Context: an optimization exercise on an open-source flow, tuned for small area, a short achievable clock period and few clock cycles per item. The choices shown serve that exercise and are no tape-out recipe. Where RTL was checked, it was by simulation tests only, not by an equivalence proof against the original. Not every run is shown, and edits may drop behaviour that the tests do not exercise. Only the layout flow was run in runs 6 to 8; the RTL was not checked for function there.

File: flow/config.mk
export PLATFORM = sky130hd
export DESIGN_NAME = mod_mul64_module
export DESIGN_NICKNAME = mod_mul64_module
export VERILOG_FILES = /design/flow/design.v
export SDC_FILE = /design/flow/constraint.sdc
export NUM_CORES = 4
export LEC_CHECK = 0
export CAP_MARGIN = 20
export CORE_MARGIN = 2
export CORE_UTILIZATION = 40
export SLEW_MARGIN = 20
File: flow/constraint.sdc
create_clock -name core_clock -period 6.0 [get_ports {clk}]
set_input_delay 1.2000 -clock core_clock [delete_from_list [all_inputs] [get_ports {clk}]]
set_output_delay 1.2000 -clock core_clock [all_outputs]
set_load 0.01 [all_outputs]
File: flow/design.v
`timescale 1ns / 1ps
module mul_module
#(
    parameter A_WIDTH = 64,
    parameter B_WIDTH = 64,
    parameter P_WIDTH = A_WIDTH + B_WIDTH
)
(
    input clk,
    input rst,
    input start,
    input [A_WIDTH-1:0] A,
    input [B_WIDTH-1:0] B,
    output [P_WIDTH-1:0] P,
    output done,
    output [7:0] cnt
    );
    reg [1:0] state;
    localparam IDLE = 2'b00;
    localparam CALC = 2'b01;
    localparam DONE = 2'b10;
    reg [B_WIDTH-1:0] B_reg;
    reg [P_WIDTH-1:0] P_reg;
    reg done_reg;
    reg [7:0] count;
    always@(posedge clk, posedge rst) begin
        if(rst) begin
            state <= IDLE;
            B_reg <= 'b0;
            P_reg <= 'b0;
            count <= 'b0;
            done_reg <= 1'b0;
        end
        else begin
            case(state)
                IDLE: begin
                    if(start) begin
                        B_reg <= B;
                        P_reg <= 'b0;
                        count <= 'b0;
                        done_reg <= 1'b0;
                        state <= CALC;
                    end
                end
                CALC: begin
                    if(count < B_WIDTH) begin
                        P_reg <= {P_reg[P_WIDTH-2:0], 1'b0} + (B_reg[B_WIDTH-1] ? {{B_WIDTH{1'b0}}, A} : {P_WIDTH{1'b0}});
                        B_reg <= {B_reg[B_WIDTH-2:0], 1'b0};  
                        count <= count + 1;
                    end
                    else begin
                        done_reg <= 1'b1;
                        state <= DONE;
                    end
                end
                DONE: begin
                    if(!start) begin
                        state <= IDLE;
                        done_reg <= 1'b0;
                    end
                end
                default: state <= IDLE;  
            endcase
        end
    end
    assign P = P_reg;
    assign done = done_reg;
    assign cnt = count;
endmodule
`timescale 1ns / 1ps
module div_module
#(  parameter N = 64,
    parameter M = 64
)
(
    input clk,
    input rst,
    input start,
    input [N-1:0] dividend,
    input [M-1:0] divisor,
    output [N-1:0] quotient,
    output [M-1:0] remainder,
    output done,
    output [7:0] cnt
);
    reg [1:0] state;
    localparam IDLE = 2'b00;
    localparam CALC = 2'b01;
    localparam DONE = 2'b10;
    reg [N-1:0] dividend_reg;
    reg [M-1:0] divisor_reg;
    reg [N-1:0] quotient_reg;
    reg [M:0] remainder_reg;
    reg [7:0] count;
    reg done_reg;
    always@(posedge clk, posedge rst) begin
        if(rst) begin
            state <= IDLE;
            dividend_reg <= 'b0;
            divisor_reg <= 'b0;
            quotient_reg <= 'b0;
            remainder_reg <= 'b0;
            count <= 'b0;
            done_reg <= 1'b0;
        end
        else begin
            case(state)
                IDLE: begin
                    if(start) begin
                        state <= CALC;
                        dividend_reg <= dividend;  
                        divisor_reg <= divisor;    
                        quotient_reg <= 'b0;  
                        remainder_reg <= 'b0;  
                        count <= 'b0;  
                        done_reg <= 1'b0;  
                    end
                end
                CALC: begin
                    if(count < N) begin
                        if({remainder_reg[M-1:0], dividend_reg[N-1]} >= divisor_reg) begin
                            remainder_reg <= {remainder_reg[M-1:0], dividend_reg[N-1]} - {1'b0, divisor_reg};  
                            quotient_reg <= {quotient_reg[N-2:0], 1'b1};  
                        end
                        else begin
                            remainder_reg <= {remainder_reg[M-1:0], dividend_reg[N-1]};  
                            quotient_reg <= {quotient_reg[N-2:0], 1'b0};
                        end
                        dividend_reg <= {dividend_reg[N-2:0], 1'b0};  
                        count <= count + 1'b1;  
                    end
                    else begin
                        done_reg <= 1'b1;  
                        state <= DONE;  
                    end
                end
                DONE: begin
                    if(!start) begin
                        state <= IDLE;  
                        done_reg <= 1'b0;
                    end
                end
                default: state <= IDLE;  
            endcase
        end
    end
    assign quotient = quotient_reg;
    assign remainder = remainder_reg[M-1:0];
    assign done = done_reg;
    assign cnt = count;
endmodule
`timescale 1ns / 1ps
module mod_mul64_module
#(
    parameter A_WIDTH = 64,
    parameter B_WIDTH = 64,
    parameter N_WIDTH = 64
)
(
    input clk,
    input rst,
    input start,
    input [A_WIDTH-1:0] A,
    input [B_WIDTH-1:0] B,
    input [N_WIDTH-1:0] N,
    output [N_WIDTH-1:0] P,
    output done
);
    reg [1:0] state;
    localparam IDLE = 2'b00;
    localparam WAIT_MUL = 2'b01;
    localparam WAIT_DIV = 2'b10;
    localparam DONE = 2'b11;
    wire [A_WIDTH+B_WIDTH-1:0] mul_result;
    wire [N_WIDTH-1:0] mod_result;
    reg mul_start, div_start;
    wire mul_done, div_done;
    reg done_reg;
    mul_module #(
        .A_WIDTH(A_WIDTH),
        .B_WIDTH(B_WIDTH),
        .P_WIDTH(A_WIDTH + B_WIDTH)
    )
    mul_module_inst(
        .clk(clk),
        .rst(rst),
        .start(mul_start),
        .A(A),
        .B(B),
        .P(mul_result),
        .done(mul_done),
        .cnt()
    );
    div_module #(
        .N(A_WIDTH + B_WIDTH),
        .M(N_WIDTH)
    )
    div_module_inst(
        .clk(clk),
        .rst(rst),
        .start(div_start),
        .dividend(mul_result),
        .divisor(N),
        .quotient(),
        .remainder(mod_result),
        .done(div_done),
        .cnt()
    );
    always @(posedge clk, posedge rst) begin
        if (rst) begin
            state <= IDLE;
            done_reg <= 1'b0;
            mul_start <= 1'b0;
            div_start <= 1'b0;
        end
        else begin
            case (state)
                IDLE: begin
                    if (start) begin
                        state <= WAIT_MUL;
                        done_reg <= 1'b0;
                        mul_start <= 1'b1;
                        div_start <= 1'b0;
                    end
                end
                WAIT_MUL: begin
                    if (mul_done) begin
                        state <= WAIT_DIV;
                        mul_start <= 1'b0;
                        div_start <= 1'b1;
                    end
                end
                WAIT_DIV: begin
                    if (div_done) begin
                        state <= DONE;
                        div_start <= 1'b0;
                        done_reg <= 1'b1;
                    end
                end
                DONE: begin
                    if (!start) begin
                        state <= IDLE;
                    end
                end
                default: state <= IDLE;
            endcase
        end
    end
    assign P = mod_result;
    assign done = done_reg;
endmodule
File: flow/run.sh
#!/bin/bash
# synth_recipe.tcl (not shown) runs the flow's synth.tcl, then flattens the netlist and writes it again
# the make line also repeats each setting of config.mk as NAME=value (left out here)
make -C /OpenROAD-flow-scripts/flow DESIGN_CONFIG=/design/flow/config.mk WORK_HOME=/design/flow/orfs CLKGATE_MAP_FILE= SYNTH_SCRIPT=/design/flow/synth_recipe.tcl finish
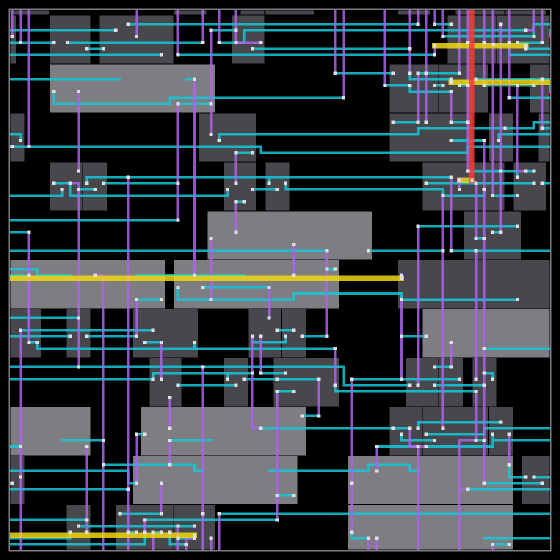
run_1/detail.png
Window x 122 to 152, y 177 to 207 um. Cells in gray, sequential cells in the stronger gray; small squares are vias.
legend:
  yellow:
    layer: metal 3
  purple:
    layer: metal 2
  red:
    layer: metal 4
  cyan:
    layer: metal 1
netlist names of flops here include: div_module_inst.dividend_reg (5), mul_module_inst.P_reg (4)
cells with their middle in the window: 44
most frequent: nand2_1 (9), dfrtp_1 (9), o21ai_0 (6)
sequential cells in the window: 9

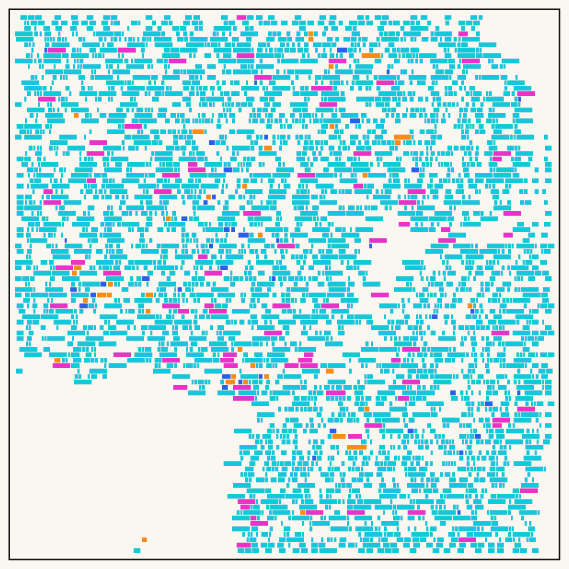
run_1/sizes.png
(2 px per um)
legend:
  blue:
    size: _2 cells
    cells: 43
  orange:
    size: _3 and _4 cells
    cells: 37
  cyan:
    size: _0 and _1 cells
    cells: 3,446
  magenta:
    size: _6 and larger
    cells: 87
Post-Layout Inst Area: 0.0345 mm^2
total of plain and repair buffers excluding clock buffers: 289
worst-case setup margin in the final layout: 1120 ps

==> results.txt, run 1 <==
The run finished with no timing, DRC or antenna violations. For this configuration, the core starts out at a cell density of 40.2%. The destination of the worst register-to-register timing path was mul_module_inst.P_reg[106]. The number of sinks on the clock net is 475. The most used flip-flop cell after synthesis is dfrtp_1. For the pin with the worst max-slew slack, the measured transition is 971 ps. The tools report the residual antenna-violating net count after detailed routing as 0. On the final layout, the worst clock skew is 21.6 ps.

The number of nets in the synthesized netlist is 3,777. Hold repair after CTS inserted 0 buffers. The tools report the area enclosed by the die boundary as 0.0753 mm^2. The run gives 99 as the count of standard-cell rows. Counting along the longest clock path gives a buffer depth of 3. In this run the mean area of a mapped cell was 8.48 um^2. After clock tree synthesis, the clock-pin slew on the worst setup and hold paths is 60 ps. The number of warning messages in the yosys log came out at 3. The run gives 0 as the number of maximum-capacitance constraint violations. Synthesis handed over a netlist of 3,447 instances. After detailed routing, the number of vias per cell comes to 5.45. At the worst endpoint, the required time is 6480 ps. The path class of the tightest hold or removal check is reg2reg. Port buffering added 259 buffers.

On the critical path the largest part of the delay comes from compound AO/OA/AOI/OAI gates. The count of final setup violators came out at 0. For the number of fill cells in the layout, the log shows 7,073.

The startpoint identified for the worst register-to-register timing path is mul_module_inst.B_reg[63]. The slowest stage of the critical path belongs to the cell a2111oi_2. The half-perimeter wire length after placement came out at 56.2 mm. Via count of the first global-routing pass: 24,100.

260 I/O pins were placed. Number of buffer and inverter instances along the worst setup path: 2. Of the post-synthesis cell area, the dominant cell type holds 40.6%.

The placeable core area is 0.0727 mm^2. The post-synthesis mux area share was 4.97%. The logs give 0 for the post-cts resize count and 2 for the number of H-tree levels. The most frequent standard cell in the layout excluding fill and tap cells is nand2_1. For the first-pass GRT wire length, the log shows 130 mm. The number of DRC markers in iteration 0 came out at 1,747. The initial antenna violation count was 0. In this run the worst setup path terminates at mul_module_inst.P_reg[106]. By area, the combinational part of the netlist is dominated by compound AO/OA/AOI/OAI gates. The floorplan die height is 274 um.

Summing the sequential cell areas from Yosys gives 40.6% of the chip area. For the highest attainable clock frequency, the log shows 0.205 GHz. For the final count of hold timing violations, the log shows 0. Data arrives at the worst endpoint at 5370 ps. The kind of launch point of the worst setup path was an input pin. The total CTS buffers was 56; the clock insertion delay at the later pin of the skew report was 620 ps. The die is 274 um wide.

The synthesized netlist devotes 20.4% of its cell area to compound gates. For this run the aggregate overflow at the end of global routing stands at 0.
Testbench counts for the RTL of run 1, summed over its fixed seeds: cycles 38,400, ops 192.
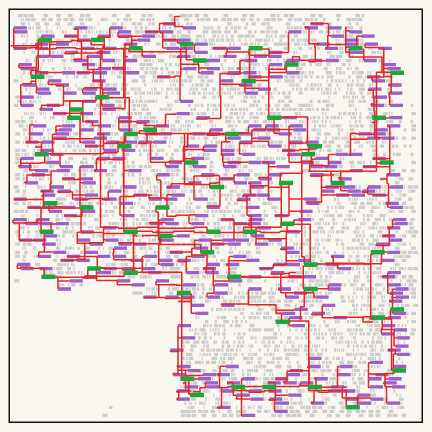
run_1/clk_routes.png
(1.5 px per um)
legend:
  red:
    item: clock wires
    length: 6,970 um
  purple:
    item: flip-flops
    count: 475
  green:
    item: clock drivers
    count: 56
flops lie: widely spread
routed clock nets: 57

==> run 1: worst min path at each step <==
stage,slack [ps],to,cells after the start,from
after floorplan,450,mul_module_inst.B_reg[54],2,mul_module_inst.B_reg[54]
after global placement,460,div_module_inst.dividend_reg[5],2,div_module_inst.dividend_reg[5]
after detailed placement,470,mul_module_inst.B_reg[49],2,mul_module_inst.B_reg[49]
after CTS,480,mul_module_inst.B_reg[48],2,mul_module_inst.B_reg[48]
after global routing,490,div_module_inst.dividend_reg[34],2,div_module_inst.dividend_reg[34]
final,480,div_module_inst.dividend_reg[126],2,div_module_inst.dividend_reg[126]
==> run 1: worst min-delay path, delay by kind of cell, from the launching register on <==
family / cells / cell delay, ps
compound gates: 1 / 60
flops: 1 / 340
simple gates: 1 / 40
==> run 1: cells in the mapped netlist, types with 23 or more instances <==
cell / instances
a21o_1: 72
a21oi_1: 177
a22o_1: 23
a31oi_1: 69
and2_1: 73
and3_1: 45
clkbuf_1: 201
dfrtp_1: 475
ha_1: 133
inv_1: 112
mux2i_1: 143
nand2_1: 628
nand3_1: 79
nand4_1: 70
nor2_1: 175
nor3_1: 34
o21ai_0: 436
o21bai_1: 25
xnor2_1: 78
xor2_1: 81
==> run 1: metrics by stage <==
step	util [%]	cell area [um^2]	TNS [ps]
after global routing	47.4	34500	0
after floorplan	-	29200	-776530
after CTS	47.4	34500	0
after global placement	44.8	32600	0
after detailed placement	44.9	32600	0
final	47.4	34500	0
==> run 1: routing by layer <==
metal	global-route usage, %	share of wire [%]	vias to the layer above
met4	5.52	2.4	0
li1	-	-	12400
met1	30.1	48	11900
met5	0	0	-
met3	2.65	4.4	112
met2	33.2	45	535
==> run 1: area by class of cell <==
cell class / count / area, um^2 / area share (%)
tap: 959 / 1200 / 3.48
inverter: 112 / 424 / 1.23
sequential: 475 / 11900 / 34.5
clock inverter: 18 / 189 / 0.548
clock buffer: 79 / 1640 / 4.75
timing repair buffer: 289 / 2950 / 8.56
multi-input combinational: 2640 / 16200 / 46.9
==> run 2: changes to the inputs <==
==> flow/design.v (replaced) <==
`timescale 1ns / 1ps
module mod_mul64_module
#(
    parameter A_WIDTH = 64,
    parameter B_WIDTH = 64,
    parameter N_WIDTH = 64
)
(
    input clk,
    input rst,
    input start,
    input [A_WIDTH-1:0] A,
    input [B_WIDTH-1:0] B,
    input [N_WIDTH-1:0] N,
    output [N_WIDTH-1:0] P,
    output done
);
    localparam W = 67;
    localparam IDLE = 3'd0;
    localparam NORM = 3'd1;
    localparam LOOP = 3'd2;
    localparam CADD = 3'd3;
    localparam CONV = 3'd4;
    localparam SHR  = 3'd5;
    reg [2:0] state;
    reg done_reg;
    reg [5:0] sc;
    reg [6:0] cnt;
    reg b_reg;
    reg [63:0] n_reg;
    reg [3:0] a_hi;
    reg [W-1:0] S, C;
    wire c_zero = ~|C;
    wire in_loop = (state == LOOP);
    wire conv_fin = (state == CONV) && c_zero && !S[W-1];
    wire m2 = in_loop && (cnt != 7'd0);                     
    wire mh = ((state == SHR) || (conv_fin && sc != 6'd0));  
    wire m1 = !in_loop && !mh;                               
    wire add_n = (state == CADD) || ((state == CONV) && c_zero && S[W-1]);
    wire [W-1:0] s_in = ({W{m2}} & {S[W-2:0], 1'b0})
                      | ({W{m1}} & S)
                      | ({W{mh}} & {1'b0, S[W-1:1]});
    wire [W-1:0] c_in = ({W{m2}} & {C[W-2:0], 1'b0})
                      | ({W{!in_loop}} & C);
    wire xb = in_loop & b_reg;
    wire [W-1:0] x = {3'b000, {4{xb}} & a_hi, {60{xb}} & A[59:0]};
    wire [W-1:0] s1 = s_in ^ c_in ^ x;
    wire [W-1:0] maj1 = (s_in & c_in) | (s_in & x) | (c_in & x);
    wire [W-1:0] c1 = {maj1[W-2:0], 1'b0};
    wire [5:0] g = s1[W-1:W-6] + c1[W-1:W-6];
    wire [5:0] u = g + 6'd48;
    wire [2:0] xf = {1'b1, n_reg[62:61]};
    wire [5:0] t0 = 6'd46 - {3'b000, xf};        
    wire [5:0] tm1 = 6'd45 - {2'b00, xf, 1'b0};  
    wire ge2 = (u >= 6'd48);
    wire ge1 = (u >= 6'd47);
    wire ge0 = (u >= t0);
    wire gem1 = (u >= tm1);
    wire q_p2 = ge2;
    wire q_p1 = ge1 & !ge2;
    wire q_m1 = gem1 & !ge0;
    wire q_m2 = !gem1;
    wire sel1 = (in_loop & (q_p1 | q_m1)) | add_n;
    wire sel2 = in_loop & (q_p2 | q_m2);
    wire neg  = in_loop & (q_p2 | q_p1);
    wire [W-1:0] y = (({W{sel1}} & {3'b000, n_reg})
                   |  ({W{sel2}} & {2'b00, n_reg, 1'b0})) ^ {W{neg}};
    wire [W-1:0] s2 = s1 ^ c1 ^ y;
    wire [W-1:0] maj2 = (s1 & c1) | (s1 & y) | (c1 & y);
    wire [W-1:0] c2 = {maj2[W-2:0], neg};
    always @(posedge clk) begin
        S <= s2;
        C <= c2;
        a_hi <= A[63:60];
    end
    wire [6:0] cnt_n = cnt + 7'd1;
    wire [5:0] bidx = ~cnt_n[5:0];
    always @(posedge clk) begin
        if (state == IDLE)
            n_reg <= N;
        else if (state == NORM)
            n_reg <= {n_reg[62:0], 1'b0};
    end
    always @(posedge clk, posedge rst) begin
        if (rst) begin
            state <= IDLE;
            done_reg <= 1'b0;
            sc <= 6'd0;
            cnt <= 7'd0;
            b_reg <= 1'b0;
        end
        else begin
            case (state)
                IDLE: begin
                    b_reg <= B[63];
                    cnt <= 7'd0;
                    sc <= 6'd0;
                    if (start) begin
                        done_reg <= 1'b0;
                        state <= N[63] ? LOOP : NORM;
                    end
                end
                NORM: begin
                    sc <= sc + 6'd1;
                    if (n_reg[62])
                        state <= LOOP;
                end
                LOOP: begin
                    cnt <= cnt_n;
                    b_reg <= !cnt_n[6] & B[bidx];
                    if (cnt == {1'b0, sc} + 7'd63)
                        state <= CADD;
                end
                CADD: begin
                    state <= CONV;
                end
                CONV: begin
                    if (conv_fin) begin
                        if (sc != 6'd0) begin
                            sc <= sc - 6'd1;
                            if (sc == 6'd1) begin
                                state <= IDLE;
                                done_reg <= 1'b1;
                            end
                            else
                                state <= SHR;
                        end
                        else begin
                            state <= IDLE;
                            done_reg <= 1'b1;
                        end
                    end
                end
                SHR: begin
                    sc <= sc - 6'd1;
                    if (sc == 6'd1) begin
                        state <= IDLE;
                        done_reg <= 1'b1;
                    end
                end
                default: state <= IDLE;
            endcase
        end
    end
    assign P = S[63:0];
    assign done = done_reg;
endmodule
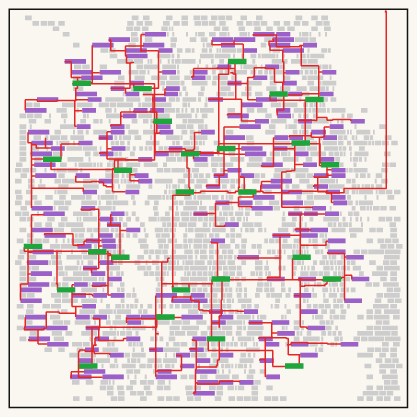
run_2/clk_routes.png
(2 px per um)
legend:
  red:
    item: clock wires
    length: 3,330 um
  green:
    item: clock drivers
    count: 26
  purple:
    item: flip-flops
    count: 220
routed clock nets: 27
flops lie: widely spread
clock skew after layout: 9.49 ps

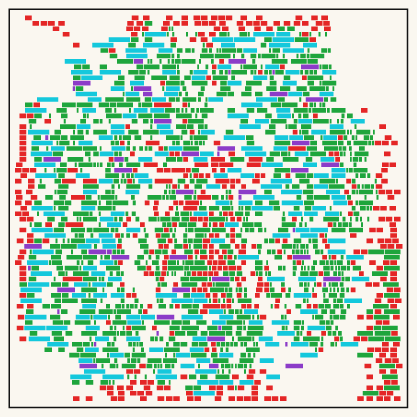
run_2/placement_by_type.png
(2 px per um)
legend:
  green:
    class: combinational and other logic
    cells: 1,061
  cyan:
    class: flops
    cells: 220
  purple:
    class: clock drivers and dummy loads
    cells: 48
  red:
    class: other buffers and delay cells
    cells: 482

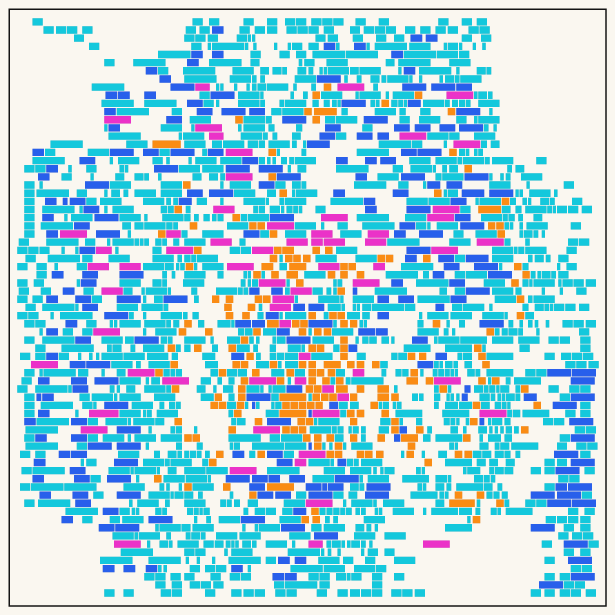
run_2/sizes.png
(3 px per um)
legend:
  blue:
    size: _2 cells
    cells: 244
  magenta:
    size: _6 and larger
    cells: 64
  orange:
    size: _3 and _4 cells
    cells: 211
  cyan:
    size: _0 and _1 cells
    cells: 1,292

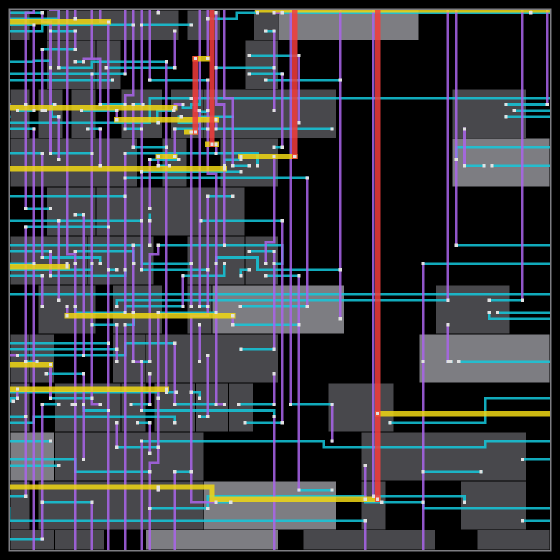
run_2/detail.png
Window x 84 to 114, y 124 to 154 um. Cells in gray, sequential cells in the stronger gray; small squares are vias.
legend:
  yellow:
    layer: metal 3
  red:
    layer: metal 4
  purple:
    layer: metal 2
  cyan:
    layer: metal 1
sequential cells in the window: 4
most frequent: inv_1 (7), a21oi_1 (6)
netlist names of flops here include: S (2)
cells with their middle in the window: 43

==> results.txt, run 2 <==
For the highest attainable clock frequency, the log shows 0.145 GHz (-29%). The library cells used most frequently in the layout, excluding fill and tap cells, are clkdlybuf4s50_1 (259), buf_4 (192), inv_1 (146), dfxtp_1 (135), a21oi_1 (132). Number of warning messages in the yosys log: 1 (-2).

The fraction of post-synthesis cell area in the top cell type by area is 18.3% (-22 points). TritonCTS built the clock tree. The arrival time of data at the critical path endpoint was 7320 ps (+1950 ps). By count the netlist is led by inv_1 (149), a21oi_1 (138), dfxtp_1 (138). The CTS clock-pin slew for the worst setup and hold paths came out at 60 ps (about the same). The number of fill cells in the layout was 3,282 (-54%).

The number of buffers inserted by hold repair at cts is 0 (unchanged). The total via count after detailed routing came out at 13,000. On the worst path, the slowest cell contributes a delay of 590 ps.

The most frequent standard cell in the layout excluding fill and tap cells is clkdlybuf4s50_1. The total I/O pin count came out at 260 (unchanged). Among all cell types in the netlist, the one instantiated most often is inv_1.

Global routing usage on met2: 40.8% (+7.6 points). The cell at the root of the clock tree was clkbuf_16. The final critical path takes up 115% of the cycle. After the last flow step, the layout net total stands at 2,143. Destination of the worst register-to-register timing path: S[49]. The starting utilization of the core area was 40.3% (+0.11 points); the register bit count reported by yosys was 220. The logs give 0.0211 mm^2 (-39%) for the final instance area and 0.0194 mm^2 (-41%) for the total cell area at the placement stage.

The count of standard-cell rows is 71 (-28%). The run gives 1,448 (-58%) as the number of standard cells after synthesis. The logs give 26 (-54%) for the total CTS buffers and 33.6% (+3.5 points) for the routing usage on met1.

The count of final setup violators came out at 128 (+128). In this run the layout check failures are setup timing. Proportion of layout cells with a drive suffix above 1: 28.7%. Grouping stages by cell kind, the critical path spends the most delay in simple AND/OR/NAND/NOR gates. For the share of the yosys chip area belonging to registers, the log shows 34.0% (-6.7 points). Compared with the post-synthesis result, the final layout area differs by 39.5%.

Slew at the pin closest to its max-slew limit: 960 ps (-10.7 ps). The path with the worst hold slack has its endpoint at b_reg. The primary flip-flop cell chosen by synthesis mapping is dfxtp_1. Ranked by total cell area, the synthesized netlist is headed by dfxtp_1 (18%), fa_1 (17%), edfxtp_1 (13%). The most critical setup path has its startpoint at C[46]. The utilization after layout was 56.3% (+8.9 points). The proportion of register bits with asynchronous set or reset after synthesis came out at 8.18%. The worst hold-check path type was reg2reg.

The run gives 49.1 mm as the final wirelength. The count of flip-flops with a built-in enable after synthesis is 64, and the worst path setup slack after routing is -906 ps (-2020 ps). The residual antenna-violating net count after detailed routing came out at 0 (unchanged). For the number of optimization iterations in the first detailed-route pass, the log shows 5. The max-slew violation count is 0, and the number of cells on the worst hold path is 2 (unchanged).

The worst register-to-register path has a depth of 26. The number of DRC markers in iteration 0 is 870 (-50%). Across every metal layer, demand over resource in global routing totals 24.4%. For the worst-case clock buffer depth, the log shows 3 (unchanged). The most heavily used metal layer in global routing is met2. The highest-delay cell along the critical path is or4_4. The tools report the kind of end point of the critical path as a register. Number of sinks on the clock net: 220 (-54%).

The run gives 0.941 as the routability-driven placement congestion ratio. The overall overflow remaining after global route came out at 0 (unchanged). The number of distinct standard cells referenced by the synthesized netlist is 59. For the half-perimeter wire length after placement, the log shows 35.8 mm (-36%). The mean instance size in the synthesized netlist was 10.4 um^2 (+23%); the number of buffer and inverter instances along the worst setup path was 4 (+2). The worst pin sits at a relative slew slack of 35.8%. The met3 capacity usage during global routing is 3.05% (+0.40 points). The floorplan die width is 198 um (-28%), and the vias per cell is 5.57 (+2.3%). The tools report the worst setup timing slack at the placement stage as -988 ps. Setup repair after global routing could not meet its margin everywhere. The final setup TNS is -97,640 ps (-97,640 ps).

For the placeable core area, the log shows 0.0375 mm^2 (-48%). The required time at the endpoint of the critical path was 6410 ps (-70 ps). The tools report the hold path startpoint as b_reg.

The run finished, with violations left. The initial antenna violation count came out at 1 (+1). The number of I/O port buffers is 259 (unchanged), and the floorplan die height is 198 um (-28%).

The first-pass GRT wire length was 75.0 mm (-42%); the clock insertion delay at the later pin of the skew report was 530 ps (-90 ps). The worst setup path is launched from a register. The largest fanout on the critical path is 33, and the worst hold slack after final layout is 496 ps. The worst setup path is of the reg2reg kind.

The tools report the synthesized area as 0.0151 mm^2. The number of maximum-capacitance constraint violations came out at 0 (unchanged). The worst register-to-register path begins at C[46]. The minimum clock period came out at 6910 ps.

The tools report the final standard cell count with taps included and fillers excluded as 2,323. The synthesized design spends more area on one cell type than any other, namely dfxtp_1. Final count of hold timing violations: 0 (unchanged). The via count of the first global-routing pass was 13,000 (-46%). The count of placed standard cells including taps is 2,223, and the routed length per placed instance is 21.1 um.

The area enclosed by the die boundary was 0.0394 mm^2 (-48%). The number of H-tree levels is 1 (-1), and the setup slack of the worst register-to-register path is -910 ps. The net count after synthesis came out at 1,800 (-52%).

In the routed design, unresolved DRC markers number 0. Entering global routing, the biggest net connects 54 pins.
Testbench counts for the RTL of run 2, summed over its fixed seeds: cycles 14,378, ops 192.
## run 2: changes by cell type after synthesis, sizes merged, moves of 106 or more
cell | previous run | this run
ha | 133 | 27
clkbuf | 201 | 91
nand2 | 628 | 105
mux2i | 143 | 1
o21ai | 446 | 25
dfxtp | 0 | 138
fa | 2 | 130
dfrtp | 475 | 18
nor2 | 176 | 20
## run 2: cell families (layout without fill, tap and decap cells)
| logic type | count (synthesis) | after routing | share of synthesized area [%] |
|---|---|---|---|
| multiplexers | 86 | 86 | 7.89 |
| buffers and inverters | 316 | 679 | 9.85 |
| other | 0 | 1 | 0 |
| flip-flops | 220 | 220 | 34.0 |
| AND/OR/NAND/NOR | 263 | 263 | 8.96 |
| XOR/XNOR | 21 | 21 | 1.27 |
| adder cells (fa/ha/maj) | 157 | 157 | 19.4 |
| AO/OA/AOI/OAI | 385 | 385 | 18.6 |
## run 2: final cells by class
class / instances / area, um^2 / area share, %
Timing Repair Buffer: 482 / 4600 / 21.8
Antenna cell: 1 / 2.50 / 0.0119
Multi-Input combinational cell: 912 / 9310 / 44.1
Clock buffer: 42 / 815 / 3.86
Tap cell: 511 / 639 / 3.03
Inverter: 149 / 559 / 2.65
Sequential cell: 220 / 5140 / 24.4
Clock inverter: 6 / 32.5 / 0.154
## run 2: layer usage
metal	share of wire, %	wire, um
met4	2.4	1170
met3	5.8	2870
met2	48	23300
met5	0	0
met1	44	21700
## run 2: how the worst max path moves through the flow
stage,to,cells after the start
3_5_place_dp,C[62],27
4_1_cts,S[4],32
6_report,S[49],26
3_3_place_gp,C[62],27
5_1_grt,S[12],29
2_1_floorplan,S[1],28
## run 2: repair_timing
| action | in CTS | in global routing |
|---|---|---|
| endpoints found under the setup margin | 129 | 130 |
| pin swaps | 32 | 82 |
| gates cloned | 1 | 5 |
| hold endpoints to repair | 0 | 0 |
| gates resized for setup | 59 | 46 |
| setup buffers | 41 | 7 |
## run 2: worst reg2reg max path: cells and delay by family (launching register included)
kind / cells / cell delay [ps]
compound gates: 6 / 1150
buf+inv: 4 / 490
fa+ha+maj: 6 / 1930
xor+xnor: 1 / 110
flops: 1 / 390
simple gates: 9 / 2740
--- run 3 (changed files replaced; the others as in run 2) ---
==> flow/design.v <==
`timescale 1ns / 1ps
module mod_mul64_module
#(
    parameter A_WIDTH = 64,
    parameter B_WIDTH = 64,
    parameter N_WIDTH = 64
)
(
    input clk,
    input rst,
    input start,
    input [A_WIDTH-1:0] A,
    input [B_WIDTH-1:0] B,
    input [N_WIDTH-1:0] N,
    output [N_WIDTH-1:0] P,
    output done
);
    localparam W = 68;
    localparam IDLE = 3'd0;
    localparam NORM = 3'd1;
    localparam LOOP = 3'd2;
    localparam CONV = 3'd3;
    localparam SHR  = 3'd4;
    reg [2:0] state;
    reg done_reg;
    reg [5:0] sc;
    reg [6:0] cnt;
    reg b_reg;
    reg md2;     
    reg md1;     
    reg mdh;     
    reg mda;     
    reg [63:0] n_reg;
    reg [3:0] a_hi;
    reg [W-1:0] S, C;
    wire mlp = md2;
    wire mh1 = md1 & !(start & (state == IDLE));
    wire [W-1:0] s_in = ({W{md2}} & {S[W-2:0], 1'b0})
                      | ({W{mh1}} & S)
                      | ({W{mdh}} & {1'b0, S[W-1:1]});
    wire [W-1:0] c_in = ({W{md2}} & {C[W-2:0], 1'b0})
                      | ({W{mh1 | mdh}} & C);
    wire xb = mlp & b_reg;
    wire [W-1:0] x = {4'b0000, {4{xb}} & a_hi, {60{xb}} & A[59:0]};
    wire [W-1:0] s1 = s_in ^ c_in ^ x;
    wire [W-1:0] maj1 = (s_in & c_in) | (s_in & x) | (c_in & x);
    wire [W-1:0] c1 = {maj1[W-2:0], 1'b0};
    wire [7:0] e_s = S[W-2:W-9];
    wire [7:0] e_c = C[W-2:W-9];
    wire [7:0] e_x = {4'b0000, {4{b_reg}} & a_hi};
    wire [7:0] e_s1 = e_s ^ e_c ^ e_x;
    wire [7:0] e_c1 = (e_s & e_c) | (e_s & e_x) | (e_c & e_x);
    wire [6:0] f;
    add7 u_add7 (.a(e_s1[7:1]), .b(e_c1[6:0]), .s(f));
    wire neg_f = f[6];
    wire [5:0] fl = f[5:0];
    wire ge2 = !neg_f;
    wire ge1 = !neg_f | (fl == 6'd63);
    reg ge0, gem1;
    always @(*) begin
        case (n_reg[62:61])
            2'd0: begin ge0 = !neg_f | (fl >= 6'd58); gem1 = !neg_f | (fl >= 6'd53); end
            2'd1: begin ge0 = !neg_f | (fl >= 6'd57); gem1 = !neg_f | (fl >= 6'd51); end
            2'd2: begin ge0 = !neg_f | (fl >= 6'd56); gem1 = !neg_f | (fl >= 6'd49); end
            default: begin ge0 = !neg_f | (fl >= 6'd55); gem1 = !neg_f | (fl >= 6'd47); end
        endcase
    end
    wire sub2 = mlp & ge2;
    wire sub1 = mlp & ge1 & !ge2;
    wire add1 = (mlp & gem1 & !ge0) | mda;
    wire add2 = mlp & !gem1;
    wire neg = sub1 | sub2;
    wire [W-1:0] n1 = {4'b0000, n_reg};
    wire [W-1:0] n2 = {3'b000, n_reg, 1'b0};
    wire [W-1:0] y = ({W{add1}} & n1) | ({W{add2}} & n2)
                   | ({W{sub1}} & ~n1) | ({W{sub2}} & ~n2);
    wire [W-1:0] s2 = s1 ^ c1 ^ y;
    wire [W-1:0] maj2 = (s1 & c1) | (s1 & y) | (c1 & y);
    wire [W-1:0] c2 = {maj2[W-2:0], neg};
    always @(posedge clk) begin
        S <= s2;
        C <= c2;
        a_hi <= A[63:60];
    end
    wire [W-1:0] h_s = S ^ C;
    wire [W-1:0] h_c = {S[W-2:0] & C[W-2:0], 1'b0};
    wire cz_next = ~|(h_s & h_c);
    wire neg_next = h_s[W-1] ^ h_c[W-1];
    wire [6:0] cnt_n = cnt + 7'd1;
    wire [5:0] bidx = ~cnt_n[5:0];
    always @(posedge clk) begin
        if (state == IDLE)
            n_reg <= N;
        else if (state == NORM)
            n_reg <= {n_reg[62:0], 1'b0};
    end
    always @(posedge clk, posedge rst) begin
        if (rst) begin
            state <= IDLE;
            done_reg <= 1'b0;
            sc <= 6'd0;
            cnt <= 7'd0;
            b_reg <= 1'b0;
            md2 <= 1'b0;
            md1 <= 1'b1;
            mdh <= 1'b0;
            mda <= 1'b0;
        end
        else begin
            md2 <= 1'b0;
            md1 <= 1'b0;
            mdh <= 1'b0;
            mda <= 1'b0;
            case (state)
                IDLE: begin
                    b_reg <= B[63];
                    cnt <= 7'd0;
                    sc <= 6'd0;
                    if (start) begin
                        done_reg <= 1'b0;
                        if (N[63]) begin
                            state <= LOOP;
                            md2 <= 1'b1;
                        end
                        else
                            state <= NORM;
                    end
                    else
                        md1 <= 1'b1;
                end
                NORM: begin
                    sc <= sc + 6'd1;
                    if (n_reg[62]) begin
                        state <= LOOP;
                        md2 <= 1'b1;
                    end
                end
                LOOP: begin
                    cnt <= cnt_n;
                    b_reg <= !cnt_n[6] & B[bidx];
                    if (cnt == {1'b0, sc} + 7'd63) begin
                        state <= CONV;
                        md1 <= 1'b1;
                        mda <= 1'b1;
                    end
                    else
                        md2 <= 1'b1;
                end
                CONV: begin
                    md1 <= 1'b1;
                    if (!mda && cz_next) begin
                        if (neg_next)
                            mda <= 1'b1;
                        else if (sc != 6'd0) begin
                            state <= SHR;
                            md1 <= 1'b0;
                            mdh <= 1'b1;
                        end
                        else begin
                            state <= IDLE;
                            done_reg <= 1'b1;
                        end
                    end
                end
                SHR: begin
                    sc <= sc - 6'd1;
                    if (sc == 6'd1) begin
                        state <= IDLE;
                        done_reg <= 1'b1;
                        md1 <= 1'b1;
                    end
                    else
                        mdh <= 1'b1;
                end
                default: state <= IDLE;
            endcase
        end
    end
    assign P = S[63:0];
    assign done = done_reg;
endmodule
module add7 (
    input [6:0] a,
    input [6:0] b,
    output [6:0] s
);
    wire [6:0] g0 = a & b;
    wire [6:0] p0 = a ^ b;
    wire [6:0] g1, p1;
    assign g1[0] = g0[0];
    assign p1[0] = p0[0];
    genvar i;
    generate
        for (i = 1; i < 7; i = i + 1) begin : l1
            assign g1[i] = g0[i] | (p0[i] & g0[i-1]);
            assign p1[i] = p0[i] & p0[i-1];
        end
    endgenerate
    wire [6:0] g2, p2;
    assign g2[1:0] = g1[1:0];
    assign p2[1:0] = p1[1:0];
    generate
        for (i = 2; i < 7; i = i + 1) begin : l2
            assign g2[i] = g1[i] | (p1[i] & g1[i-2]);
            assign p2[i] = p1[i] & p1[i-2];
        end
    endgenerate
    wire [6:0] g3;
    assign g3[3:0] = g2[3:0];
    generate
        for (i = 4; i < 7; i = i + 1) begin : l3
            assign g3[i] = g2[i] | (p2[i] & g2[i-4]);
        end
    endgenerate
    assign s = p0 ^ {g3[5:0], 1'b0};
endmodule
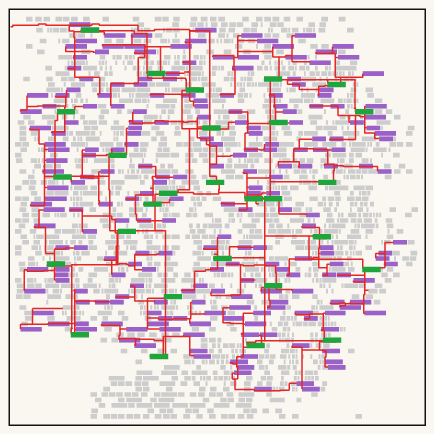
run_3/clk_routes.png
(2 px per um)
legend:
  red:
    item: clock wires
    length: 3,470 um
  green:
    item: clock drivers
    count: 28
  purple:
    item: flip-flops
    count: 226
flops lie: widely spread
routed clock nets: 29
clock latency at the later pin of the worst-skew pair: 560 ps

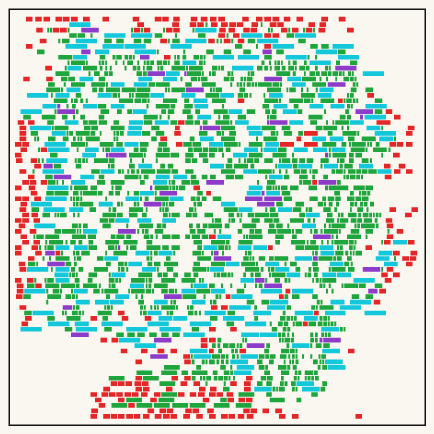
run_3/placement_by_type.png
(2 px per um)
legend:
  cyan:
    class: flops
    cells: 226
  purple:
    class: clock drivers and dummy loads
    cells: 52
  green:
    class: combinational and other logic
    cells: 1,228
  red:
    class: other buffers and delay cells
    cells: 276

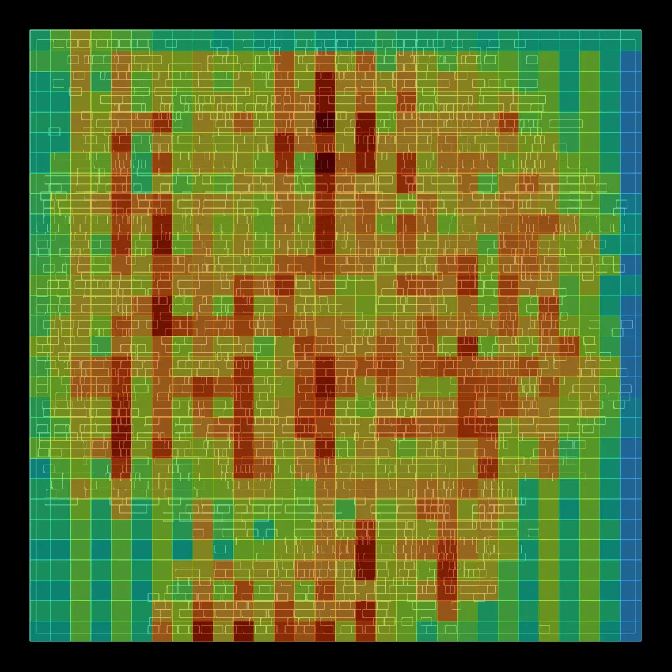
run_3/congestion.png
met3 demand-to-capacity share in global routing: 4.67%
final core utilization: 48.9%

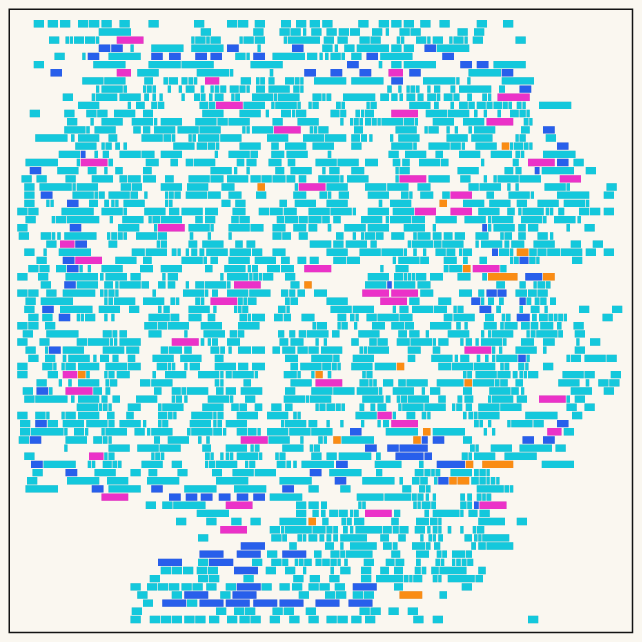
run_3/sizes.png
(3 px per um)
legend:
  magenta:
    size: _6 and larger
    cells: 43
  blue:
    size: _2 cells
    cells: 101
  orange:
    size: _3 and _4 cells
    cells: 21
  cyan:
    size: _0 and _1 cells
    cells: 1,617
area growth from synthesis to final layout: 20.9%
worst-case setup margin in the final layout: 1170 ps
Post-Layout Inst Area: 0.0200 mm^2
total of plain and repair buffers excluding clock buffers: 276

==> results.txt, run 3 <==
The flow ran to the end and the layout has no timing, DRC or antenna violations. For the total CTS buffers, the log shows 28 (+7.7%). The run gives 97 (+80%) as the largest net degree at the start of global routing.

The post-cts resize count is 0 (-100%), and the slew at the pin closest to its max-slew limit is 1080 ps (+115 ps). The run gives 0 (unchanged) as the number of buffers inserted by hold repair at cts. The register bit count reported by yosys was 226 (+2.7%); the number of remaining DRC errors was 0 (unchanged). The post-synthesis mux area share is 7.04% (-0.84 points). TritonCTS built the clock tree. For the highest attainable clock frequency, the log shows 0.207 GHz (+43%). The kind of launch point of the worst setup path was a register. The run gives 226 (+2.7%) as the number of sinks on the clock net. The cell sitting at the root of the clock tree is a clkbuf_16. The path with the worst hold slack has its endpoint at done_reg. The overall fraction of global-route tracks in use was 24.1% (-0.33 points); the area enclosed by the die boundary was 0.0429 mm^2 (+9.1%). The initial antenna violation count is 3 (+2). The count of standard-cell rows came out at 74 (+4.2%). The largest fanout on the critical path works out to 38 (+15%). Among all cell types in the netlist, the one instantiated most often is nand2_1.

The final critical-path share of the clock period came out at 80.4% (-35 points). The count of nets after finishing is 2,172 (+1.4%), and the adder-cell share of the synthesized area is 22.5% (+3.1 points). The share of the synthesized netlist area taken by xor and xnor gates is 1.33% (+0.067 points). The floorplan die height is 207 um (+4.4%). In this run the most critical hold path is launched from done_reg. The worst hold-check path type was reg2reg. The run gives 1 (unchanged) as the number of warning messages in the yosys log.

The run gives 0 (unchanged) as the residual antenna-violating net count after detailed routing. The vias per cell was 5.83 (+4.6%). The number of DRC markers in iteration 0 was 1,482 (+70%). The critical path in this run is classified as reg2reg. Net count after synthesis: 2,037 (+13%). The tools report the overall overflow remaining after global route as 0 (unchanged). Placeable core area: 0.0408 mm^2 (+8.9%). The mean instance size in the synthesized netlist was 10.2 um^2 (-2.6%); the half-perimeter wire length after placement was 38.2 mm (+6.6%). For the number of fill cells in the layout, the log shows 3,710 (+13%).

In the post-synthesis netlist, the biggest area contributors are dfxtp_1 (17%), fa_1 (16%), edfxtp_1 (12%). The normalized max-slew margin is 28.3% (-7.5 points). Primary flip-flop cell chosen by synthesis mapping: dfxtp_1. The total via count after detailed routing is 13,500 (+4.2%). Number of standard cells after synthesis: 1,625 (+12%). The number of distinct standard cells referenced by the synthesized netlist came out at 71 (+20%). The setup slack of the worst register-to-register path was 1170 ps (+2080 ps).

The tools report the count of final setup violators as 0 (-100%). In this run the critical register-to-register path is launched from b_reg. The final count of hold timing violations is 0 (unchanged). The simple-gate area share of the yosys netlist was 8.01% (-0.95 points); the total I/O pin count was 260 (unchanged). The count of flip-flops with a built-in enable after synthesis came out at 64 (unchanged).

The endpoint identified for the worst register-to-register timing path is S[39]. Setup repair after global routing left no endpoint under its margin. The CTS clock-pin slew for the worst setup and hold paths came out at 60 ps (about the same).

The synthesized area is 0.0165 mm^2 (+9.3%). The arrival time of data at the critical path endpoint is 5250 ps (-2070 ps). Leaving out fill and tap cells, the most frequent cell in the layout is clkdlybuf4s50_1. The final wirelength was 52.2 mm (+6.4%). The number of cells on the worst hold path is 2 (unchanged). For the worst-case clock buffer depth, the log shows 3 (unchanged). Max-slew violation count: 0 (unchanged). The top cell types in the final layout, fill and taps aside, are clkdlybuf4s50_1 (259), nand2_1 (217), inv_1 (162), dfxtp_1 (140), fa_1 (134). For the share of the yosys chip area belonging to registers, the log shows 31.9% (-2.0 points).

The run gives 0 (unchanged) as the number of maximum-capacitance constraint violations. The routed length per placed instance was 22.6 um (+6.7%). The final setup TNS was 0 ps (+97,640 ps). Kind of end point of the critical path: a register. The fraction of post-synthesis cell area in the top cell type by area is 17.0% (-1.3 points). The run gives 81.9 mm (+9.2%) as the first-pass GRT wire length. The run gives 533 ps (+36.9 ps) as the worst hold slack after final layout. The routability-driven placement congestion ratio was 0.840 (-11%).

The number of I/O port buffers is 259 (unchanged). After synthesis, the most frequently instantiated cells are nand2_1 (218), inv_1 (162), dfxtp_1 (140). The clock tree skew after final layout came out at 24.1 ps (+14.6 ps). The required time at the endpoint of the critical path was 6430 ps (+20 ps).
Testbench counts for the RTL of run 3, summed over its fixed seeds: cycles 14,350, ops 192.
[run 3: per-layer routing]
layer / share of wire [%] / GRT usage [%] / up-vias
met4: 3.2 / 7.59 / 0
met3: 8.6 / 4.67 / 81
met5: 0 / 0 / -
met2: 46 / 37.4 / 632
li1: - / - / 6125
met1: 42 / 33.8 / 6656
[run 3: through the flow]
step                      area, um^2  worst slack (ps)  cells
after floorplan                16500              1920   1625
after global placement         19000              1370   2261
after detailed placement       19000              1250   2261
after CTS                      19900              1250   2313
after global routing           20000               908   2315
final                          20000              1170   2315
[run 3: logic make-up after synthesis]
logic type / after synthesis
flip-flops: 226
XOR/XNOR: 23
adder cells (fa/ha/maj): 217
AND/OR/NAND/NOR: 305
buffers and inverters: 334
AO/OA/AOI/OAI: 434
multiplexers: 86
[run 3: worst max-delay path, stage by stage, from the launching register on]
cell and delay, ps:
dfrtp_1 500, nand2_1 120, fa_1 500, inv_1 50
ha_1 210, fa_1 480, a211oi_2 300, nor2_2 90
xnor2_1 200, o31ai_1 370, a31o_2 640, buf_12 300
o22ai_1 110, a211o_1 300, fa_1 500
[run 3: worst max-delay path by stage]
| stage | end | cells past startpoint | slack (ps) | start |
|---|---|---|---|---|
| 3_5_place_dp | S[48] | 14 | 1250 | b_reg |
| 2_1_floorplan | S[62] | 15 | 1920 | b_reg |
| 3_3_place_gp | S[26] | 14 | 1370 | b_reg |
| 4_1_cts | S[33] | 14 | 1250 | b_reg |
| 6_report | S[39] | 14 | 1170 | b_reg |
| 5_1_grt | S[42] | 14 | 910 | b_reg |
[run 3: area by class of cell]
cell class | instances | area (um^2) | share of cell area (%)
Multi-Input combinational cell | 1065 | 9680 | 48.5
Sequential cell | 226 | 5280 | 26.5
Timing Repair Buffer | 276 | 2770 | 13.9
Clock buffer | 38 | 861 | 4.31
Tap cell | 532 | 666 | 3.33
Inverter | 163 | 612 | 3.06
Clock inverter | 14 | 92.6 | 0.464
Antenna cell | 1 | 2.50 | 0.0125
--- run 4 (changed files replaced; the others as in run 3) ---
==> flow/design.v <==
`timescale 1ns / 1ps
module mod_mul64_module
#(
    parameter A_WIDTH = 64,
    parameter B_WIDTH = 64,
    parameter N_WIDTH = 64
)
(
    input clk,
    input rst,
    input start,
    input [A_WIDTH-1:0] A,
    input [B_WIDTH-1:0] B,
    input [N_WIDTH-1:0] N,
    output [N_WIDTH-1:0] P,
    output done
);
    localparam W = 68;
    localparam IDLE = 3'd0;
    localparam NORM = 3'd1;
    localparam LOOP = 3'd2;
    localparam CONV = 3'd3;
    localparam SHR  = 3'd4;
    reg [2:0] state;
    reg done_reg;
    reg [5:0] sc;
    reg [6:0] cnt;
    reg b_cur;       
    reg b_nxt;       
    reg b_nn;        
    reg md2;         
    reg md1;         
    reg mdh;         
    reg mda;         
    reg t2, t1, t0, tm1;
    reg [63:0] n_reg;
    reg [7:0] u3;    
    reg [7:0] k0;    
    reg [7:0] km1;   
    reg [W-1:0] S, C;
    wire ml = md2;
    wire hold = md1 & !(start & (state == IDLE));
    wire [W-1:0] s_in = ({W{md2}} & {S[W-2:0], 1'b0})
                      | ({W{hold}} & S)
                      | ({W{mdh}} & {1'b0, S[W-1:1]});
    wire [W-1:0] c_in = ({W{md2}} & {C[W-2:0], 1'b0})
                      | ({W{hold | mdh}} & C);
    wire q_s2 = t2;
    wire q_s1 = t1 & !t2;
    wire q_a1 = (tm1 & !t0) | mda;
    wire q_a2 = !tm1;
    wire [W-1:0] n1 = {4'b0000, n_reg};
    wire [W-1:0] n2 = {3'b000, n_reg, 1'b0};
    wire [W-1:0] y = ({W{q_a1}} & n1) | ({W{q_a2}} & n2)
                   | ({W{q_s1}} & ~n1) | ({W{q_s2}} & ~n2);
    wire neg = q_s1 | q_s2;
    wire [W-1:0] s1 = s_in ^ c_in ^ y;
    wire [W-1:0] maj1 = (s_in & c_in) | (s_in & y) | (c_in & y);
    wire [W-1:0] c1 = {maj1[W-2:0], neg};
    wire xb = ml & b_cur;
    wire [W-1:0] x = {4'b0000, {64{xb}} & A};
    wire [W-1:0] s2 = s1 ^ c1 ^ x;
    wire [W-1:0] maj2 = (s1 & c1) | (s1 & x) | (c1 & x);
    wire [W-1:0] c2 = {maj2[W-2:0], 1'b0};
    always @(posedge clk) begin
        S <= s2;
        C <= c2;
    end
    wire [7:0] u1 = S[W-3:W-10];
    wire [7:0] u2 = C[W-3:W-10];
    wire [7:0] u4 = ({8{q_a1}} & {3'b000, n_reg[63:59]})
                  | ({8{q_a2}} & {2'b00, n_reg[63:58]})
                  | ({8{q_s1}} & {3'b111, ~n_reg[63:59]})
                  | ({8{q_s2}} & {2'b11, ~n_reg[63:58]});
    wire [7:0] e_s1 = u1 ^ u2 ^ u3;
    wire [7:0] e_c1 = {(u1[6:0] & u2[6:0]) | (u1[6:0] & u3[6:0]) | (u2[6:0] & u3[6:0]), 1'b0};
    wire [7:0] e_s2 = e_s1 ^ e_c1 ^ u4;
    wire [7:0] e_c2 = {(e_s1[6:0] & e_c1[6:0]) | (e_s1[6:0] & u4[6:0]) | (e_c1[6:0] & u4[6:0]), 1'b0};
    wire lt2, lt1, lt0, ltm1;
    sign3 u_s2  (.a(e_s2), .b(e_c2), .k(8'd0), .s(lt2));
    sign3 u_s1  (.a(e_s2), .b(e_c2), .k(8'd4), .s(lt1));
    sign3 u_s0  (.a(e_s2), .b(e_c2), .k(k0),   .s(lt0));
    sign3 u_sm1 (.a(e_s2), .b(e_c2), .k(km1),  .s(ltm1));
    wire ge2 = !lt2;
    wire ge1 = !lt1;
    wire ge0 = !lt0;
    wire gem1 = !ltm1;
    wire [W-1:0] h_s = S ^ C;
    wire [W-1:0] h_c = {S[W-2:0] & C[W-2:0], 1'b0};
    wire cz_next = ~|(h_s & h_c);
    wire neg_next = h_s[W-1] ^ h_c[W-1];
    wire [6:0] cnt_3 = cnt + 7'd3;
    wire b_n3 = !cnt_3[6] & B[~cnt_3[5:0]];
    wire last = (cnt == {1'b0, sc} + 7'd63);
    wire [63:0] n_next = (state == IDLE) ? N :
                         (state == NORM) ? {n_reg[62:0], 1'b0} : n_reg;
    always @(posedge clk) begin
        n_reg <= n_next;
        k0 <= {4'b0001, n_next[62:60]} + 8'd5;
        km1 <= {3'b001, n_next[62:60], 1'b0} + 8'd6;
    end
    wire [5:0] a15 = a15_n[6:1];
    wire [6:0] a15_n = {2'b00, A[63:59]} + {1'b0, A[63:59], 1'b0};
    function [7:0] u3_of(input bh, input bl);
        u3_of = (bh & bl) ? {2'b00, a15} :
                bh ? {3'b000, A[63:59]} :
                bl ? {4'b0000, A[63:60]} : 8'd0;
    endfunction
    always @(posedge clk, posedge rst) begin
        if (rst) begin
            state <= IDLE;
            done_reg <= 1'b0;
            sc <= 6'd0;
            cnt <= 7'd0;
            b_cur <= 1'b0;
            b_nxt <= 1'b0;
            b_nn <= 1'b0;
            u3 <= 8'd0;
            md2 <= 1'b0;
            md1 <= 1'b1;
            mdh <= 1'b0;
            mda <= 1'b0;
            t2 <= 1'b0;
            t1 <= 1'b0;
            t0 <= 1'b1;
            tm1 <= 1'b1;
        end
        else begin
            md2 <= 1'b0;
            md1 <= 1'b0;
            mdh <= 1'b0;
            mda <= 1'b0;
            t2 <= 1'b0;
            t1 <= 1'b0;
            t0 <= 1'b1;
            tm1 <= 1'b1;
            case (state)
                IDLE: begin
                    b_cur <= B[63];
                    b_nxt <= B[62];
                    b_nn <= B[61];
                    u3 <= u3_of(B[63], B[62]);
                    cnt <= 7'd0;
                    sc <= 6'd0;
                    if (start) begin
                        done_reg <= 1'b0;
                        if (N[63]) begin
                            state <= LOOP;
                            md2 <= 1'b1;
                            t2 <= 1'b1;
                            t1 <= 1'b1;
                        end
                        else
                            state <= NORM;
                    end
                    else
                        md1 <= 1'b1;
                end
                NORM: begin
                    sc <= sc + 6'd1;
                    if (n_reg[62]) begin
                        state <= LOOP;
                        md2 <= 1'b1;
                        t2 <= 1'b1;
                        t1 <= 1'b1;
                    end
                end
                LOOP: begin
                    cnt <= cnt + 7'd1;
                    b_cur <= b_nxt;
                    b_nxt <= b_nn;
                    b_nn <= b_n3;
                    u3 <= u3_of(b_nxt, b_nn);
                    if (last) begin
                        state <= CONV;
                        md1 <= 1'b1;
                        mda <= 1'b1;
                    end
                    else begin
                        md2 <= 1'b1;
                        t2 <= ge2;
                        t1 <= ge1;
                        t0 <= ge0;
                        tm1 <= gem1;
                    end
                end
                CONV: begin
                    md1 <= 1'b1;
                    if (!mda && cz_next) begin
                        if (neg_next)
                            mda <= 1'b1;
                        else if (sc != 6'd0) begin
                            state <= SHR;
                            md1 <= 1'b0;
                            mdh <= 1'b1;
                        end
                        else begin
                            state <= IDLE;
                            done_reg <= 1'b1;
                        end
                    end
                end
                SHR: begin
                    sc <= sc - 6'd1;
                    if (sc == 6'd1) begin
                        state <= IDLE;
                        done_reg <= 1'b1;
                        md1 <= 1'b1;
                    end
                    else
                        mdh <= 1'b1;
                end
                default: state <= IDLE;
            endcase
        end
    end
    assign P = S[63:0];
    assign done = done_reg;
endmodule
module sign3 (
    input [7:0] a,
    input [7:0] b,
    input [7:0] k,
    output s
);
    wire [7:0] x = a ^ b ^ k;
    wire [7:0] y = {(a[6:0] & b[6:0]) | (a[6:0] & k[6:0]) | (b[6:0] & k[6:0]), 1'b0};
    wire [6:0] g0 = x[6:0] & y[6:0];
    wire [6:0] p0 = x[6:0] ^ y[6:0];
    wire [6:0] g1, p1, g2, p2, g3;
    genvar i;
    generate
        for (i = 0; i < 7; i = i + 1) begin : pf
            if (i < 1) begin : a1
                assign g1[i] = g0[i];
                assign p1[i] = p0[i];
            end else begin : b1
                assign g1[i] = g0[i] | (p0[i] & g0[i-1]);
                assign p1[i] = p0[i] & p0[i-1];
            end
            if (i < 2) begin : a2
                assign g2[i] = g1[i];
                assign p2[i] = p1[i];
            end else begin : b2
                assign g2[i] = g1[i] | (p1[i] & g1[i-2]);
                assign p2[i] = p1[i] & p1[i-2];
            end
            if (i < 4) begin : a3
                assign g3[i] = g2[i];
            end else begin : b3
                assign g3[i] = g2[i] | (p2[i] & g2[i-4]);
            end
        end
    endgenerate
    assign s = x[7] ^ y[7] ^ g3[6];
endmodule
==> flow/config.mk <==
export PLATFORM = sky130hd
export DESIGN_NAME = mod_mul64_module
export DESIGN_NICKNAME = mod_mul64_module
export VERILOG_FILES = /design/flow/design.v
export SDC_FILE = /design/flow/constraint.sdc
export NUM_CORES = 4
export LEC_CHECK = 0
export CAP_MARGIN = 20
export CORE_MARGIN = 2
export CORE_UTILIZATION = 65
export SETUP_SLACK_MARGIN = 1.5
export SLEW_MARGIN = 20
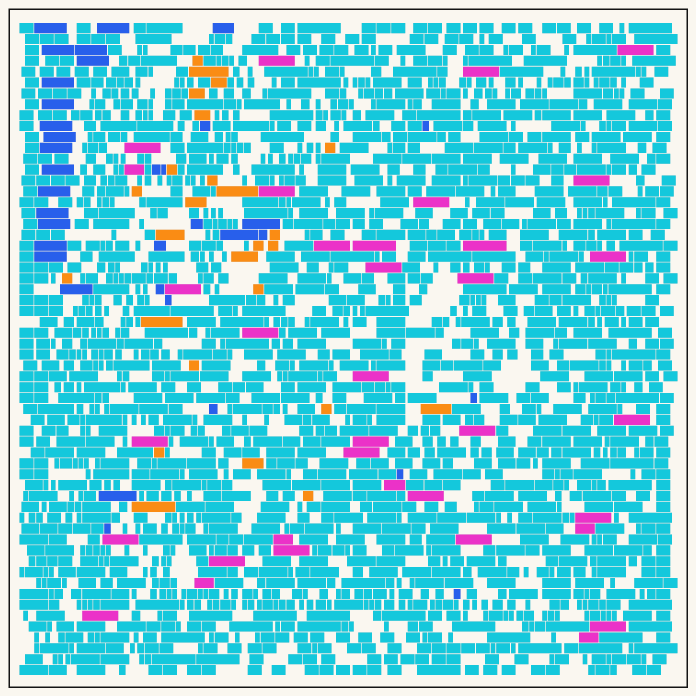
run_4/sizes.png
(4 px per um)
legend:
  cyan:
    size: _0 and _1 cells
    cells: 1,785
  magenta:
    size: _6 and larger
    cells: 35
  blue:
    size: _2 cells
    cells: 35
  orange:
    size: _3 and _4 cells
    cells: 26

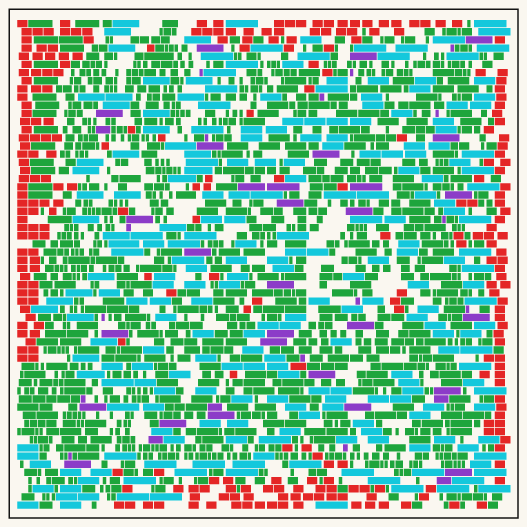
run_4/placement_by_type.png
(3 px per um)
legend:
  green:
    class: combinational and other logic
    cells: 1,316
  cyan:
    class: flops
    cells: 242
  red:
    class: other buffers and delay cells
    cells: 274
  purple:
    class: clock drivers and dummy loads
    cells: 49

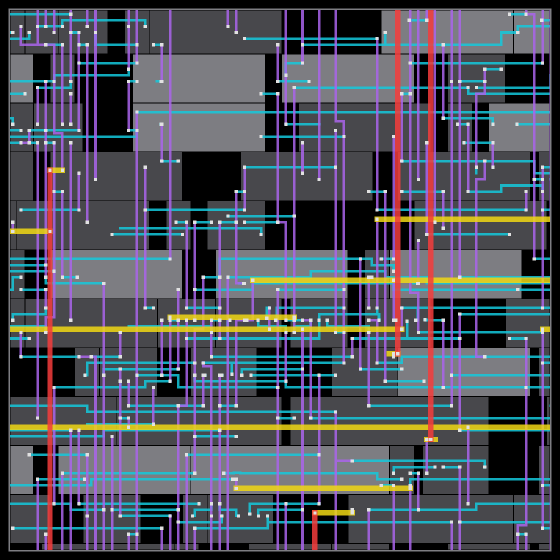
run_4/detail.png
Window x 70 to 100, y 103 to 133 um. Cells in gray, sequential cells in the stronger gray; small squares are vias.
legend:
  yellow:
    layer: metal 3
  red:
    layer: metal 4
  cyan:
    layer: metal 1
  purple:
    layer: metal 2
cells with their middle in the window: 48
sequential cells in the window: 10
most frequent: dfxtp_1 (9), fa_1 (9), a22o_1 (6)
netlist names of flops here include: S (5), C (4)

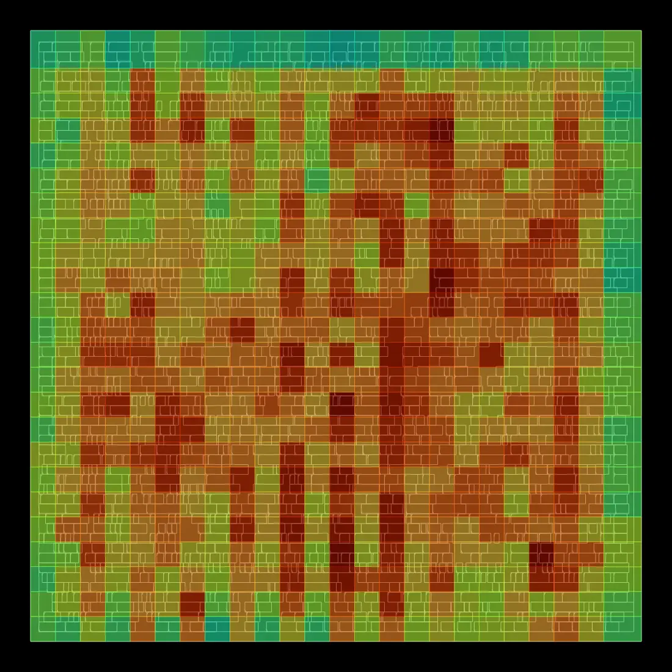
run_4/congestion.png
routed length per placed instance: 22.5 um
busiest grt layer: met2
global-route total usage across every layer: 35.1%

==> results.txt, run 4 <==
The run finished with no timing, DRC or antenna violations. The final critical-path share of the clock period is 69.3% (-11 points). The run gives 6460 ps (+30 ps) as the required time at the endpoint of the critical path. The initial antenna violation count came out at 0 (-3).

The post-cts resize count came out at 0 (unchanged). The floorplan die height is 169 um (-18%). For the worst-case clock buffer depth, the log shows 3 (unchanged).

The via count of the first global-routing pass is 14,500. The number of buffers inserted by hold repair at cts is 0 (unchanged). For the antenna cell count, the log shows 0 (-1).

The total via count after detailed routing is 14,400 (+6.8%). Number of distinct standard cells referenced by the synthesized netlist: 70 (-1.4%). The max-slew violation count came out at 0 (unchanged). The largest fanout on the critical path was 36 (-5.3%). The total I/O pin count is 260 (unchanged), and the number of sinks on the clock net is 242 (+7.1%). The footprint of the multi-input gates was 0.0106 mm^2 (+9.1%); the final wirelength was 49.9 mm (-4.5%). The run gives 0.241 GHz (+16%) as the highest attainable clock frequency. The normalized max-slew margin is 28.9% (+0.63 points). The CTS clock-pin slew for the worst setup and hold paths works out to 60 ps (about the same). The tools report the number of H-tree levels as 1. The most frequently used cell type in the post-synthesis netlist was nand2_1. The logs give 2,310 (+6.4%) for the count of nets after finishing and 0.00564 mm^2 (+6.8%) for the area of all sequential standard cells. The number of cells on the worst hold path came out at 2 (unchanged). The setup slack of the worst register-to-register path was 1840 ps (+670 ps); the fraction of post-synthesis cell area in the top cell type by area was 17.1% (+0.098 points).

The count of standard-cell rows is 60 (-19%). The library cells used most frequently in the layout, excluding fill and tap cells, are clkdlybuf4s50_1 (259), nand2_1 (167), fa_1 (151), dfxtp_1 (147), inv_1 (138). The number of DRC markers in iteration 0 came out at 2,249 (+52%).

For the clock tree skew after final layout, the log shows 8.36 ps (-15.7 ps). By area the synthesized netlist is led by fa_1 (17%), dfxtp_1 (17%), edfxtp_1 (10%). Kind of end point of the critical path: a register. The run gives 36.0 mm (-5.7%) as the half-perimeter wire length after placement. The most frequent standard cell in the layout excluding fill and tap cells was clkdlybuf4s50_1. The register bit count reported by yosys is 242 (+7.1%), and the number of maximum-capacitance constraint violations is 0 (unchanged). The worst path setup slack after routing was 1840 ps (+670 ps); the proportion of layout cells with a drive suffix above 1 was 5.10%.

The final setup TNS is 0 ps (unchanged), and the slew at the pin closest to its max-slew limit is 1070 ps (-9.39 ps). Setup repair after global routing left no endpoint under its margin. Final count of hold timing violations: 0 (unchanged). The worst setup path is of the reg2reg kind. The total CTS buffers was 27 (-3.6%); the first-pass GRT wire length was 79.0 mm (-3.5%).

Count of final setup violators: 0 (unchanged). The logs give 0.0269 mm^2 (-34%) for the placeable core area and 108 (+11%) for the largest net degree at the start of global routing. Arrival time of data at the critical path endpoint: 4610 ps (-640 ps). The worst-case hold path end point was u3[2].

The number of fill cells in the layout is 1,818 (-51%). The tools report the area enclosed by the die boundary as 0.0286 mm^2 (-33%). Destination of the worst register-to-register timing path: t0. The initial utilization of the core area, before any placement, comes to 65.9%.

TritonCTS built the clock tree. The routability-driven placement congestion ratio was 0.972 (+16%). The worst setup path is launched from a register. The overall overflow remaining after global route was 0 (unchanged); the count of flip-flops with a built-in enable after synthesis was 61 (-4.7%). The logs give 1,740 (+7.1%) for the number of standard cells after synthesis and 0 (unchanged) for the residual antenna-violating net count after detailed routing.

The vias per cell was 6.49 (+11%); the net count after synthesis was 2,189 (+7.5%). The growth of design area from synthesis to finish came out at 17.0%. Mean instance size in the synthesized netlist: 10.2 um^2 (+0.15%). Primary flip-flop cell chosen by synthesis mapping: dfxtp_1. The run gives 31.8% (-0.16 points) as the share of the yosys chip area belonging to registers. In this run the most critical hold path is launched from u3[2]. Synthesized area: 0.0177 mm^2 (+7.2%). Startpoint of the worst-slack reg-to-reg timing path: tm1. For the worst setup timing slack at the placement stage, the log shows 1620 ps (+369 ps).

The number of I/O port buffers came out at 259 (unchanged). The number of remaining DRC errors came out at 0 (unchanged). The worst hold-check path type is reg2reg. The tools report the number of warning messages in the yosys log as 1 (unchanged). The tree is rooted in a clkbuf_16.

The run gives 530 ps (-30 ps) as the clock insertion delay at the later pin of the skew report. The commonest cells after synthesis are nand2_1 (169), fa_1 (151), dfxtp_1 (147).
Testbench counts for the RTL of run 4, summed over its fixed seeds: cycles 14,248, ops 192.
run 4: worst max path at each step:
| stage | start | to | slack, ps | depth (start not counted) |
|---|---|---|---|---|
| after floorplan | tm1 | t0 | 2170 | 16 |
| after global placement | start | S[61] | 1710 | 10 |
| after detailed placement | start | S[62] | 1620 | 10 |
| after CTS | tm1 | t0 | 1580 | 12 |
| after global routing | tm1 | t0 | 1530 | 16 |
| final | tm1 | t0 | 1840 | 16 |
run 4: metal layers:
metal	track usage (%)	vias up	wire length, um
li1	-	6448	-
met1	46.3	6995	19200
met2	60.2	841	24200
met3	5.54	133	4780
met4	10.9	0	1710
met5	0	-	0
run 4: critical path, cell delays in order, from the launching register on:
cell	delay (ps)
dfstp_4	840
buf_8	340
nand2_1	90
o21ai_0	80
o21ai_0	100
a21o_1	210
inv_1	90
fa_1	400
inv_1	140
fa_1	440
ha_1	310
a21oi_1	110
o21ai_0	120
maj3_1	370
a21oi_1	210
xnor2_1	140
nand2b_1	70
run 4: through the flow:
| step | instances | hold WS, ps | area, um^2 | utilization (%) |
|---|---|---|---|---|
| 2_1_floorplan | 1740 | 450 | 17700 | - |
| 3_3_place_gp | 2173 | 474 | 19900 | 73.9 |
| 3_5_place_dp | 2173 | 493 | 19900 | 73.9 |
| 4_1_cts | 2222 | 509 | 20700 | 77.1 |
| 5_1_grt | 2222 | 537 | 20700 | 77.2 |
| 6_report | 2222 | 517 | 20700 | 77.2 |
run 4: cell type report:
class	instances	share of cell area (%)
multi-input combinational	1177	51.0
timing repair buffer	274	13.1
clock buffer	40	3.73
sequential	242	27.2
tap	341	2.06
clock inverter	9	0.452
inverter	139	2.52
run 4: cells by family (layout without fill, tap and decap cells):
| family | count (synthesis) | count (layout) | share of synthesized area (%) |
|---|---|---|---|
| compound gates | 408 | 408 | 17.0 |
| xor+xnor | 34 | 34 | 1.68 |
| fa+ha+maj | 258 | 258 | 24.6 |
| buf+inv | 321 | 462 | 8.72 |
| flops | 242 | 242 | 31.8 |
| mux | 86 | 86 | 6.09 |
| simple gates | 391 | 391 | 10.2 |
==> run 5: changes to the inputs <==
--- a/flow/config.mk
+++ b/flow/config.mk
@@ -8,5 +8,4 @@
 export CAP_MARGIN = 20
 export CORE_MARGIN = 2
-export CORE_UTILIZATION = 65
-export SETUP_SLACK_MARGIN = 1.5
+export CORE_UTILIZATION = 40
 export SLEW_MARGIN = 20
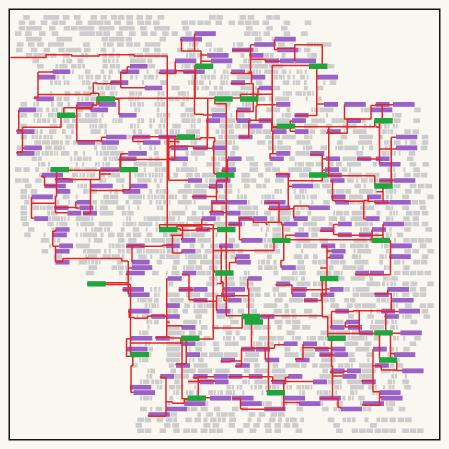
run_5/clk_routes.png
(2 px per um)
legend:
  green:
    item: clock drivers
    count: 30
  purple:
    item: flip-flops
    count: 242
  red:
    item: clock wires
    length: 3,820 um
routed clock nets: 31

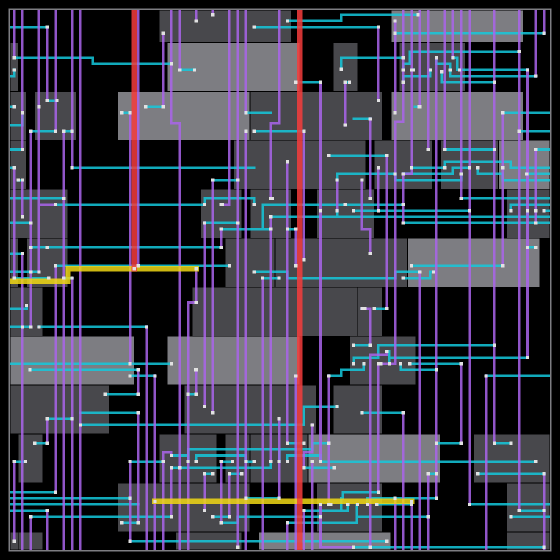
run_5/detail.png
Window x 92 to 122, y 135 to 165 um. Cells in gray, sequential cells in the stronger gray; small squares are vias.
legend:
  cyan:
    layer: metal 1
  yellow:
    layer: metal 3
  red:
    layer: metal 4
  purple:
    layer: metal 2
netlist names of flops here include: C (4), S (4)
most frequent: dfxtp_1 (8), fa_1 (7), a22o_1 (6)
cells with their middle in the window: 39
sequential cells in the window: 8

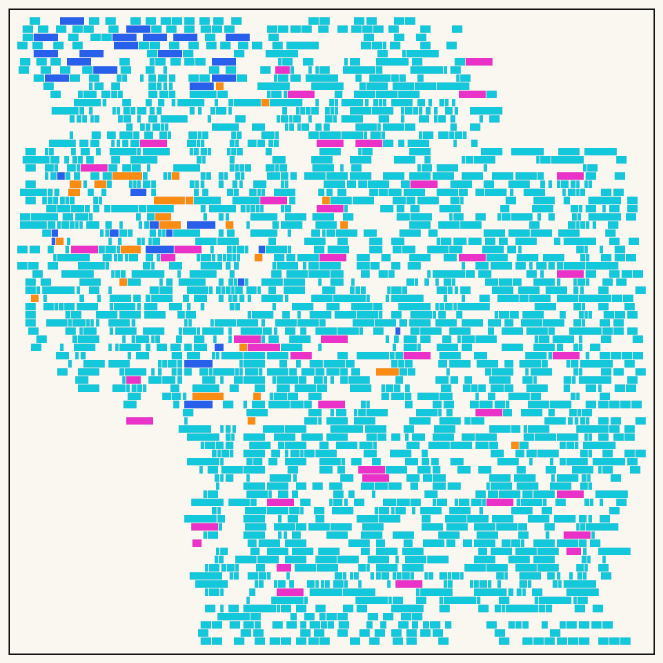
run_5/sizes.png
(3 px per um)
legend:
  cyan:
    size: _0 and _1 cells
    cells: 1,792
  blue:
    size: _2 cells
    cells: 32
  magenta:
    size: _6 and larger
    cells: 40
  orange:
    size: _3 and _4 cells
    cells: 25

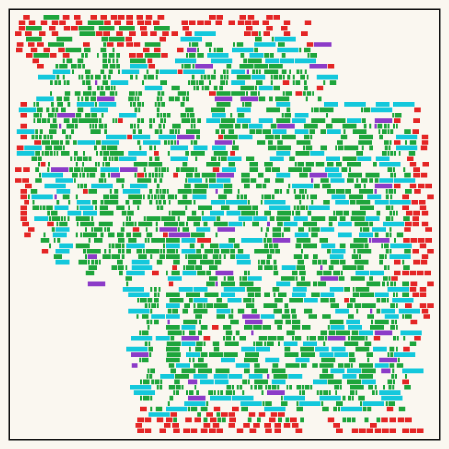
run_5/placement_by_type.png
(2 px per um)
legend:
  purple:
    class: clock drivers and dummy loads
    cells: 56
  red:
    class: other buffers and delay cells
    cells: 275
  cyan:
    class: flops
    cells: 242
  green:
    class: combinational and other logic
    cells: 1,316
fraction of area in registers: 26.6%
final core utilization: 48.2%
area inside the core boundary: 0.0439 mm^2

==> results.txt, run 5 <==
The required time at the endpoint of the critical path is 6500 ps (+40 ps). The flow ran to the end and the layout has no timing, DRC or antenna violations. The tools report the kind of end point of the critical path as a register.

The area enclosed by the die boundary came out at 0.0460 mm^2 (+61%). Most frequent standard cell in the layout excluding fill and tap cells: clkdlybuf4s50_1. The proportion of layout cells with a drive suffix above 1 works out to 5.13% (+0.031 points).

The final critical-path share of the clock period works out to 73.0% (+3.7 points). The adder-cell share of the synthesized area came out at 24.6% (unchanged). The overall overflow remaining after global route was 0 (unchanged). The number of maximum-capacitance constraint violations is 0 (unchanged), and the total CTS buffers is 30 (+11%). The number of buffers inserted by hold repair at cts came out at 0 (unchanged).

The routability-driven placement congestion ratio was 0.909 (-6.5%). The slew at the pin closest to its max-slew limit is 1210 ps (+139 ps). The clock tree skew after final layout was 16.1 ps (+7.70 ps).

The combinational family with the most area after synthesis is adder cells. For the number of fill cells in the layout, the log shows 4,100 (+130%). Setup repair after global routing left no endpoint under its margin. The logs give 0 (unchanged) for the count of final setup violators and 13,900 (-3.8%) for the total via count after detailed routing.

The compound-cell area share of the yosys netlist came out at 17.0% (unchanged). The arrival time of data at the critical path endpoint is 4880 ps (+270 ps). Highest attainable clock frequency: 0.228 GHz (-5.1%).

The delay of the slowest cell on the worst path came out at 760 ps (-80 ps). The final wirelength was 54.2 mm (+8.5%); the post-synthesis mux area share was 6.09% (unchanged). The setup slack of the worst register-to-register path was 1620 ps (-220 ps).

The number of warning messages in the yosys log is 1 (unchanged), and the floorplan die height is 214 um (+27%). The growth of design area from synthesis to finish was 19.4%; the number of standard cells after synthesis was 1,740 (unchanged). Synthesized area: 0.0177 mm^2 (unchanged). The share of the synthesized netlist area taken by xor and xnor gates is 1.68% (unchanged), and the number of sinks on the clock net is 242 (unchanged). The tools report the half-perimeter wire length after placement as 39.9 mm (+11%). Number of H-tree levels: 1 (unchanged). Largest fanout on the critical path: 20 (-44%). Overall fraction of global-route tracks in use: 23.4% (-12 points). The CTS clock-pin slew for the worst setup and hold paths was 60 ps (about the same); the number of I/O port buffers was 259 (unchanged). The simple-gate area share of the yosys netlist works out to 10.2% (unchanged). The largest net degree at the start of global routing is 114 (+5.6%).
==> run 5: metal layers <==
layer	share of wire (%)	global-route usage [%]	up-vias
met2	47	38.2	481
met1	44	32.4	6870
met5	0	0	-
li1	-	-	6453
met3	6.7	3.79	59
met4	2.0	5.74	0
==> run 5: cell families (layout without fill, tap and decap cells) <==
logic type      count (synthesis)  count (layout)
xor+xnor                       34              34
buf+inv                       321             470
compound gates                408             408
mux                            86              86
fa+ha+maj                     258             258
simple gates                  391             391
flops                         242             242
==> run 5: worst paths after layout <==
path | startpoint | endpoint | cells after the start
min in group asynchronous | rst | done_reg | 3
max in group asynchronous | rst | state[0] | 3
hold reg to reg | u3[3] | u3[3] | 2
setup reg to reg | t2 | t0 | 14
hold / removal | u3[3] | u3[3] | 2
setup / recovery | t2 | t0 | 14
==> run 5: layout make-up <==
cell class | count | area, um^2 | area share [%]
sequential | 242 | 5640 | 26.6
clock inverter | 5 | 51.3 | 0.242
tap | 592 | 741 | 3.50
clock buffer | 51 | 922 | 4.36
inverter | 139 | 522 | 2.47
timing repair buffer | 275 | 2730 | 12.9
multi-input combinational | 1177 | 10600 | 49.9
==> run 5: stage by stage <==
step / setup WS (ps) / hold slack [ps] / area (um^2) / instances
final: 1620 / 491 / 21200 / 2481
after global routing: 1350 / 525 / 21200 / 2481
after CTS: 1680 / 494 / 21100 / 2480
after detailed placement: 1520 / 479 / 20200 / 2424
after floorplan: 2170 / 450 / 17700 / 1740
after global placement: 1560 / 469 / 20200 / 2424
==> run 5: tightest hold or removal path, stage by stage, from the launching register on <==
cell	delay, ps
dfrtp_1	350
nand2_1	50
o21ai_0	60
--- run 6 (changed files replaced; the others as in run 5) ---
==> flow/design.v <==
`timescale 1ns / 1ps
module mod_mul64_module
#(
    parameter A_WIDTH = 64,
    parameter B_WIDTH = 64,
    parameter N_WIDTH = 64
)
(
    input clk,
    input rst,
    input start,
    input [A_WIDTH-1:0] A,
    input [B_WIDTH-1:0] B,
    input [N_WIDTH-1:0] N,
    output [N_WIDTH-1:0] P,
    output done
);
    localparam W = 68;
    localparam IDLE = 3'd0;
    localparam NORM = 3'd1;
    localparam LOOP = 3'd2;
    localparam CONV = 3'd3;
    localparam SHR  = 3'd4;
    reg [2:0] state;
    reg done_reg;
    reg [5:0] sc;
    reg [6:0] cnt;
    reg b_cur;       
    reg b_nxt;       
    reg b_nn;        
    reg md2;         
    reg md1;         
    reg mdh;         
    reg cadd;        
    reg q_a1;        
    reg q_a2;        
    reg q_s1;        
    reg q_s2;        
    reg neg;         
    reg [7:0] u4;    
    reg [63:0] n_reg;
    reg [7:0] v2;    
    reg [7:0] v1;    
    reg [7:0] v0;    
    reg [7:0] vm1;   
    reg [4:0] a5;    
    reg [5:0] a15;   
    reg [W-1:0] S, C;
    wire ml = md2;
    wire hold = md1;
    wire [W-1:0] s_in = ({W{md2}} & {S[W-2:0], 1'b0})
                      | ({W{hold}} & S)
                      | ({W{mdh}} & {1'b0, S[W-1:1]});
    wire [W-1:0] c_in = ({W{md2}} & {C[W-2:0], 1'b0})
                      | ({W{hold | mdh}} & C);
    wire [W-1:0] n1 = {4'b0000, n_reg};
    wire [W-1:0] n2 = {3'b000, n_reg, 1'b0};
    wire [W-1:0] y = ({W{q_a1}} & n1) | ({W{q_a2}} & n2)
                   | ({W{q_s1}} & ~n1) | ({W{q_s2}} & ~n2);
    wire [W-1:0] s1 = s_in ^ c_in ^ y;
    wire [W-1:0] maj1 = (s_in & c_in) | (s_in & y) | (c_in & y);
    wire [W-1:0] c1 = {maj1[W-2:0], neg};
    wire xb = ml & b_cur;
    wire [W-1:0] x = {4'b0000, {64{xb}} & A};
    wire [W-1:0] s2 = s1 ^ c1 ^ x;
    wire [W-1:0] maj2 = (s1 & c1) | (s1 & x) | (c1 & x);
    wire [W-1:0] c2 = {maj2[W-2:0], 1'b0};
    always @(posedge clk) begin
        S <= s2;
        C <= c2;
    end
    wire [7:0] u1 = S[W-3:W-10];
    wire [7:0] u2 = C[W-3:W-10];
    wire lt2, lt1, lt0, ltm1;
    sign4 u_s2  (.a(u1), .b(u2), .c(v2),  .d(u4), .s(lt2));
    sign4 u_s1  (.a(u1), .b(u2), .c(v1),  .d(u4), .s(lt1));
    sign4 u_s0  (.a(u1), .b(u2), .c(v0),  .d(u4), .s(lt0));
    sign4 u_sm1 (.a(u1), .b(u2), .c(vm1), .d(u4), .s(ltm1));
    wire ge2 = !lt2;
    wire ge1 = !lt1;
    wire ge0 = !lt0;
    wire gem1 = !ltm1;
    wire nq_s2 = ge2;
    wire nq_s1 = ge1 & !ge2;
    wire nq_a1 = gem1 & !ge0;
    wire nq_a2 = !gem1;
    wire [7:0] u4_n = ({8{nq_a1}} & {3'b000, n_reg[63:59]})
                    | ({8{nq_a2}} & {2'b00, n_reg[63:58]})
                    | ({8{nq_s1}} & {3'b111, ~n_reg[63:59]})
                    | ({8{nq_s2}} & {2'b11, ~n_reg[63:58]});
    wire c_zero = ~|C;
    wire fin = (state == CONV) && !cadd && c_zero;
    wire done_now = fin && !S[W-1] && (sc == 6'd0);
    wire [6:0] cnt_3 = cnt + 7'd3;
    wire b_n3 = !cnt_3[6] & B[~cnt_3[5:0]];
    wire last = (cnt == {1'b0, sc} + 7'd63);
    wire [63:0] n_next = (state == IDLE) ? N :
                         (state == NORM && !n_reg[63]) ? {n_reg[62:0], 1'b0} : n_reg;
    always @(posedge clk) begin
        n_reg <= n_next;
        a5 <= A[63:59];
        a15 <= a15_n[6:1];
    end
    wire [6:0] a15_n = {2'b00, A[63:59]} + {1'b0, A[63:59], 1'b0};
    wire u3_h = (state == LOOP) ? b_nxt : b_cur;
    wire u3_l = (state == LOOP) ? b_nn : b_nxt;
    wire [7:0] u3_n = (u3_h & u3_l) ? {2'b00, a15} :
                      u3_h ? {3'b000, a5} :
                      u3_l ? {4'b0000, a5[4:1]} : 8'd0;
    wire [7:0] fx_n = {5'b00001, n_next[62:60]};
    always @(posedge clk) begin
        v2 <= u3_n;
        v1 <= u3_n + 8'd4;
        v0 <= u3_n + fx_n + 8'd5;
        vm1 <= u3_n + {fx_n[6:0], 1'b0} + 8'd6;
    end
    always @(posedge clk, posedge rst) begin
        if (rst) begin
            state <= IDLE;
            done_reg <= 1'b0;
            sc <= 6'd0;
            cnt <= 7'd0;
            b_cur <= 1'b0;
            b_nxt <= 1'b0;
            b_nn <= 1'b0;
            md2 <= 1'b0;
            md1 <= 1'b1;
            mdh <= 1'b0;
            cadd <= 1'b0;
            q_a1 <= 1'b0;
            q_a2 <= 1'b0;
            q_s1 <= 1'b0;
            q_s2 <= 1'b0;
            neg <= 1'b0;
            u4 <= 8'd0;
        end
        else begin
            cadd <= 1'b0;
            md2 <= 1'b0;
            md1 <= 1'b0;
            mdh <= 1'b0;
            q_a1 <= 1'b0;
            q_a2 <= 1'b0;
            q_s1 <= 1'b0;
            q_s2 <= 1'b0;
            neg <= 1'b0;
            u4 <= 8'd0;
            case (state)
                IDLE: begin
                    b_cur <= B[63];
                    b_nxt <= B[62];
                    b_nn <= B[61];
                    cnt <= 7'd0;
                    sc <= 6'd0;
                    if (start) begin
                        done_reg <= 1'b0;
                        state <= NORM;
                    end
                    else
                        md1 <= 1'b1;
                end
                NORM: begin
                    if (!n_reg[63])
                        sc <= sc + 6'd1;
                    if (n_reg[63] || n_reg[62]) begin
                        state <= LOOP;
                        md2 <= 1'b1;
                        q_s2 <= 1'b1;
                        neg <= 1'b1;
                        u4 <= {2'b11, ~n_next[63:58]};
                    end
                end
                LOOP: begin
                    cnt <= cnt + 7'd1;
                    b_cur <= b_nxt;
                    b_nxt <= b_nn;
                    b_nn <= b_n3;
                    if (last) begin
                        state <= CONV;
                        md1 <= 1'b1;
                        cadd <= 1'b1;
                        q_a1 <= gem1;
                        q_a2 <= !gem1;
                    end
                    else begin
                        md2 <= 1'b1;
                        q_s2 <= nq_s2;
                        q_s1 <= nq_s1;
                        q_a1 <= nq_a1;
                        q_a2 <= nq_a2;
                        neg <= ge1;
                        u4 <= u4_n;
                    end
                end
                CONV: begin
                    md1 <= 1'b1;
                    if (fin) begin
                        if (S[W-1]) begin
                            q_a1 <= 1'b1;
                            cadd <= 1'b1;
                        end
                        else if (sc != 6'd0) begin
                            state <= SHR;
                            md1 <= 1'b0;
                            mdh <= 1'b1;
                        end
                        else begin
                            state <= IDLE;
                            done_reg <= 1'b1;
                        end
                    end
                end
                SHR: begin
                    sc <= sc - 6'd1;
                    if (sc == 6'd1) begin
                        state <= IDLE;
                        done_reg <= 1'b1;
                        md1 <= 1'b1;
                    end
                    else
                        mdh <= 1'b1;
                end
                default: state <= IDLE;
            endcase
        end
    end
    assign P = S[63:0];
    assign done = done_reg | done_now;
endmodule
module sign4 (
    input [7:0] a,
    input [7:0] b,
    input [7:0] c,
    input [7:0] d,
    output s
);
    wire [7:0] s1 = a ^ b ^ c;
    wire [7:0] c1 = {(a[6:0] & b[6:0]) | (a[6:0] & c[6:0]) | (b[6:0] & c[6:0]), 1'b0};
    wire [7:0] x = s1 ^ c1 ^ d;
    wire [7:0] y = {(s1[6:0] & c1[6:0]) | (s1[6:0] & d[6:0]) | (c1[6:0] & d[6:0]), 1'b0};
    wire [6:0] g0 = x[6:0] & y[6:0];
    wire [6:0] p0 = x[6:0] ^ y[6:0];
    wire [6:0] g1, p1, g2, p2, g3;
    genvar i;
    generate
        for (i = 0; i < 7; i = i + 1) begin : pf
            if (i < 1) begin : a1
                assign g1[i] = g0[i];
                assign p1[i] = p0[i];
            end else begin : b1
                assign g1[i] = g0[i] | (p0[i] & g0[i-1]);
                assign p1[i] = p0[i] & p0[i-1];
            end
            if (i < 2) begin : a2
                assign g2[i] = g1[i];
                assign p2[i] = p1[i];
            end else begin : b2
                assign g2[i] = g1[i] | (p1[i] & g1[i-2]);
                assign p2[i] = p1[i] & p1[i-2];
            end
            if (i < 4) begin : a3
                assign g3[i] = g2[i];
            end else begin : b3
                assign g3[i] = g2[i] | (p2[i] & g2[i-4]);
            end
        end
    endgenerate
    assign s = x[7] ^ y[7] ^ g3[6];
endmodule
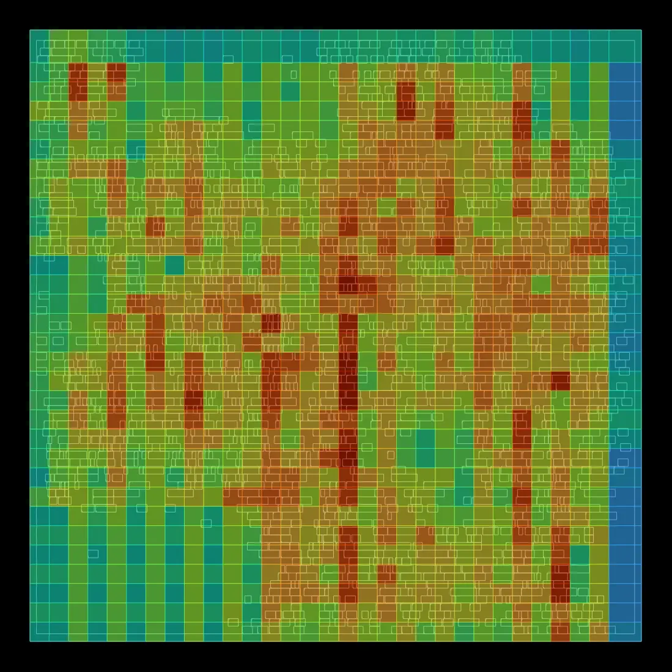
run_6/congestion.png
global-route total usage across every layer: 21.4%
routed length per placed instance: 20.9 um
met3 demand-to-capacity share in global routing: 4.33%
final core utilization: 48.8%
met1 track demand over resource in global routing: 28.3%

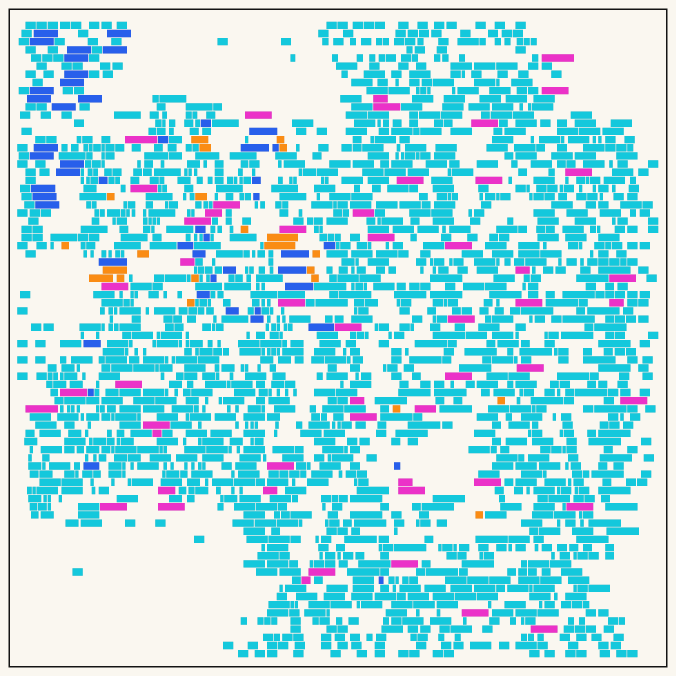
run_6/sizes.png
(3 px per um)
legend:
  blue:
    size: _2 cells
    cells: 48
  magenta:
    size: _6 and larger
    cells: 52
  orange:
    size: _3 and _4 cells
    cells: 22
  cyan:
    size: _0 and _1 cells
    cells: 1,697
Post-Layout Inst Area: 0.0221 mm^2
area growth from synthesis to final layout: 20.2%
total of plain and repair buffers excluding clock buffers: 275
worst-case setup margin in the final layout: 1670 ps

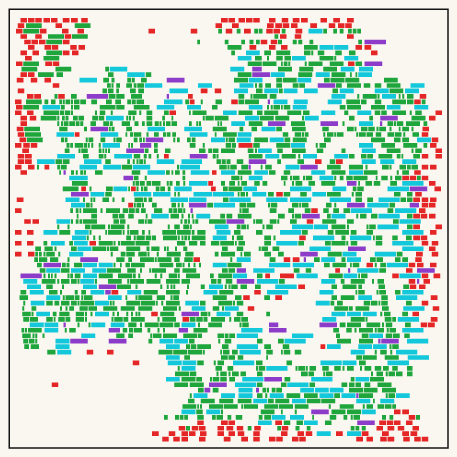
run_6/placement_by_type.png
(2 px per um)
legend:
  green:
    class: combinational and other logic
    cells: 1,211
  cyan:
    class: flops
    cells: 270
  red:
    class: other buffers and delay cells
    cells: 275
  purple:
    class: clock drivers and dummy loads
    cells: 63

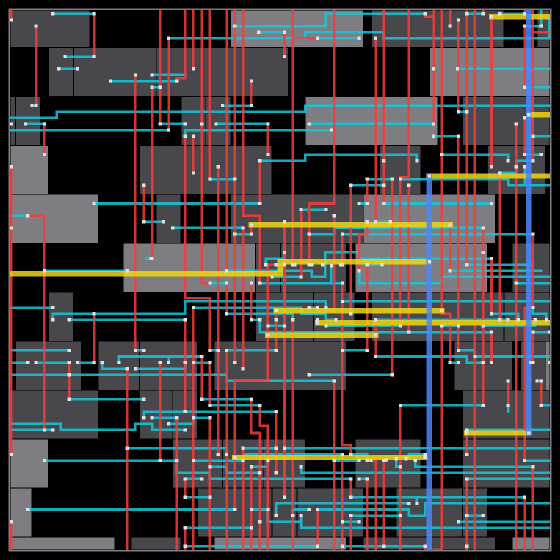
run_6/detail.png
Window x 94 to 124, y 138 to 168 um. Cells in gray, sequential cells in the stronger gray; small squares are vias.
legend:
  yellow:
    layer: metal 3
  cyan:
    layer: metal 1
  red:
    layer: metal 2
  blue:
    layer: metal 4
netlist names of flops here include: C (4), S (2)
cells with their middle in the window: 48
most frequent: fa_1 (8), dfxtp_1 (6), inv_1 (6)
sequential cells in the window: 7

==> results.txt, run 6 <==
The highest attainable clock frequency came out at 0.231 GHz (+1.2%). The first-pass GRT wire length is 79.2 mm, and the fraction of post-synthesis cell area in the top cell type by area is 19.6%. Clock insertion delay at the later pin of the skew report: 560 ps. The number of buffers inserted by hold repair at cts is 0 (unchanged). The number of I/O port buffers came out at 259 (unchanged).

In this run the most used layer during global routing was met2. Setup repair after global routing left no endpoint under its margin.

The total CTS buffers was 35 (+17%). Final critical-path share of the clock period: 72.1% (-0.84 points). For this configuration, the core starts out at a cell density of 40.6%.

The startpoint identified for the worst hold timing path is a15[5]. The tools report the worst-case clock buffer depth as 3. In this run the post-CTS setup repair buffer count came out at 0. The largest net degree at the start of global routing was 121 (+6.1%).

By count the netlist is led by inv_1 (182), fa_1 (180), dfxtp_1 (176). The number of standard cells after synthesis came out at 1,666 (-4.3%). Half-perimeter wire length after placement: 37.6 mm (-5.8%). In this run, synthesis inferred 58 flip-flops with an integrated enable. The number of fill cells in the layout was 4,142 (+1.0%); the largest fanout on the critical path was 3 (-85%). The number of flip-flops under the largest register name came out at 68. The total cell area at the placement stage was 0.0209 mm^2 (+3.8%); the area enclosed by the die boundary was 0.0478 mm^2 (+3.9%). The tools report the startpoint of the worst-slack reg-to-reg timing path as state[0].

The number of H-tree levels was 2 (+1). The synthesized area was 0.0184 mm^2 (+4.0%); the slew at the pin closest to its max-slew limit was 947 ps (-258 ps). Number of cells on the worst hold path: 2 (unchanged). The placeable core area is 0.0454 mm^2 (+3.3%).

The proportion of layout cells with a drive suffix above 1 was 6.71% (+1.6 points). The tools report the setup slack of the worst register-to-register path as 2270 ps (+650 ps). The CTS clock-pin slew for the worst setup and hold paths works out to 60 ps (about the same). The flow ran to the end and the layout has no timing, DRC or antenna violations. Worst hold slack after final layout: 535 ps (+44.3 ps).

Using the TritonRoute via totals, the vias-per-cell ratio works out to 5.48. The run gives 13,300 (-4.3%) as the total via count after detailed routing. STA classifies the critical path endpoint as an output port. The number of warning messages in the yosys log was 1 (unchanged).

In the final design database the tool counted 2,220 nets. The required time at the endpoint of the critical path is 4800 ps (-1700 ps). For the overall overflow remaining after global route, the log shows 0 (unchanged).

Most frequent standard cell in the layout excluding fill and tap cells: clkdlybuf4s50_1. Destination of the worst register-to-register timing path: v0[5]. The primary flip-flop cell chosen by synthesis mapping is dfxtp_1. The die is 219 um wide.

Number of maximum-capacitance constraint violations: 0 (unchanged). The worst setup path category is reg2out. The routability-driven placement congestion ratio was 0.852 (-6.3%). The number of cells traversed by the worst register-to-register path came out at 12 (-2). The logs give 50.5 mm (-6.7%) for the final wirelength and 3130 ps (-1750 ps) for the arrival time of data at the critical path endpoint. The tools report the worst-case hold path end point as v0[6]. The floorplan die height is 219 um (+1.9%), and the total I/O pin count is 260.

The tools report the count of standard-cell rows as 78. For this block, the initial DRC count from the detailed router was 1,106. The logs give 0 for the number of remaining DRC errors and 0 (unchanged) for the count of final setup violators.

The minimum clock period came out at 4330 ps. After synthesis, the netlist uses 74 different library cells. For the global routing usage on met2, the log shows 36.3% (-1.9 points).

For the number of sinks on the clock net, the log shows 270 (+12%). The tools report the clock tree skew after final layout as 35.9 ps (+19.9 ps).
## run 6: metrics by stage
step	std cells	setup WS (ps)
floorplan	1666	2880
detailed placement	2355	2160
global placement	2354	2160
finish	2421	1670
CTS	2418	1550
global route	2419	1400
## run 6: worst max path at each step
stage	start	to	slack (ps)	depth (start not counted)
after detailed placement	C[44]	done	2160	6
after global routing	C[43]	done	1400	6
after floorplan	state[1]	v0[5]	2880	14
after global placement	C[44]	done	2160	6
after CTS	C[44]	done	1550	6
final	C[45]	done	1670	6
## run 6: area by class of cell
class	count	area (um^2)	share of cell area, %
tap	600	751	3.39
antenna	2	5.00	0.0226
inverter	182	683	3.08
sequential	270	6180	27.9
multi-input combinational	1029	10600	47.9
clock inverter	9	149	0.672
timing repair buffer	275	2740	12.4
clock buffer	54	1040	4.69
## run 6: cell families (layout without fill, tap and decap cells)
kind of cell    Yosys count  count (layout)  synth area share (%)
other cells               0               2                     0
xor+xnor                 44              44                  2.36
mux                     158             158                  10.0
flops                   270             270                  33.5
buf+inv                 367             520                  9.08
compound gates          308             308                  13.9
fa+ha+maj               232             232                  23.1
simple gates            287             287                  8.05
## run 6: critical path: stages, from the launching register on
cell and delay [ps]:
dfxtp_1 340, nor4_1 590, nand4_1 390, nor2_1 270
nand4b_1 180, o21bai_1 210, clkdlybuf4s50_1 590
## run 6: layer usage
metal | vias up | wire (um)
met1 | 6658 | 21600
li1 | 6113 | -
met3 | 62 | 3360
met5 | - | 32
met4 | 6 | 835
met2 | 426 | 24700
==> run 7: changes to the inputs <==
--- a/flow/config.mk
+++ b/flow/config.mk
@@ -9,3 +9,4 @@
 export CORE_MARGIN = 2
 export CORE_UTILIZATION = 40
+export SETUP_SLACK_MARGIN = 3.0
 export SLEW_MARGIN = 20
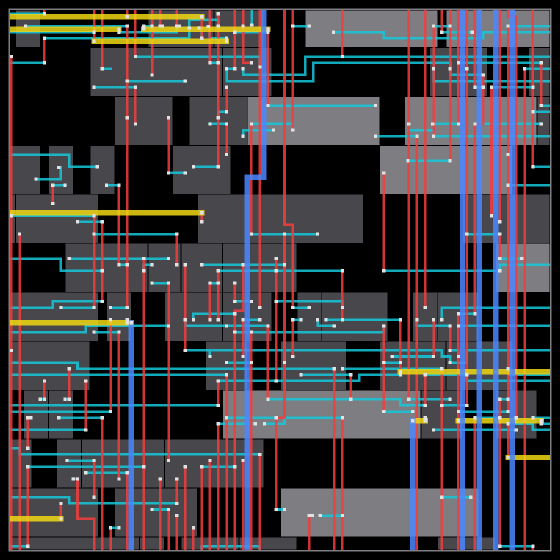
run_7/detail.png
Window x 94 to 124, y 138 to 168 um. Cells in gray, sequential cells in the stronger gray; small squares are vias.
legend:
  yellow:
    layer: metal 3
  red:
    layer: metal 2
  cyan:
    layer: metal 1
  blue:
    layer: metal 4
sequential cells in the window: 7
most frequent: inv_1 (6), dfxtp_1 (5), ha_1 (5)
cells with their middle in the window: 47
netlist names of flops here include: C (4), n_reg (2)

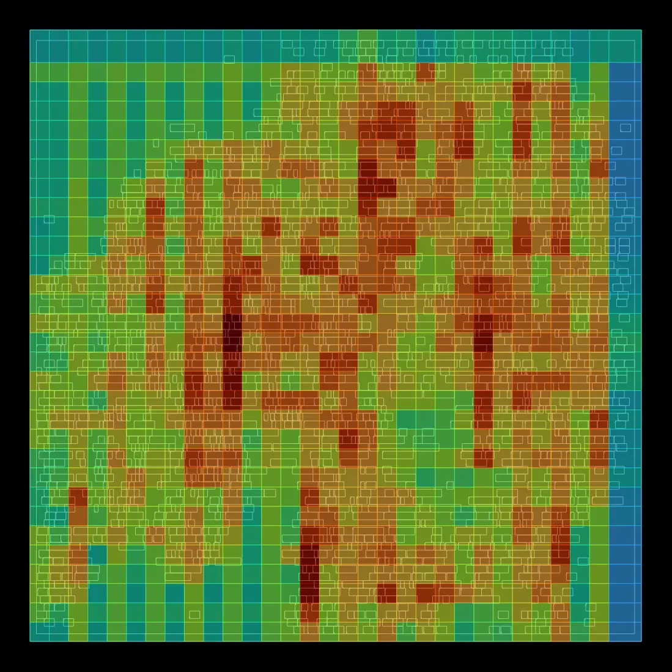
run_7/congestion.png
routed length per placed instance: 22.1 um
global-route total usage across every layer: 22.9%

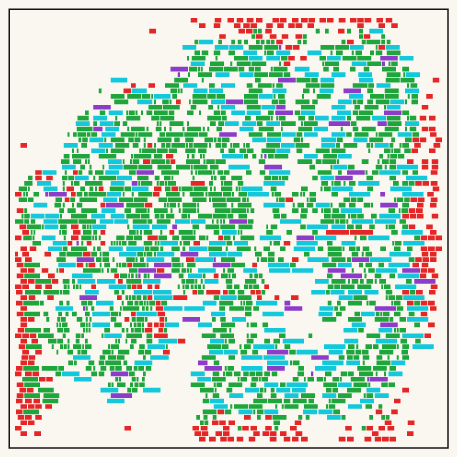
run_7/placement_by_type.png
(2 px per um)
legend:
  green:
    class: combinational and other logic
    cells: 1,213
  cyan:
    class: flops
    cells: 270
  purple:
    class: clock drivers and dummy loads
    cells: 61
  red:
    class: other buffers and delay cells
    cells: 326

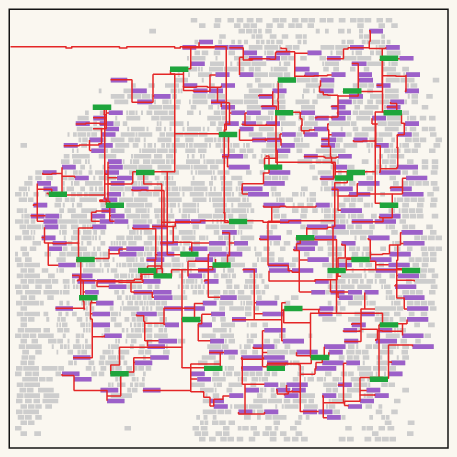
run_7/clk_routes.png
(2 px per um)
legend:
  red:
    item: clock wires
    length: 4,160 um
  purple:
    item: flip-flops
    count: 270
  green:
    item: clock drivers
    count: 34
flops lie: widely spread

==> results.txt, run 7 <==
The run gives 0 (unchanged) as the count of final setup violators. Count of standard-cell rows: 78 (unchanged). Largest fanout on the critical path: 3 (unchanged). The logs give 0.283 GHz (+22%) for the highest attainable clock frequency and 37.9 mm (+0.69%) for the half-perimeter wire length after placement. Register bit count reported by yosys: 270. By area the synthesized netlist is led by fa_1 (20%), dfxtp_1 (19%), edfxtp_1 (9.5%). The number of I/O port buffers is 259 (unchanged), and the arrival time of data at the critical path endpoint is 2340 ps (-790 ps). The number of flip-flops under the largest register name was 68 (unchanged); the max-slew violation count was 0. The tools report the residual antenna-violating net count after detailed routing as 0. Leaving out fill and tap cells, the most frequent cell in the layout is clkdlybuf4s50_1. The tools report the total CTS buffers as 34 (-2.9%).

The run gives 33.5% as the share of the yosys chip area belonging to registers. The number of fill cells in the layout was 3,987 (-3.7%); the worst-case clock buffer depth was 3 (unchanged). Number of warning messages in the yosys log: 1 (unchanged). The library cells used most frequently in the layout, excluding fill and tap cells, are clkdlybuf4s50_1 (257), fa_1 (177), inv_1 (170), dfxtp_1 (159), mux2i_1 (135).

The final critical-path share of the clock period is 59.0% (-13 points), and the number of maximum-capacitance constraint violations is 0 (unchanged). By instance count, the leading cell after synthesis is inv_1. The run gives 9 as the number of optimization iterations in the first detailed-route pass.

The tools report the final wirelength as 54.6 mm (+8.0%). Setup repair after global routing could not meet its margin everywhere. STA classifies the critical path startpoint as a register. The run gives 14,400 as the via count of the first global-routing pass.

The highest-delay cell along the critical path was nor4_4. The placeable core area was 0.0454 mm^2 (unchanged). The initial antenna violation count is 1.

The growth of design area from synthesis to finish is 26.6%, and the final standard cell count with taps included and fillers excluded is 2,470 (+2.0%). The logs give 1,666 (unchanged) for the number of standard cells after synthesis and 4800 ps (about the same) for the required time at the endpoint of the critical path. In the synthesized netlist, the cells that appear most often are inv_1 (182), fa_1 (180), dfxtp_1 (176). The starting utilization of the core area came out at 40.6% (unchanged). The tree is rooted in a clkbuf_16. The delay of the slowest cell on the worst path came out at 400 ps (-190 ps). The tools report the count of nets after finishing as 2,272 (+2.3%).

The total cell area at the placement stage came out at 0.0209 mm^2 (about the same). fa_1 takes more of the synthesized area than any other cell. The total I/O pin count is 260 (unchanged). The run gives 0 as the final count of hold timing violations.

The critical path goes through nor4_4 > nand4_1 > nor2_2 > nand4b_1 > o21bai_2 > buf_2. The primary flip-flop cell chosen by synthesis mapping is dfxtp_1. The number of remaining DRC errors is 0 (unchanged). The worst hold-check path type is reg2reg. The total via count after detailed routing was 13,800 (+4.3%); the CTS clock-pin slew for the worst setup and hold paths was 60 ps (about the same). The floorplan die height was 219 um (unchanged). The number of DRC markers in iteration 0 was 1,225 (+11%). The tools report the number of H-tree levels as 2 (unchanged). The flow ran to the end and the layout has no timing, DRC or antenna violations.

The worst setup timing slack at the placement stage is 1980 ps (-186 ps), and the synthesized area is 0.0184 mm^2 (unchanged). The minimum clock period was 3540 ps (-789 ps); the count of placed standard cells including taps was 2,354 (-0.042%). Headroom to the max-slew limit came out at 45.1%. The tools report the number of sinks on the clock net as 270 (unchanged).

The logs give 103 (-15%) for the largest net degree at the start of global routing and 0.0233 mm^2 (+5.3%) for the final instance area. Proportion of layout cells with a drive suffix above 1: 14.9% (+8.2 points). The count of flip-flops with a built-in enable after synthesis was 58 (unchanged); the net count after synthesis was 2,093. Routability-driven placement congestion ratio: 0.867 (+1.8%). The proportion of register bits with asynchronous set or reset after synthesis was 13.3%; the final setup TNS was 0 ps. The worst path setup slack after routing was 2460 ps (+789 ps); the vias per cell was 5.60 (+2.3%). The overall overflow remaining after global route is 0 (unchanged).

The number of distinct standard cells referenced by the synthesized netlist is 74 (unchanged), and the mean instance size in the synthesized netlist is 11.1 um^2. By startpoint and endpoint, the worst setup path is classified as reg2out. Worst hold slack after final layout: 506 ps (-29.3 ps). TritonCTS built the clock tree. The slew at the pin closest to its max-slew limit is 818 ps (-130 ps). The clock tree skew after final layout is 23.3 ps (-12.6 ps). STA classifies the critical path endpoint as an output port.

The area enclosed by the die boundary was 0.0478 mm^2 (unchanged); the clock insertion delay at the later pin of the skew report was 530 ps (-30 ps). For the first-pass GRT wire length, the log shows 84.1 mm (+6.2%). The fraction of post-synthesis cell area in the top cell type by area was 19.6% (unchanged); the antenna cell count was 0 (-2). Floorplan die width: 219 um (unchanged).
run 7: cells by family (layout without fill, tap and decap cells):
logic type               after synthesis  after routing  share of synthesized area [%]
AND/OR/NAND/NOR                      287            289                           8.05
adder cells (fa/ha/maj)              232            232                           23.1
AO/OA/AOI/OAI                        308            308                           13.9
flip-flops                           270            270                           33.5
multiplexers                         158            158                           10.0
buffers and inverters                367            569                           9.08
XOR/XNOR                              44             44                           2.36
run 7: final timing paths:
| check | depth (start not counted) | endpoint | startpoint | slack [ps] |
|---|---|---|---|---|
| worst max-delay path | 6 | done | C[4] | 2460 |
| worst min-delay path | 2 | v0[6] | a15[5] | 510 |
| worst max register to register | 13 | u4[1] | C[64] | 2830 |
| worst min register to register | 2 | v0[6] | a15[5] | 510 |
| max in group asynchronous | 3 | md2 | rst | 4520 |
| min in group asynchronous | 3 | b_nxt | rst | 1090 |
run 7: per-stage QoR:
step | util (%)
detailed placement | 46.1
global placement | 46.1
CTS | 50.9
floorplan | -
finish | 51.4
global route | 51.4
run 7: area by class of cell:
| class | instances | area, um^2 | area share [%] |
|---|---|---|---|
| multi-input cells | 1031 | 11200 | 47.9 |
| flip-flops and latches | 270 | 6220 | 26.7 |
| repair buffers | 326 | 3260 | 14.0 |
| clock buffers | 49 | 993 | 4.26 |
| well taps | 600 | 751 | 3.22 |
| inverters | 182 | 692 | 2.97 |
| clock inverters | 12 | 219 | 0.939 |
run 7: routing by layer:
metal,up-vias,wire length [um],GRT usage [%],share of wire [%]
met5,-,9,0,0.016
met4,2,2060,9.05,3.8
met3,106,4420,5.11,8.1
met2,584,25600,37.2,47
met1,6932,22500,29.7,41
li1,6216,-,-,-
run 7: repair_timing:
action	CTS	global route
gates cloned	3	1
pin swaps	59	36
buffers inserted	41	10
hold buffers	0	0
endpoints found under the setup margin	183	80
gates resized for setup	121	33
run 7: worst max-delay path: cells and delay by family (launching register included):
kind / cells / cell delay, ps
buf+inv: 1 / 170
compound gates: 1 / 280
simple gates: 4 / 1010
flops: 1 / 350
==> run 8: changes to the inputs <==
--- a/flow/design.v
+++ b/flow/design.v
@@ -16,5 +16,5 @@
     output done
 );
-    localparam W = 68;
+    localparam W = 66;
     localparam IDLE = 3'd0;
     localparam NORM = 3'd1;
@@ -54,13 +54,12 @@
     wire [W-1:0] c_in = ({W{md2}} & {C[W-2:0], 1'b0})
                       | ({W{hold | mdh}} & C);
-    wire [W-1:0] n1 = {4'b0000, n_reg};
-    wire [W-1:0] n2 = {3'b000, n_reg, 1'b0};
-    wire [W-1:0] y = ({W{q_a1}} & n1) | ({W{q_a2}} & n2)
-                   | ({W{q_s1}} & ~n1) | ({W{q_s2}} & ~n2);
+    wire [W-1:0] n1 = {2'b00, n_reg};
+    wire [W-1:0] n2 = {1'b0, n_reg, 1'b0};
+    wire [W-1:0] y = (({W{q_a1 | q_s1}} & n1) | ({W{q_a2 | q_s2}} & n2)) ^ {W{neg}};
     wire [W-1:0] s1 = s_in ^ c_in ^ y;
     wire [W-1:0] maj1 = (s_in & c_in) | (s_in & y) | (c_in & y);
     wire [W-1:0] c1 = {maj1[W-2:0], neg};
     wire xb = ml & b_cur;
-    wire [W-1:0] x = {4'b0000, {64{xb}} & A};
+    wire [W-1:0] x = {2'b00, {64{xb}} & A};
     wire [W-1:0] s2 = s1 ^ c1 ^ x;
     wire [W-1:0] maj2 = (s1 & c1) | (s1 & x) | (c1 & x);
@@ -70,11 +69,13 @@
         C <= c2;
     end
-    wire [7:0] u1 = S[W-3:W-10];
-    wire [7:0] u2 = C[W-3:W-10];
+    wire [7:0] u1 = S[65:58];
+    wire [7:0] u2 = C[65:58];
+    wire [7:0] e_s = u1 ^ u2 ^ u4;
+    wire [7:0] e_c = {(u1[6:0] & u2[6:0]) | (u1[6:0] & u4[6:0]) | (u2[6:0] & u4[6:0]), 1'b0};
     wire lt2, lt1, lt0, ltm1;
-    sign4 u_s2  (.a(u1), .b(u2), .c(v2),  .d(u4), .s(lt2));
-    sign4 u_s1  (.a(u1), .b(u2), .c(v1),  .d(u4), .s(lt1));
-    sign4 u_s0  (.a(u1), .b(u2), .c(v0),  .d(u4), .s(lt0));
-    sign4 u_sm1 (.a(u1), .b(u2), .c(vm1), .d(u4), .s(ltm1));
+    sign3 u_s2  (.a(e_s), .b(e_c), .k(v2),  .s(lt2));
+    sign3 u_s1  (.a(e_s), .b(e_c), .k(v1),  .s(lt1));
+    sign3 u_s0  (.a(e_s), .b(e_c), .k(v0),  .s(lt0));
+    sign3 u_sm1 (.a(e_s), .b(e_c), .k(vm1), .s(ltm1));
     wire ge2 = !lt2;
     wire ge1 = !lt1;
@@ -85,9 +86,13 @@
     wire nq_a1 = gem1 & !ge0;
     wire nq_a2 = !gem1;
-    wire [7:0] u4_n = ({8{nq_a1}} & {3'b000, n_reg[63:59]})
+    wire u4_first = (state == NORM);
+    wire [7:0] u4_n = u4_first ? {2'b11, ~n_next[63:58]} :
+                      ({8{nq_a1}} & {3'b000, n_reg[63:59]})
                     | ({8{nq_a2}} & {2'b00, n_reg[63:58]})
                     | ({8{nq_s1}} & {3'b111, ~n_reg[63:59]})
                     | ({8{nq_s2}} & {2'b11, ~n_reg[63:58]});
-    wire c_zero = ~|C;
+    reg c_zero;      
+    always @(posedge clk)
+        c_zero <= ~|c2;
     wire fin = (state == CONV) && !cadd && c_zero;
     wire done_now = fin && !S[W-1] && (sc == 6'd0);
@@ -98,4 +103,5 @@
                          (state == NORM && !n_reg[63]) ? {n_reg[62:0], 1'b0} : n_reg;
     always @(posedge clk) begin
+        u4 <= u4_n;
         n_reg <= n_next;
         a5 <= A[63:59];
@@ -133,5 +139,4 @@
             q_s2 <= 1'b0;
             neg <= 1'b0;
-            u4 <= 8'd0;
         end
         else begin
@@ -145,5 +150,4 @@
             q_s2 <= 1'b0;
             neg <= 1'b0;
-            u4 <= 8'd0;
             case (state)
                 IDLE: begin
@@ -168,5 +172,4 @@
                         q_s2 <= 1'b1;
                         neg <= 1'b1;
-                        u4 <= {2'b11, ~n_next[63:58]};
                     end
                 end
@@ -190,5 +193,4 @@
                         q_a2 <= nq_a2;
                         neg <= ge1;
-                        u4 <= u4_n;
                     end
                 end
@@ -228,15 +230,12 @@
     assign done = done_reg | done_now;
 endmodule
-module sign4 (
+module sign3 (
     input [7:0] a,
     input [7:0] b,
-    input [7:0] c,
-    input [7:0] d,
+    input [7:0] k,
     output s
 );
-    wire [7:0] s1 = a ^ b ^ c;
-    wire [7:0] c1 = {(a[6:0] & b[6:0]) | (a[6:0] & c[6:0]) | (b[6:0] & c[6:0]), 1'b0};
-    wire [7:0] x = s1 ^ c1 ^ d;
-    wire [7:0] y = {(s1[6:0] & c1[6:0]) | (s1[6:0] & d[6:0]) | (c1[6:0] & d[6:0]), 1'b0};
+    wire [7:0] x = a ^ b ^ k;
+    wire [7:0] y = {(a[6:0] & b[6:0]) | (a[6:0] & k[6:0]) | (b[6:0] & k[6:0]), 1'b0};
     wire [6:0] g0 = x[6:0] & y[6:0];
     wire [6:0] p0 = x[6:0] ^ y[6:0];
==> flow/flow/run.sh (new file) <==
#!/bin/bash
# Standard layout, with plain buf_1 cells as the port buffers.
set -e


echo 'export BUFFER_PORTS_ARGS = -buffer_cell sky130_fd_sc_hd__buf_1' >> config.mk
bash standard.sh > standard.log 2>&1
==> flow/standard.sh (new file) <==
#!/bin/bash
# synth_recipe.tcl (not shown) runs the flow's synth.tcl, then flattens the netlist and writes it again
# the make line also repeats each setting of config.mk as NAME=value (left out here)
make -C /OpenROAD-flow-scripts/flow DESIGN_CONFIG=/design/flow/config.mk WORK_HOME=/design/flow/orfs CLKGATE_MAP_FILE= SYNTH_SCRIPT=/design/flow/synth_recipe.tcl "${@:-finish}"
--- a/flow/config.mk
+++ b/flow/config.mk
@@ -11,2 +11,3 @@
 export SETUP_SLACK_MARGIN = 3.0
 export SLEW_MARGIN = 20
+export BUFFER_PORTS_ARGS = -buffer_cell sky130_fd_sc_hd__buf_1
removed: flow/run.sh
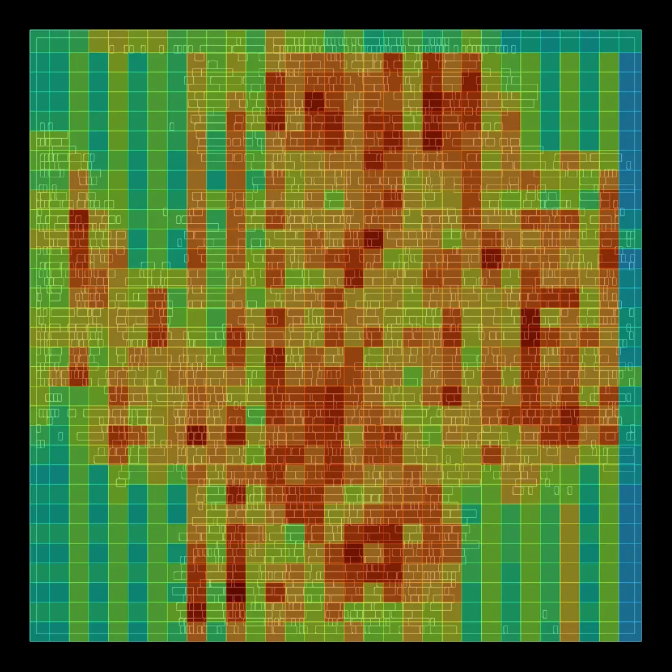
run_8/congestion.png
met1 track demand over resource in global routing: 31.4%
final core utilization: 49.2%
routed length per placed instance: 22.6 um
global-route total usage across every layer: 23.9%
met3 demand-to-capacity share in global routing: 5.10%

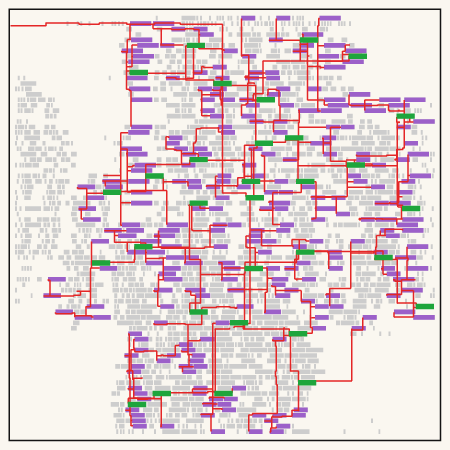
run_8/clk_routes.png
(2 px per um)
legend:
  red:
    item: clock wires
    length: 3,990 um
  green:
    item: clock drivers
    count: 31
  purple:
    item: flip-flops
    count: 267
routed clock nets: 32
clock skew after layout: 11.7 ps
clock latency at the later pin of the worst-skew pair: 580 ps

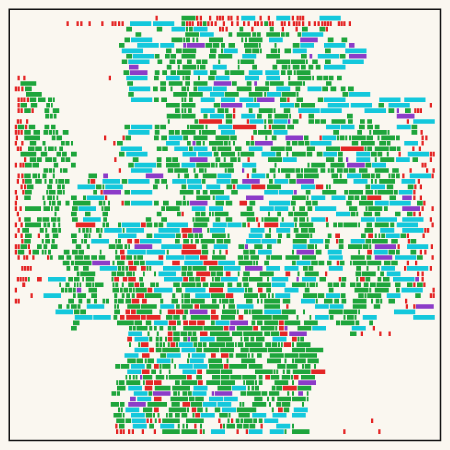
run_8/placement_by_type.png
(2 px per um)
legend:
  purple:
    class: clock drivers and dummy loads
    cells: 58
  cyan:
    class: flops
    cells: 267
  green:
    class: combinational and other logic
    cells: 1,242
  red:
    class: other buffers and delay cells
    cells: 358
area inside the core boundary: 0.0440 mm^2
Post-Layout Inst Area: 0.0216 mm^2
Site Rows: 77

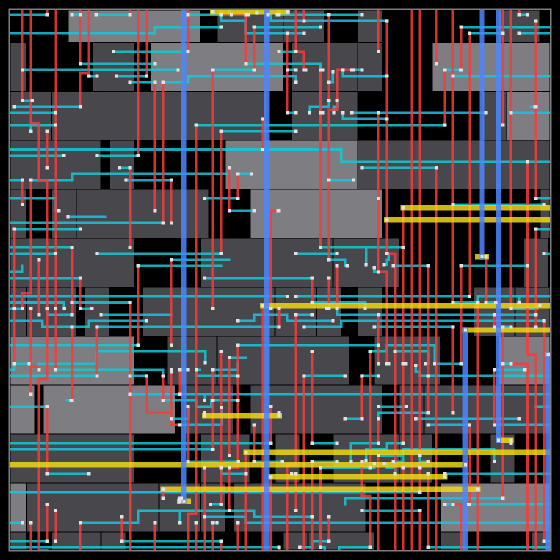
run_8/detail.png
Window x 92 to 122, y 135 to 165 um. Cells in gray, sequential cells in the stronger gray; small squares are vias.
legend:
  blue:
    layer: metal 4
  yellow:
    layer: metal 3
  cyan:
    layer: metal 1
  red:
    layer: metal 2
cells with their middle in the window: 54
most frequent: fa_1 (10), dfxtp_1 (8), inv_1 (8)
sequential cells in the window: 8
netlist names of flops here include: C (4), S (4)

==> results.txt, run 8 <==
Setup repair after global routing could not meet its margin everywhere. The final critical-path share of the clock period is 55.7% (-3.3 points). The synthesized area is 0.0178 mm^2 (-3.5%). The count of flip-flops with a built-in enable after synthesis is 58 (unchanged).

The fraction of post-synthesis cell area in the top cell type by area is 20.3% (+0.70 points). By startpoint and endpoint, the worst setup path is classified as reg2reg. The path with the worst hold slack has its endpoint at v0[6]. The number of optimization iterations in the first detailed-route pass came out at 10 (+1). The kind of launch point of the worst setup path is a register. The tools report the required time at the endpoint of the critical path as 6480 ps (+1680 ps).

The area enclosed by the die boundary came out at 0.0462 mm^2 (-3.4%). TritonCTS built the clock tree. Among all cell types in the netlist, the one instantiated most often is inv_1. Number of cells traversed by the worst register-to-register path: 9 (-4). The commonest cells after synthesis are inv_1 (206), dfxtp_1 (180), fa_1 (160). The worst register-to-register path begins at S[60].

The library cells used most frequently in the layout, excluding fill and tap cells, are buf_1 (258), inv_1 (191), dfxtp_1 (167), fa_1 (149), a22oi_1 (134). The worst hold path begins at a15[5]. The endpoint identified for the worst register-to-register timing path is u4[4].

The number of sinks on the clock net is 267 (-1.1%). The count of nets after finishing is 2,305 (+1.5%). The count of final setup violators was 0 (unchanged). The CTS clock-pin slew for the worst setup and hold paths works out to 70 ps (about the same). The logs give 10 (+9) for the initial antenna violation count and 14,300 (+3.5%) for the total via count after detailed routing.

The residual antenna-violating net count after detailed routing is 0 (unchanged). The number of DRC markers in iteration 0 is 1,538 (+26%). The proportion of layout cells with a drive suffix above 1 is 16.5% (+1.6 points).

The highest attainable clock frequency is 0.299 GHz (+5.9%), and the final wirelength is 57.0 mm (+4.4%). The number of maximum-capacitance constraint violations is 0 (unchanged), and the slew at the pin closest to its max-slew limit is 875 ps (+57.8 ps). Cell at the root of the clock tree: clkbuf_16. Floorplan die width: 215 um (-1.7%). The largest fanout on the critical path came out at 5 (+2). The number of standard cells after synthesis was 1,685 (+1.1%); the proportion of register bits with asynchronous set or reset after synthesis was 10.9% (-2.5 points). The final count of hold timing violations is 0 (unchanged). Leaving out fill and tap cells, the most frequent cell in the layout is buf_1.

For the normalized max-slew margin, the log shows 41.6% (-3.5 points). Overall overflow remaining after global route: 0 (unchanged). Share of the yosys chip area belonging to registers: 34.1% (+0.66 points). Ranked by total cell area, the synthesized netlist is headed by dfxtp_1 (20%), fa_1 (18%), edfxtp_1 (9.8%). The number of distinct standard cells referenced by the synthesized netlist is 74 (unchanged), and the number of I/O port buffers is 259 (unchanged).

The setup slack of the worst register-to-register path is 2660 ps (-170 ps). The tools report the total I/O pin count as 260 (unchanged). For the routability-driven placement congestion ratio, the log shows 0.878 (+1.3%).

The worst hold path belongs to the class reg2reg. The count of placed standard cells including taps came out at 2,365 (+0.47%). The number of warning messages in the yosys log was 1 (unchanged); the register bit count reported by yosys was 267 (-1.1%).

The mean instance size in the synthesized netlist is 10.6 um^2 (-4.5%), and the starting utilization of the core area is 40.4% (-0.20 points). The minimum clock period was 3340 ps (-198 ps). The run finished with no timing, DRC or antenna violations.

The net count after synthesis was 2,090 (-0.14%); the first-pass GRT wire length was 86.4 mm (+2.7%). Summed over all instances, the cell type with the most area after synthesis is dfxtp_1. STA classifies the critical path endpoint as a register.

The vias per cell was 5.69 (+1.5%); the max-slew violation count was 0 (unchanged). The arrival time of data at the critical path endpoint is 3820 ps (+1480 ps). The number of H-tree levels was 1 (-1). The number of cells on the worst hold path was 2 (unchanged); the final standard cell count with taps included and fillers excluded was 2,518 (+1.9%). The number of flip-flops under the largest register name is 66 (-2.9%), and the total CTS buffers is 31 (-8.8%). The run gives 3 (unchanged) as the worst-case clock buffer depth. The number of fill cells in the layout was 3,979 (-0.20%); the final setup TNS was 0 ps (unchanged).

The number of remaining DRC errors is 0 (unchanged). The most used flip-flop cell after synthesis is dfxtp_1.
-- run 8: area by class of cell --
cell class              instances  area, um^2  share of cell area [%]
clock buffers                  37         828                    3.83
inverters                     208         795                    3.67
multi-input cells            1034       10900                    50.4
clock inverters                21         169                   0.780
diodes                          1        2.50                  0.0116
flip-flops and latches        267        6120                    28.3
repair buffers                358        2080                    9.60
well taps                     592         741                    3.42
-- run 8: worst max path at each step --
stage / end / depth (start not counted)
floorplan: v0[5] / 12
global placement: c_zero / 10
detailed placement: c_zero / 10
CTS: c_zero / 11
global route: u4[4] / 9
finish: u4[4] / 9
-- run 8: worst max-delay path: stages (launching register included) --
cell,delay [ps]
dfxtp_4,360
fa_2,580
fa_1,470
ha_4,250
a41oi_4,260
nor3_4,80
or3b_4,480
a2111oi_4,370
a31oi_1,70
a31oi_1,320
-- run 8: cells by family after synthesis --
family                   share of synthesized area, %
flip-flops                                       34.1
multiplexers                                     3.64
buffers and inverters                            9.70
AND/OR/NAND/NOR                                  7.69
AO/OA/AOI/OAI                                    18.0
adder cells (fa/ha/maj)                          21.5
XOR/XNOR                                         5.35
-- run 8: routing by layer --
metal	wire length [um]	GRT usage, %
met1	22800	31.4
met2	27700	39.8
met3	4940	5.10
met4	1480	6.71
met5	93	0
-- run 8: repair_timing --
action	in CTS	in global routing
cloned	10	0
setup endpoints to repair	24	25
buffers inserted	50	34
gates resized for setup	132	64
hold buffers	0	0
pin swaps	55	68
endpoints found under the hold margin	0	0
-- run 8: metrics by stage --
stage | cell area (um^2) | worst slack (ps)
4_1_cts | 21100 | 2700
2_1_floorplan | 18000 | 2960
5_1_grt | 21600 | 2570
6_report | 21600 | 2660
3_5_place_dp | 18800 | 2130
3_3_place_gp | 18800 | 2170

[separate check: timing with driven ports]
How much do the figures lean on ideal ports? The routed layouts below were timed once more, with nothing changed but the port constraints.
Step 1 assumes that a clkbuf_16 drives the clock port and a buf_2 every other input.
Step 2 moves the port delays by t, midway between the first and last clock arrival at a register: inputs arrive t later, outputs are due t later. That takes back most of the time a late clock gives input paths.
Three values: ideal ports, drivers, drivers and shift; two values: the first two.
run | t, ns | slack for setup (ns) | worst hold slack (ns) | clock arrival spread, ns | slew at the worst register clock pin (ns)
run 1 | 0.671 | 1.117 / 1.089 / 0.418 | 0.476 / 0.476 / 0.476 | 0.026 / 0.026 | 0.06 / 0.06
run 2 | 0.587 | -0.906 / -0.906 / -0.906 | 0.496 / 0.496 / 0.496 | 0.011 / 0.011 | 0.06 / 0.06
run 3 | 0.599 | 1.174 / 1.174 / 1.174 | 0.533 / 0.533 / 0.533 | 0.025 / 0.024 | 0.06 / 0.06
run 4 | 0.572 | 1.843 / 1.843 / 1.533 | 0.517 / 0.517 / 0.517 | 0.011 / 0.012 | 0.06 / 0.06
run 5 | 0.625 | 1.622 / 1.622 / 1.446 | 0.491 / 0.491 / 0.491 | 0.018 / 0.017 | 0.06 / 0.06
run 6 | 0.588 | 1.673 / 1.621 / 2.209 | 0.535 / 0.535 / 0.535 | 0.039 / 0.038 | 0.06 / 0.06
run 7 | 0.573 | 2.462 / 2.410 / 2.706 | 0.506 / 0.506 / 0.506 | 0.023 / 0.023 | 0.07 / 0.07
run 8 | 0.635 | 2.660 / 2.660 / 2.660 | 0.547 / 0.547 / 0.547 | 0.013 / 0.012 | 0.07 / 0.07
For run 1, which loses most, drivers alone change the setup slack by -0.028 ns; drivers and shift together by -0.699 ns.
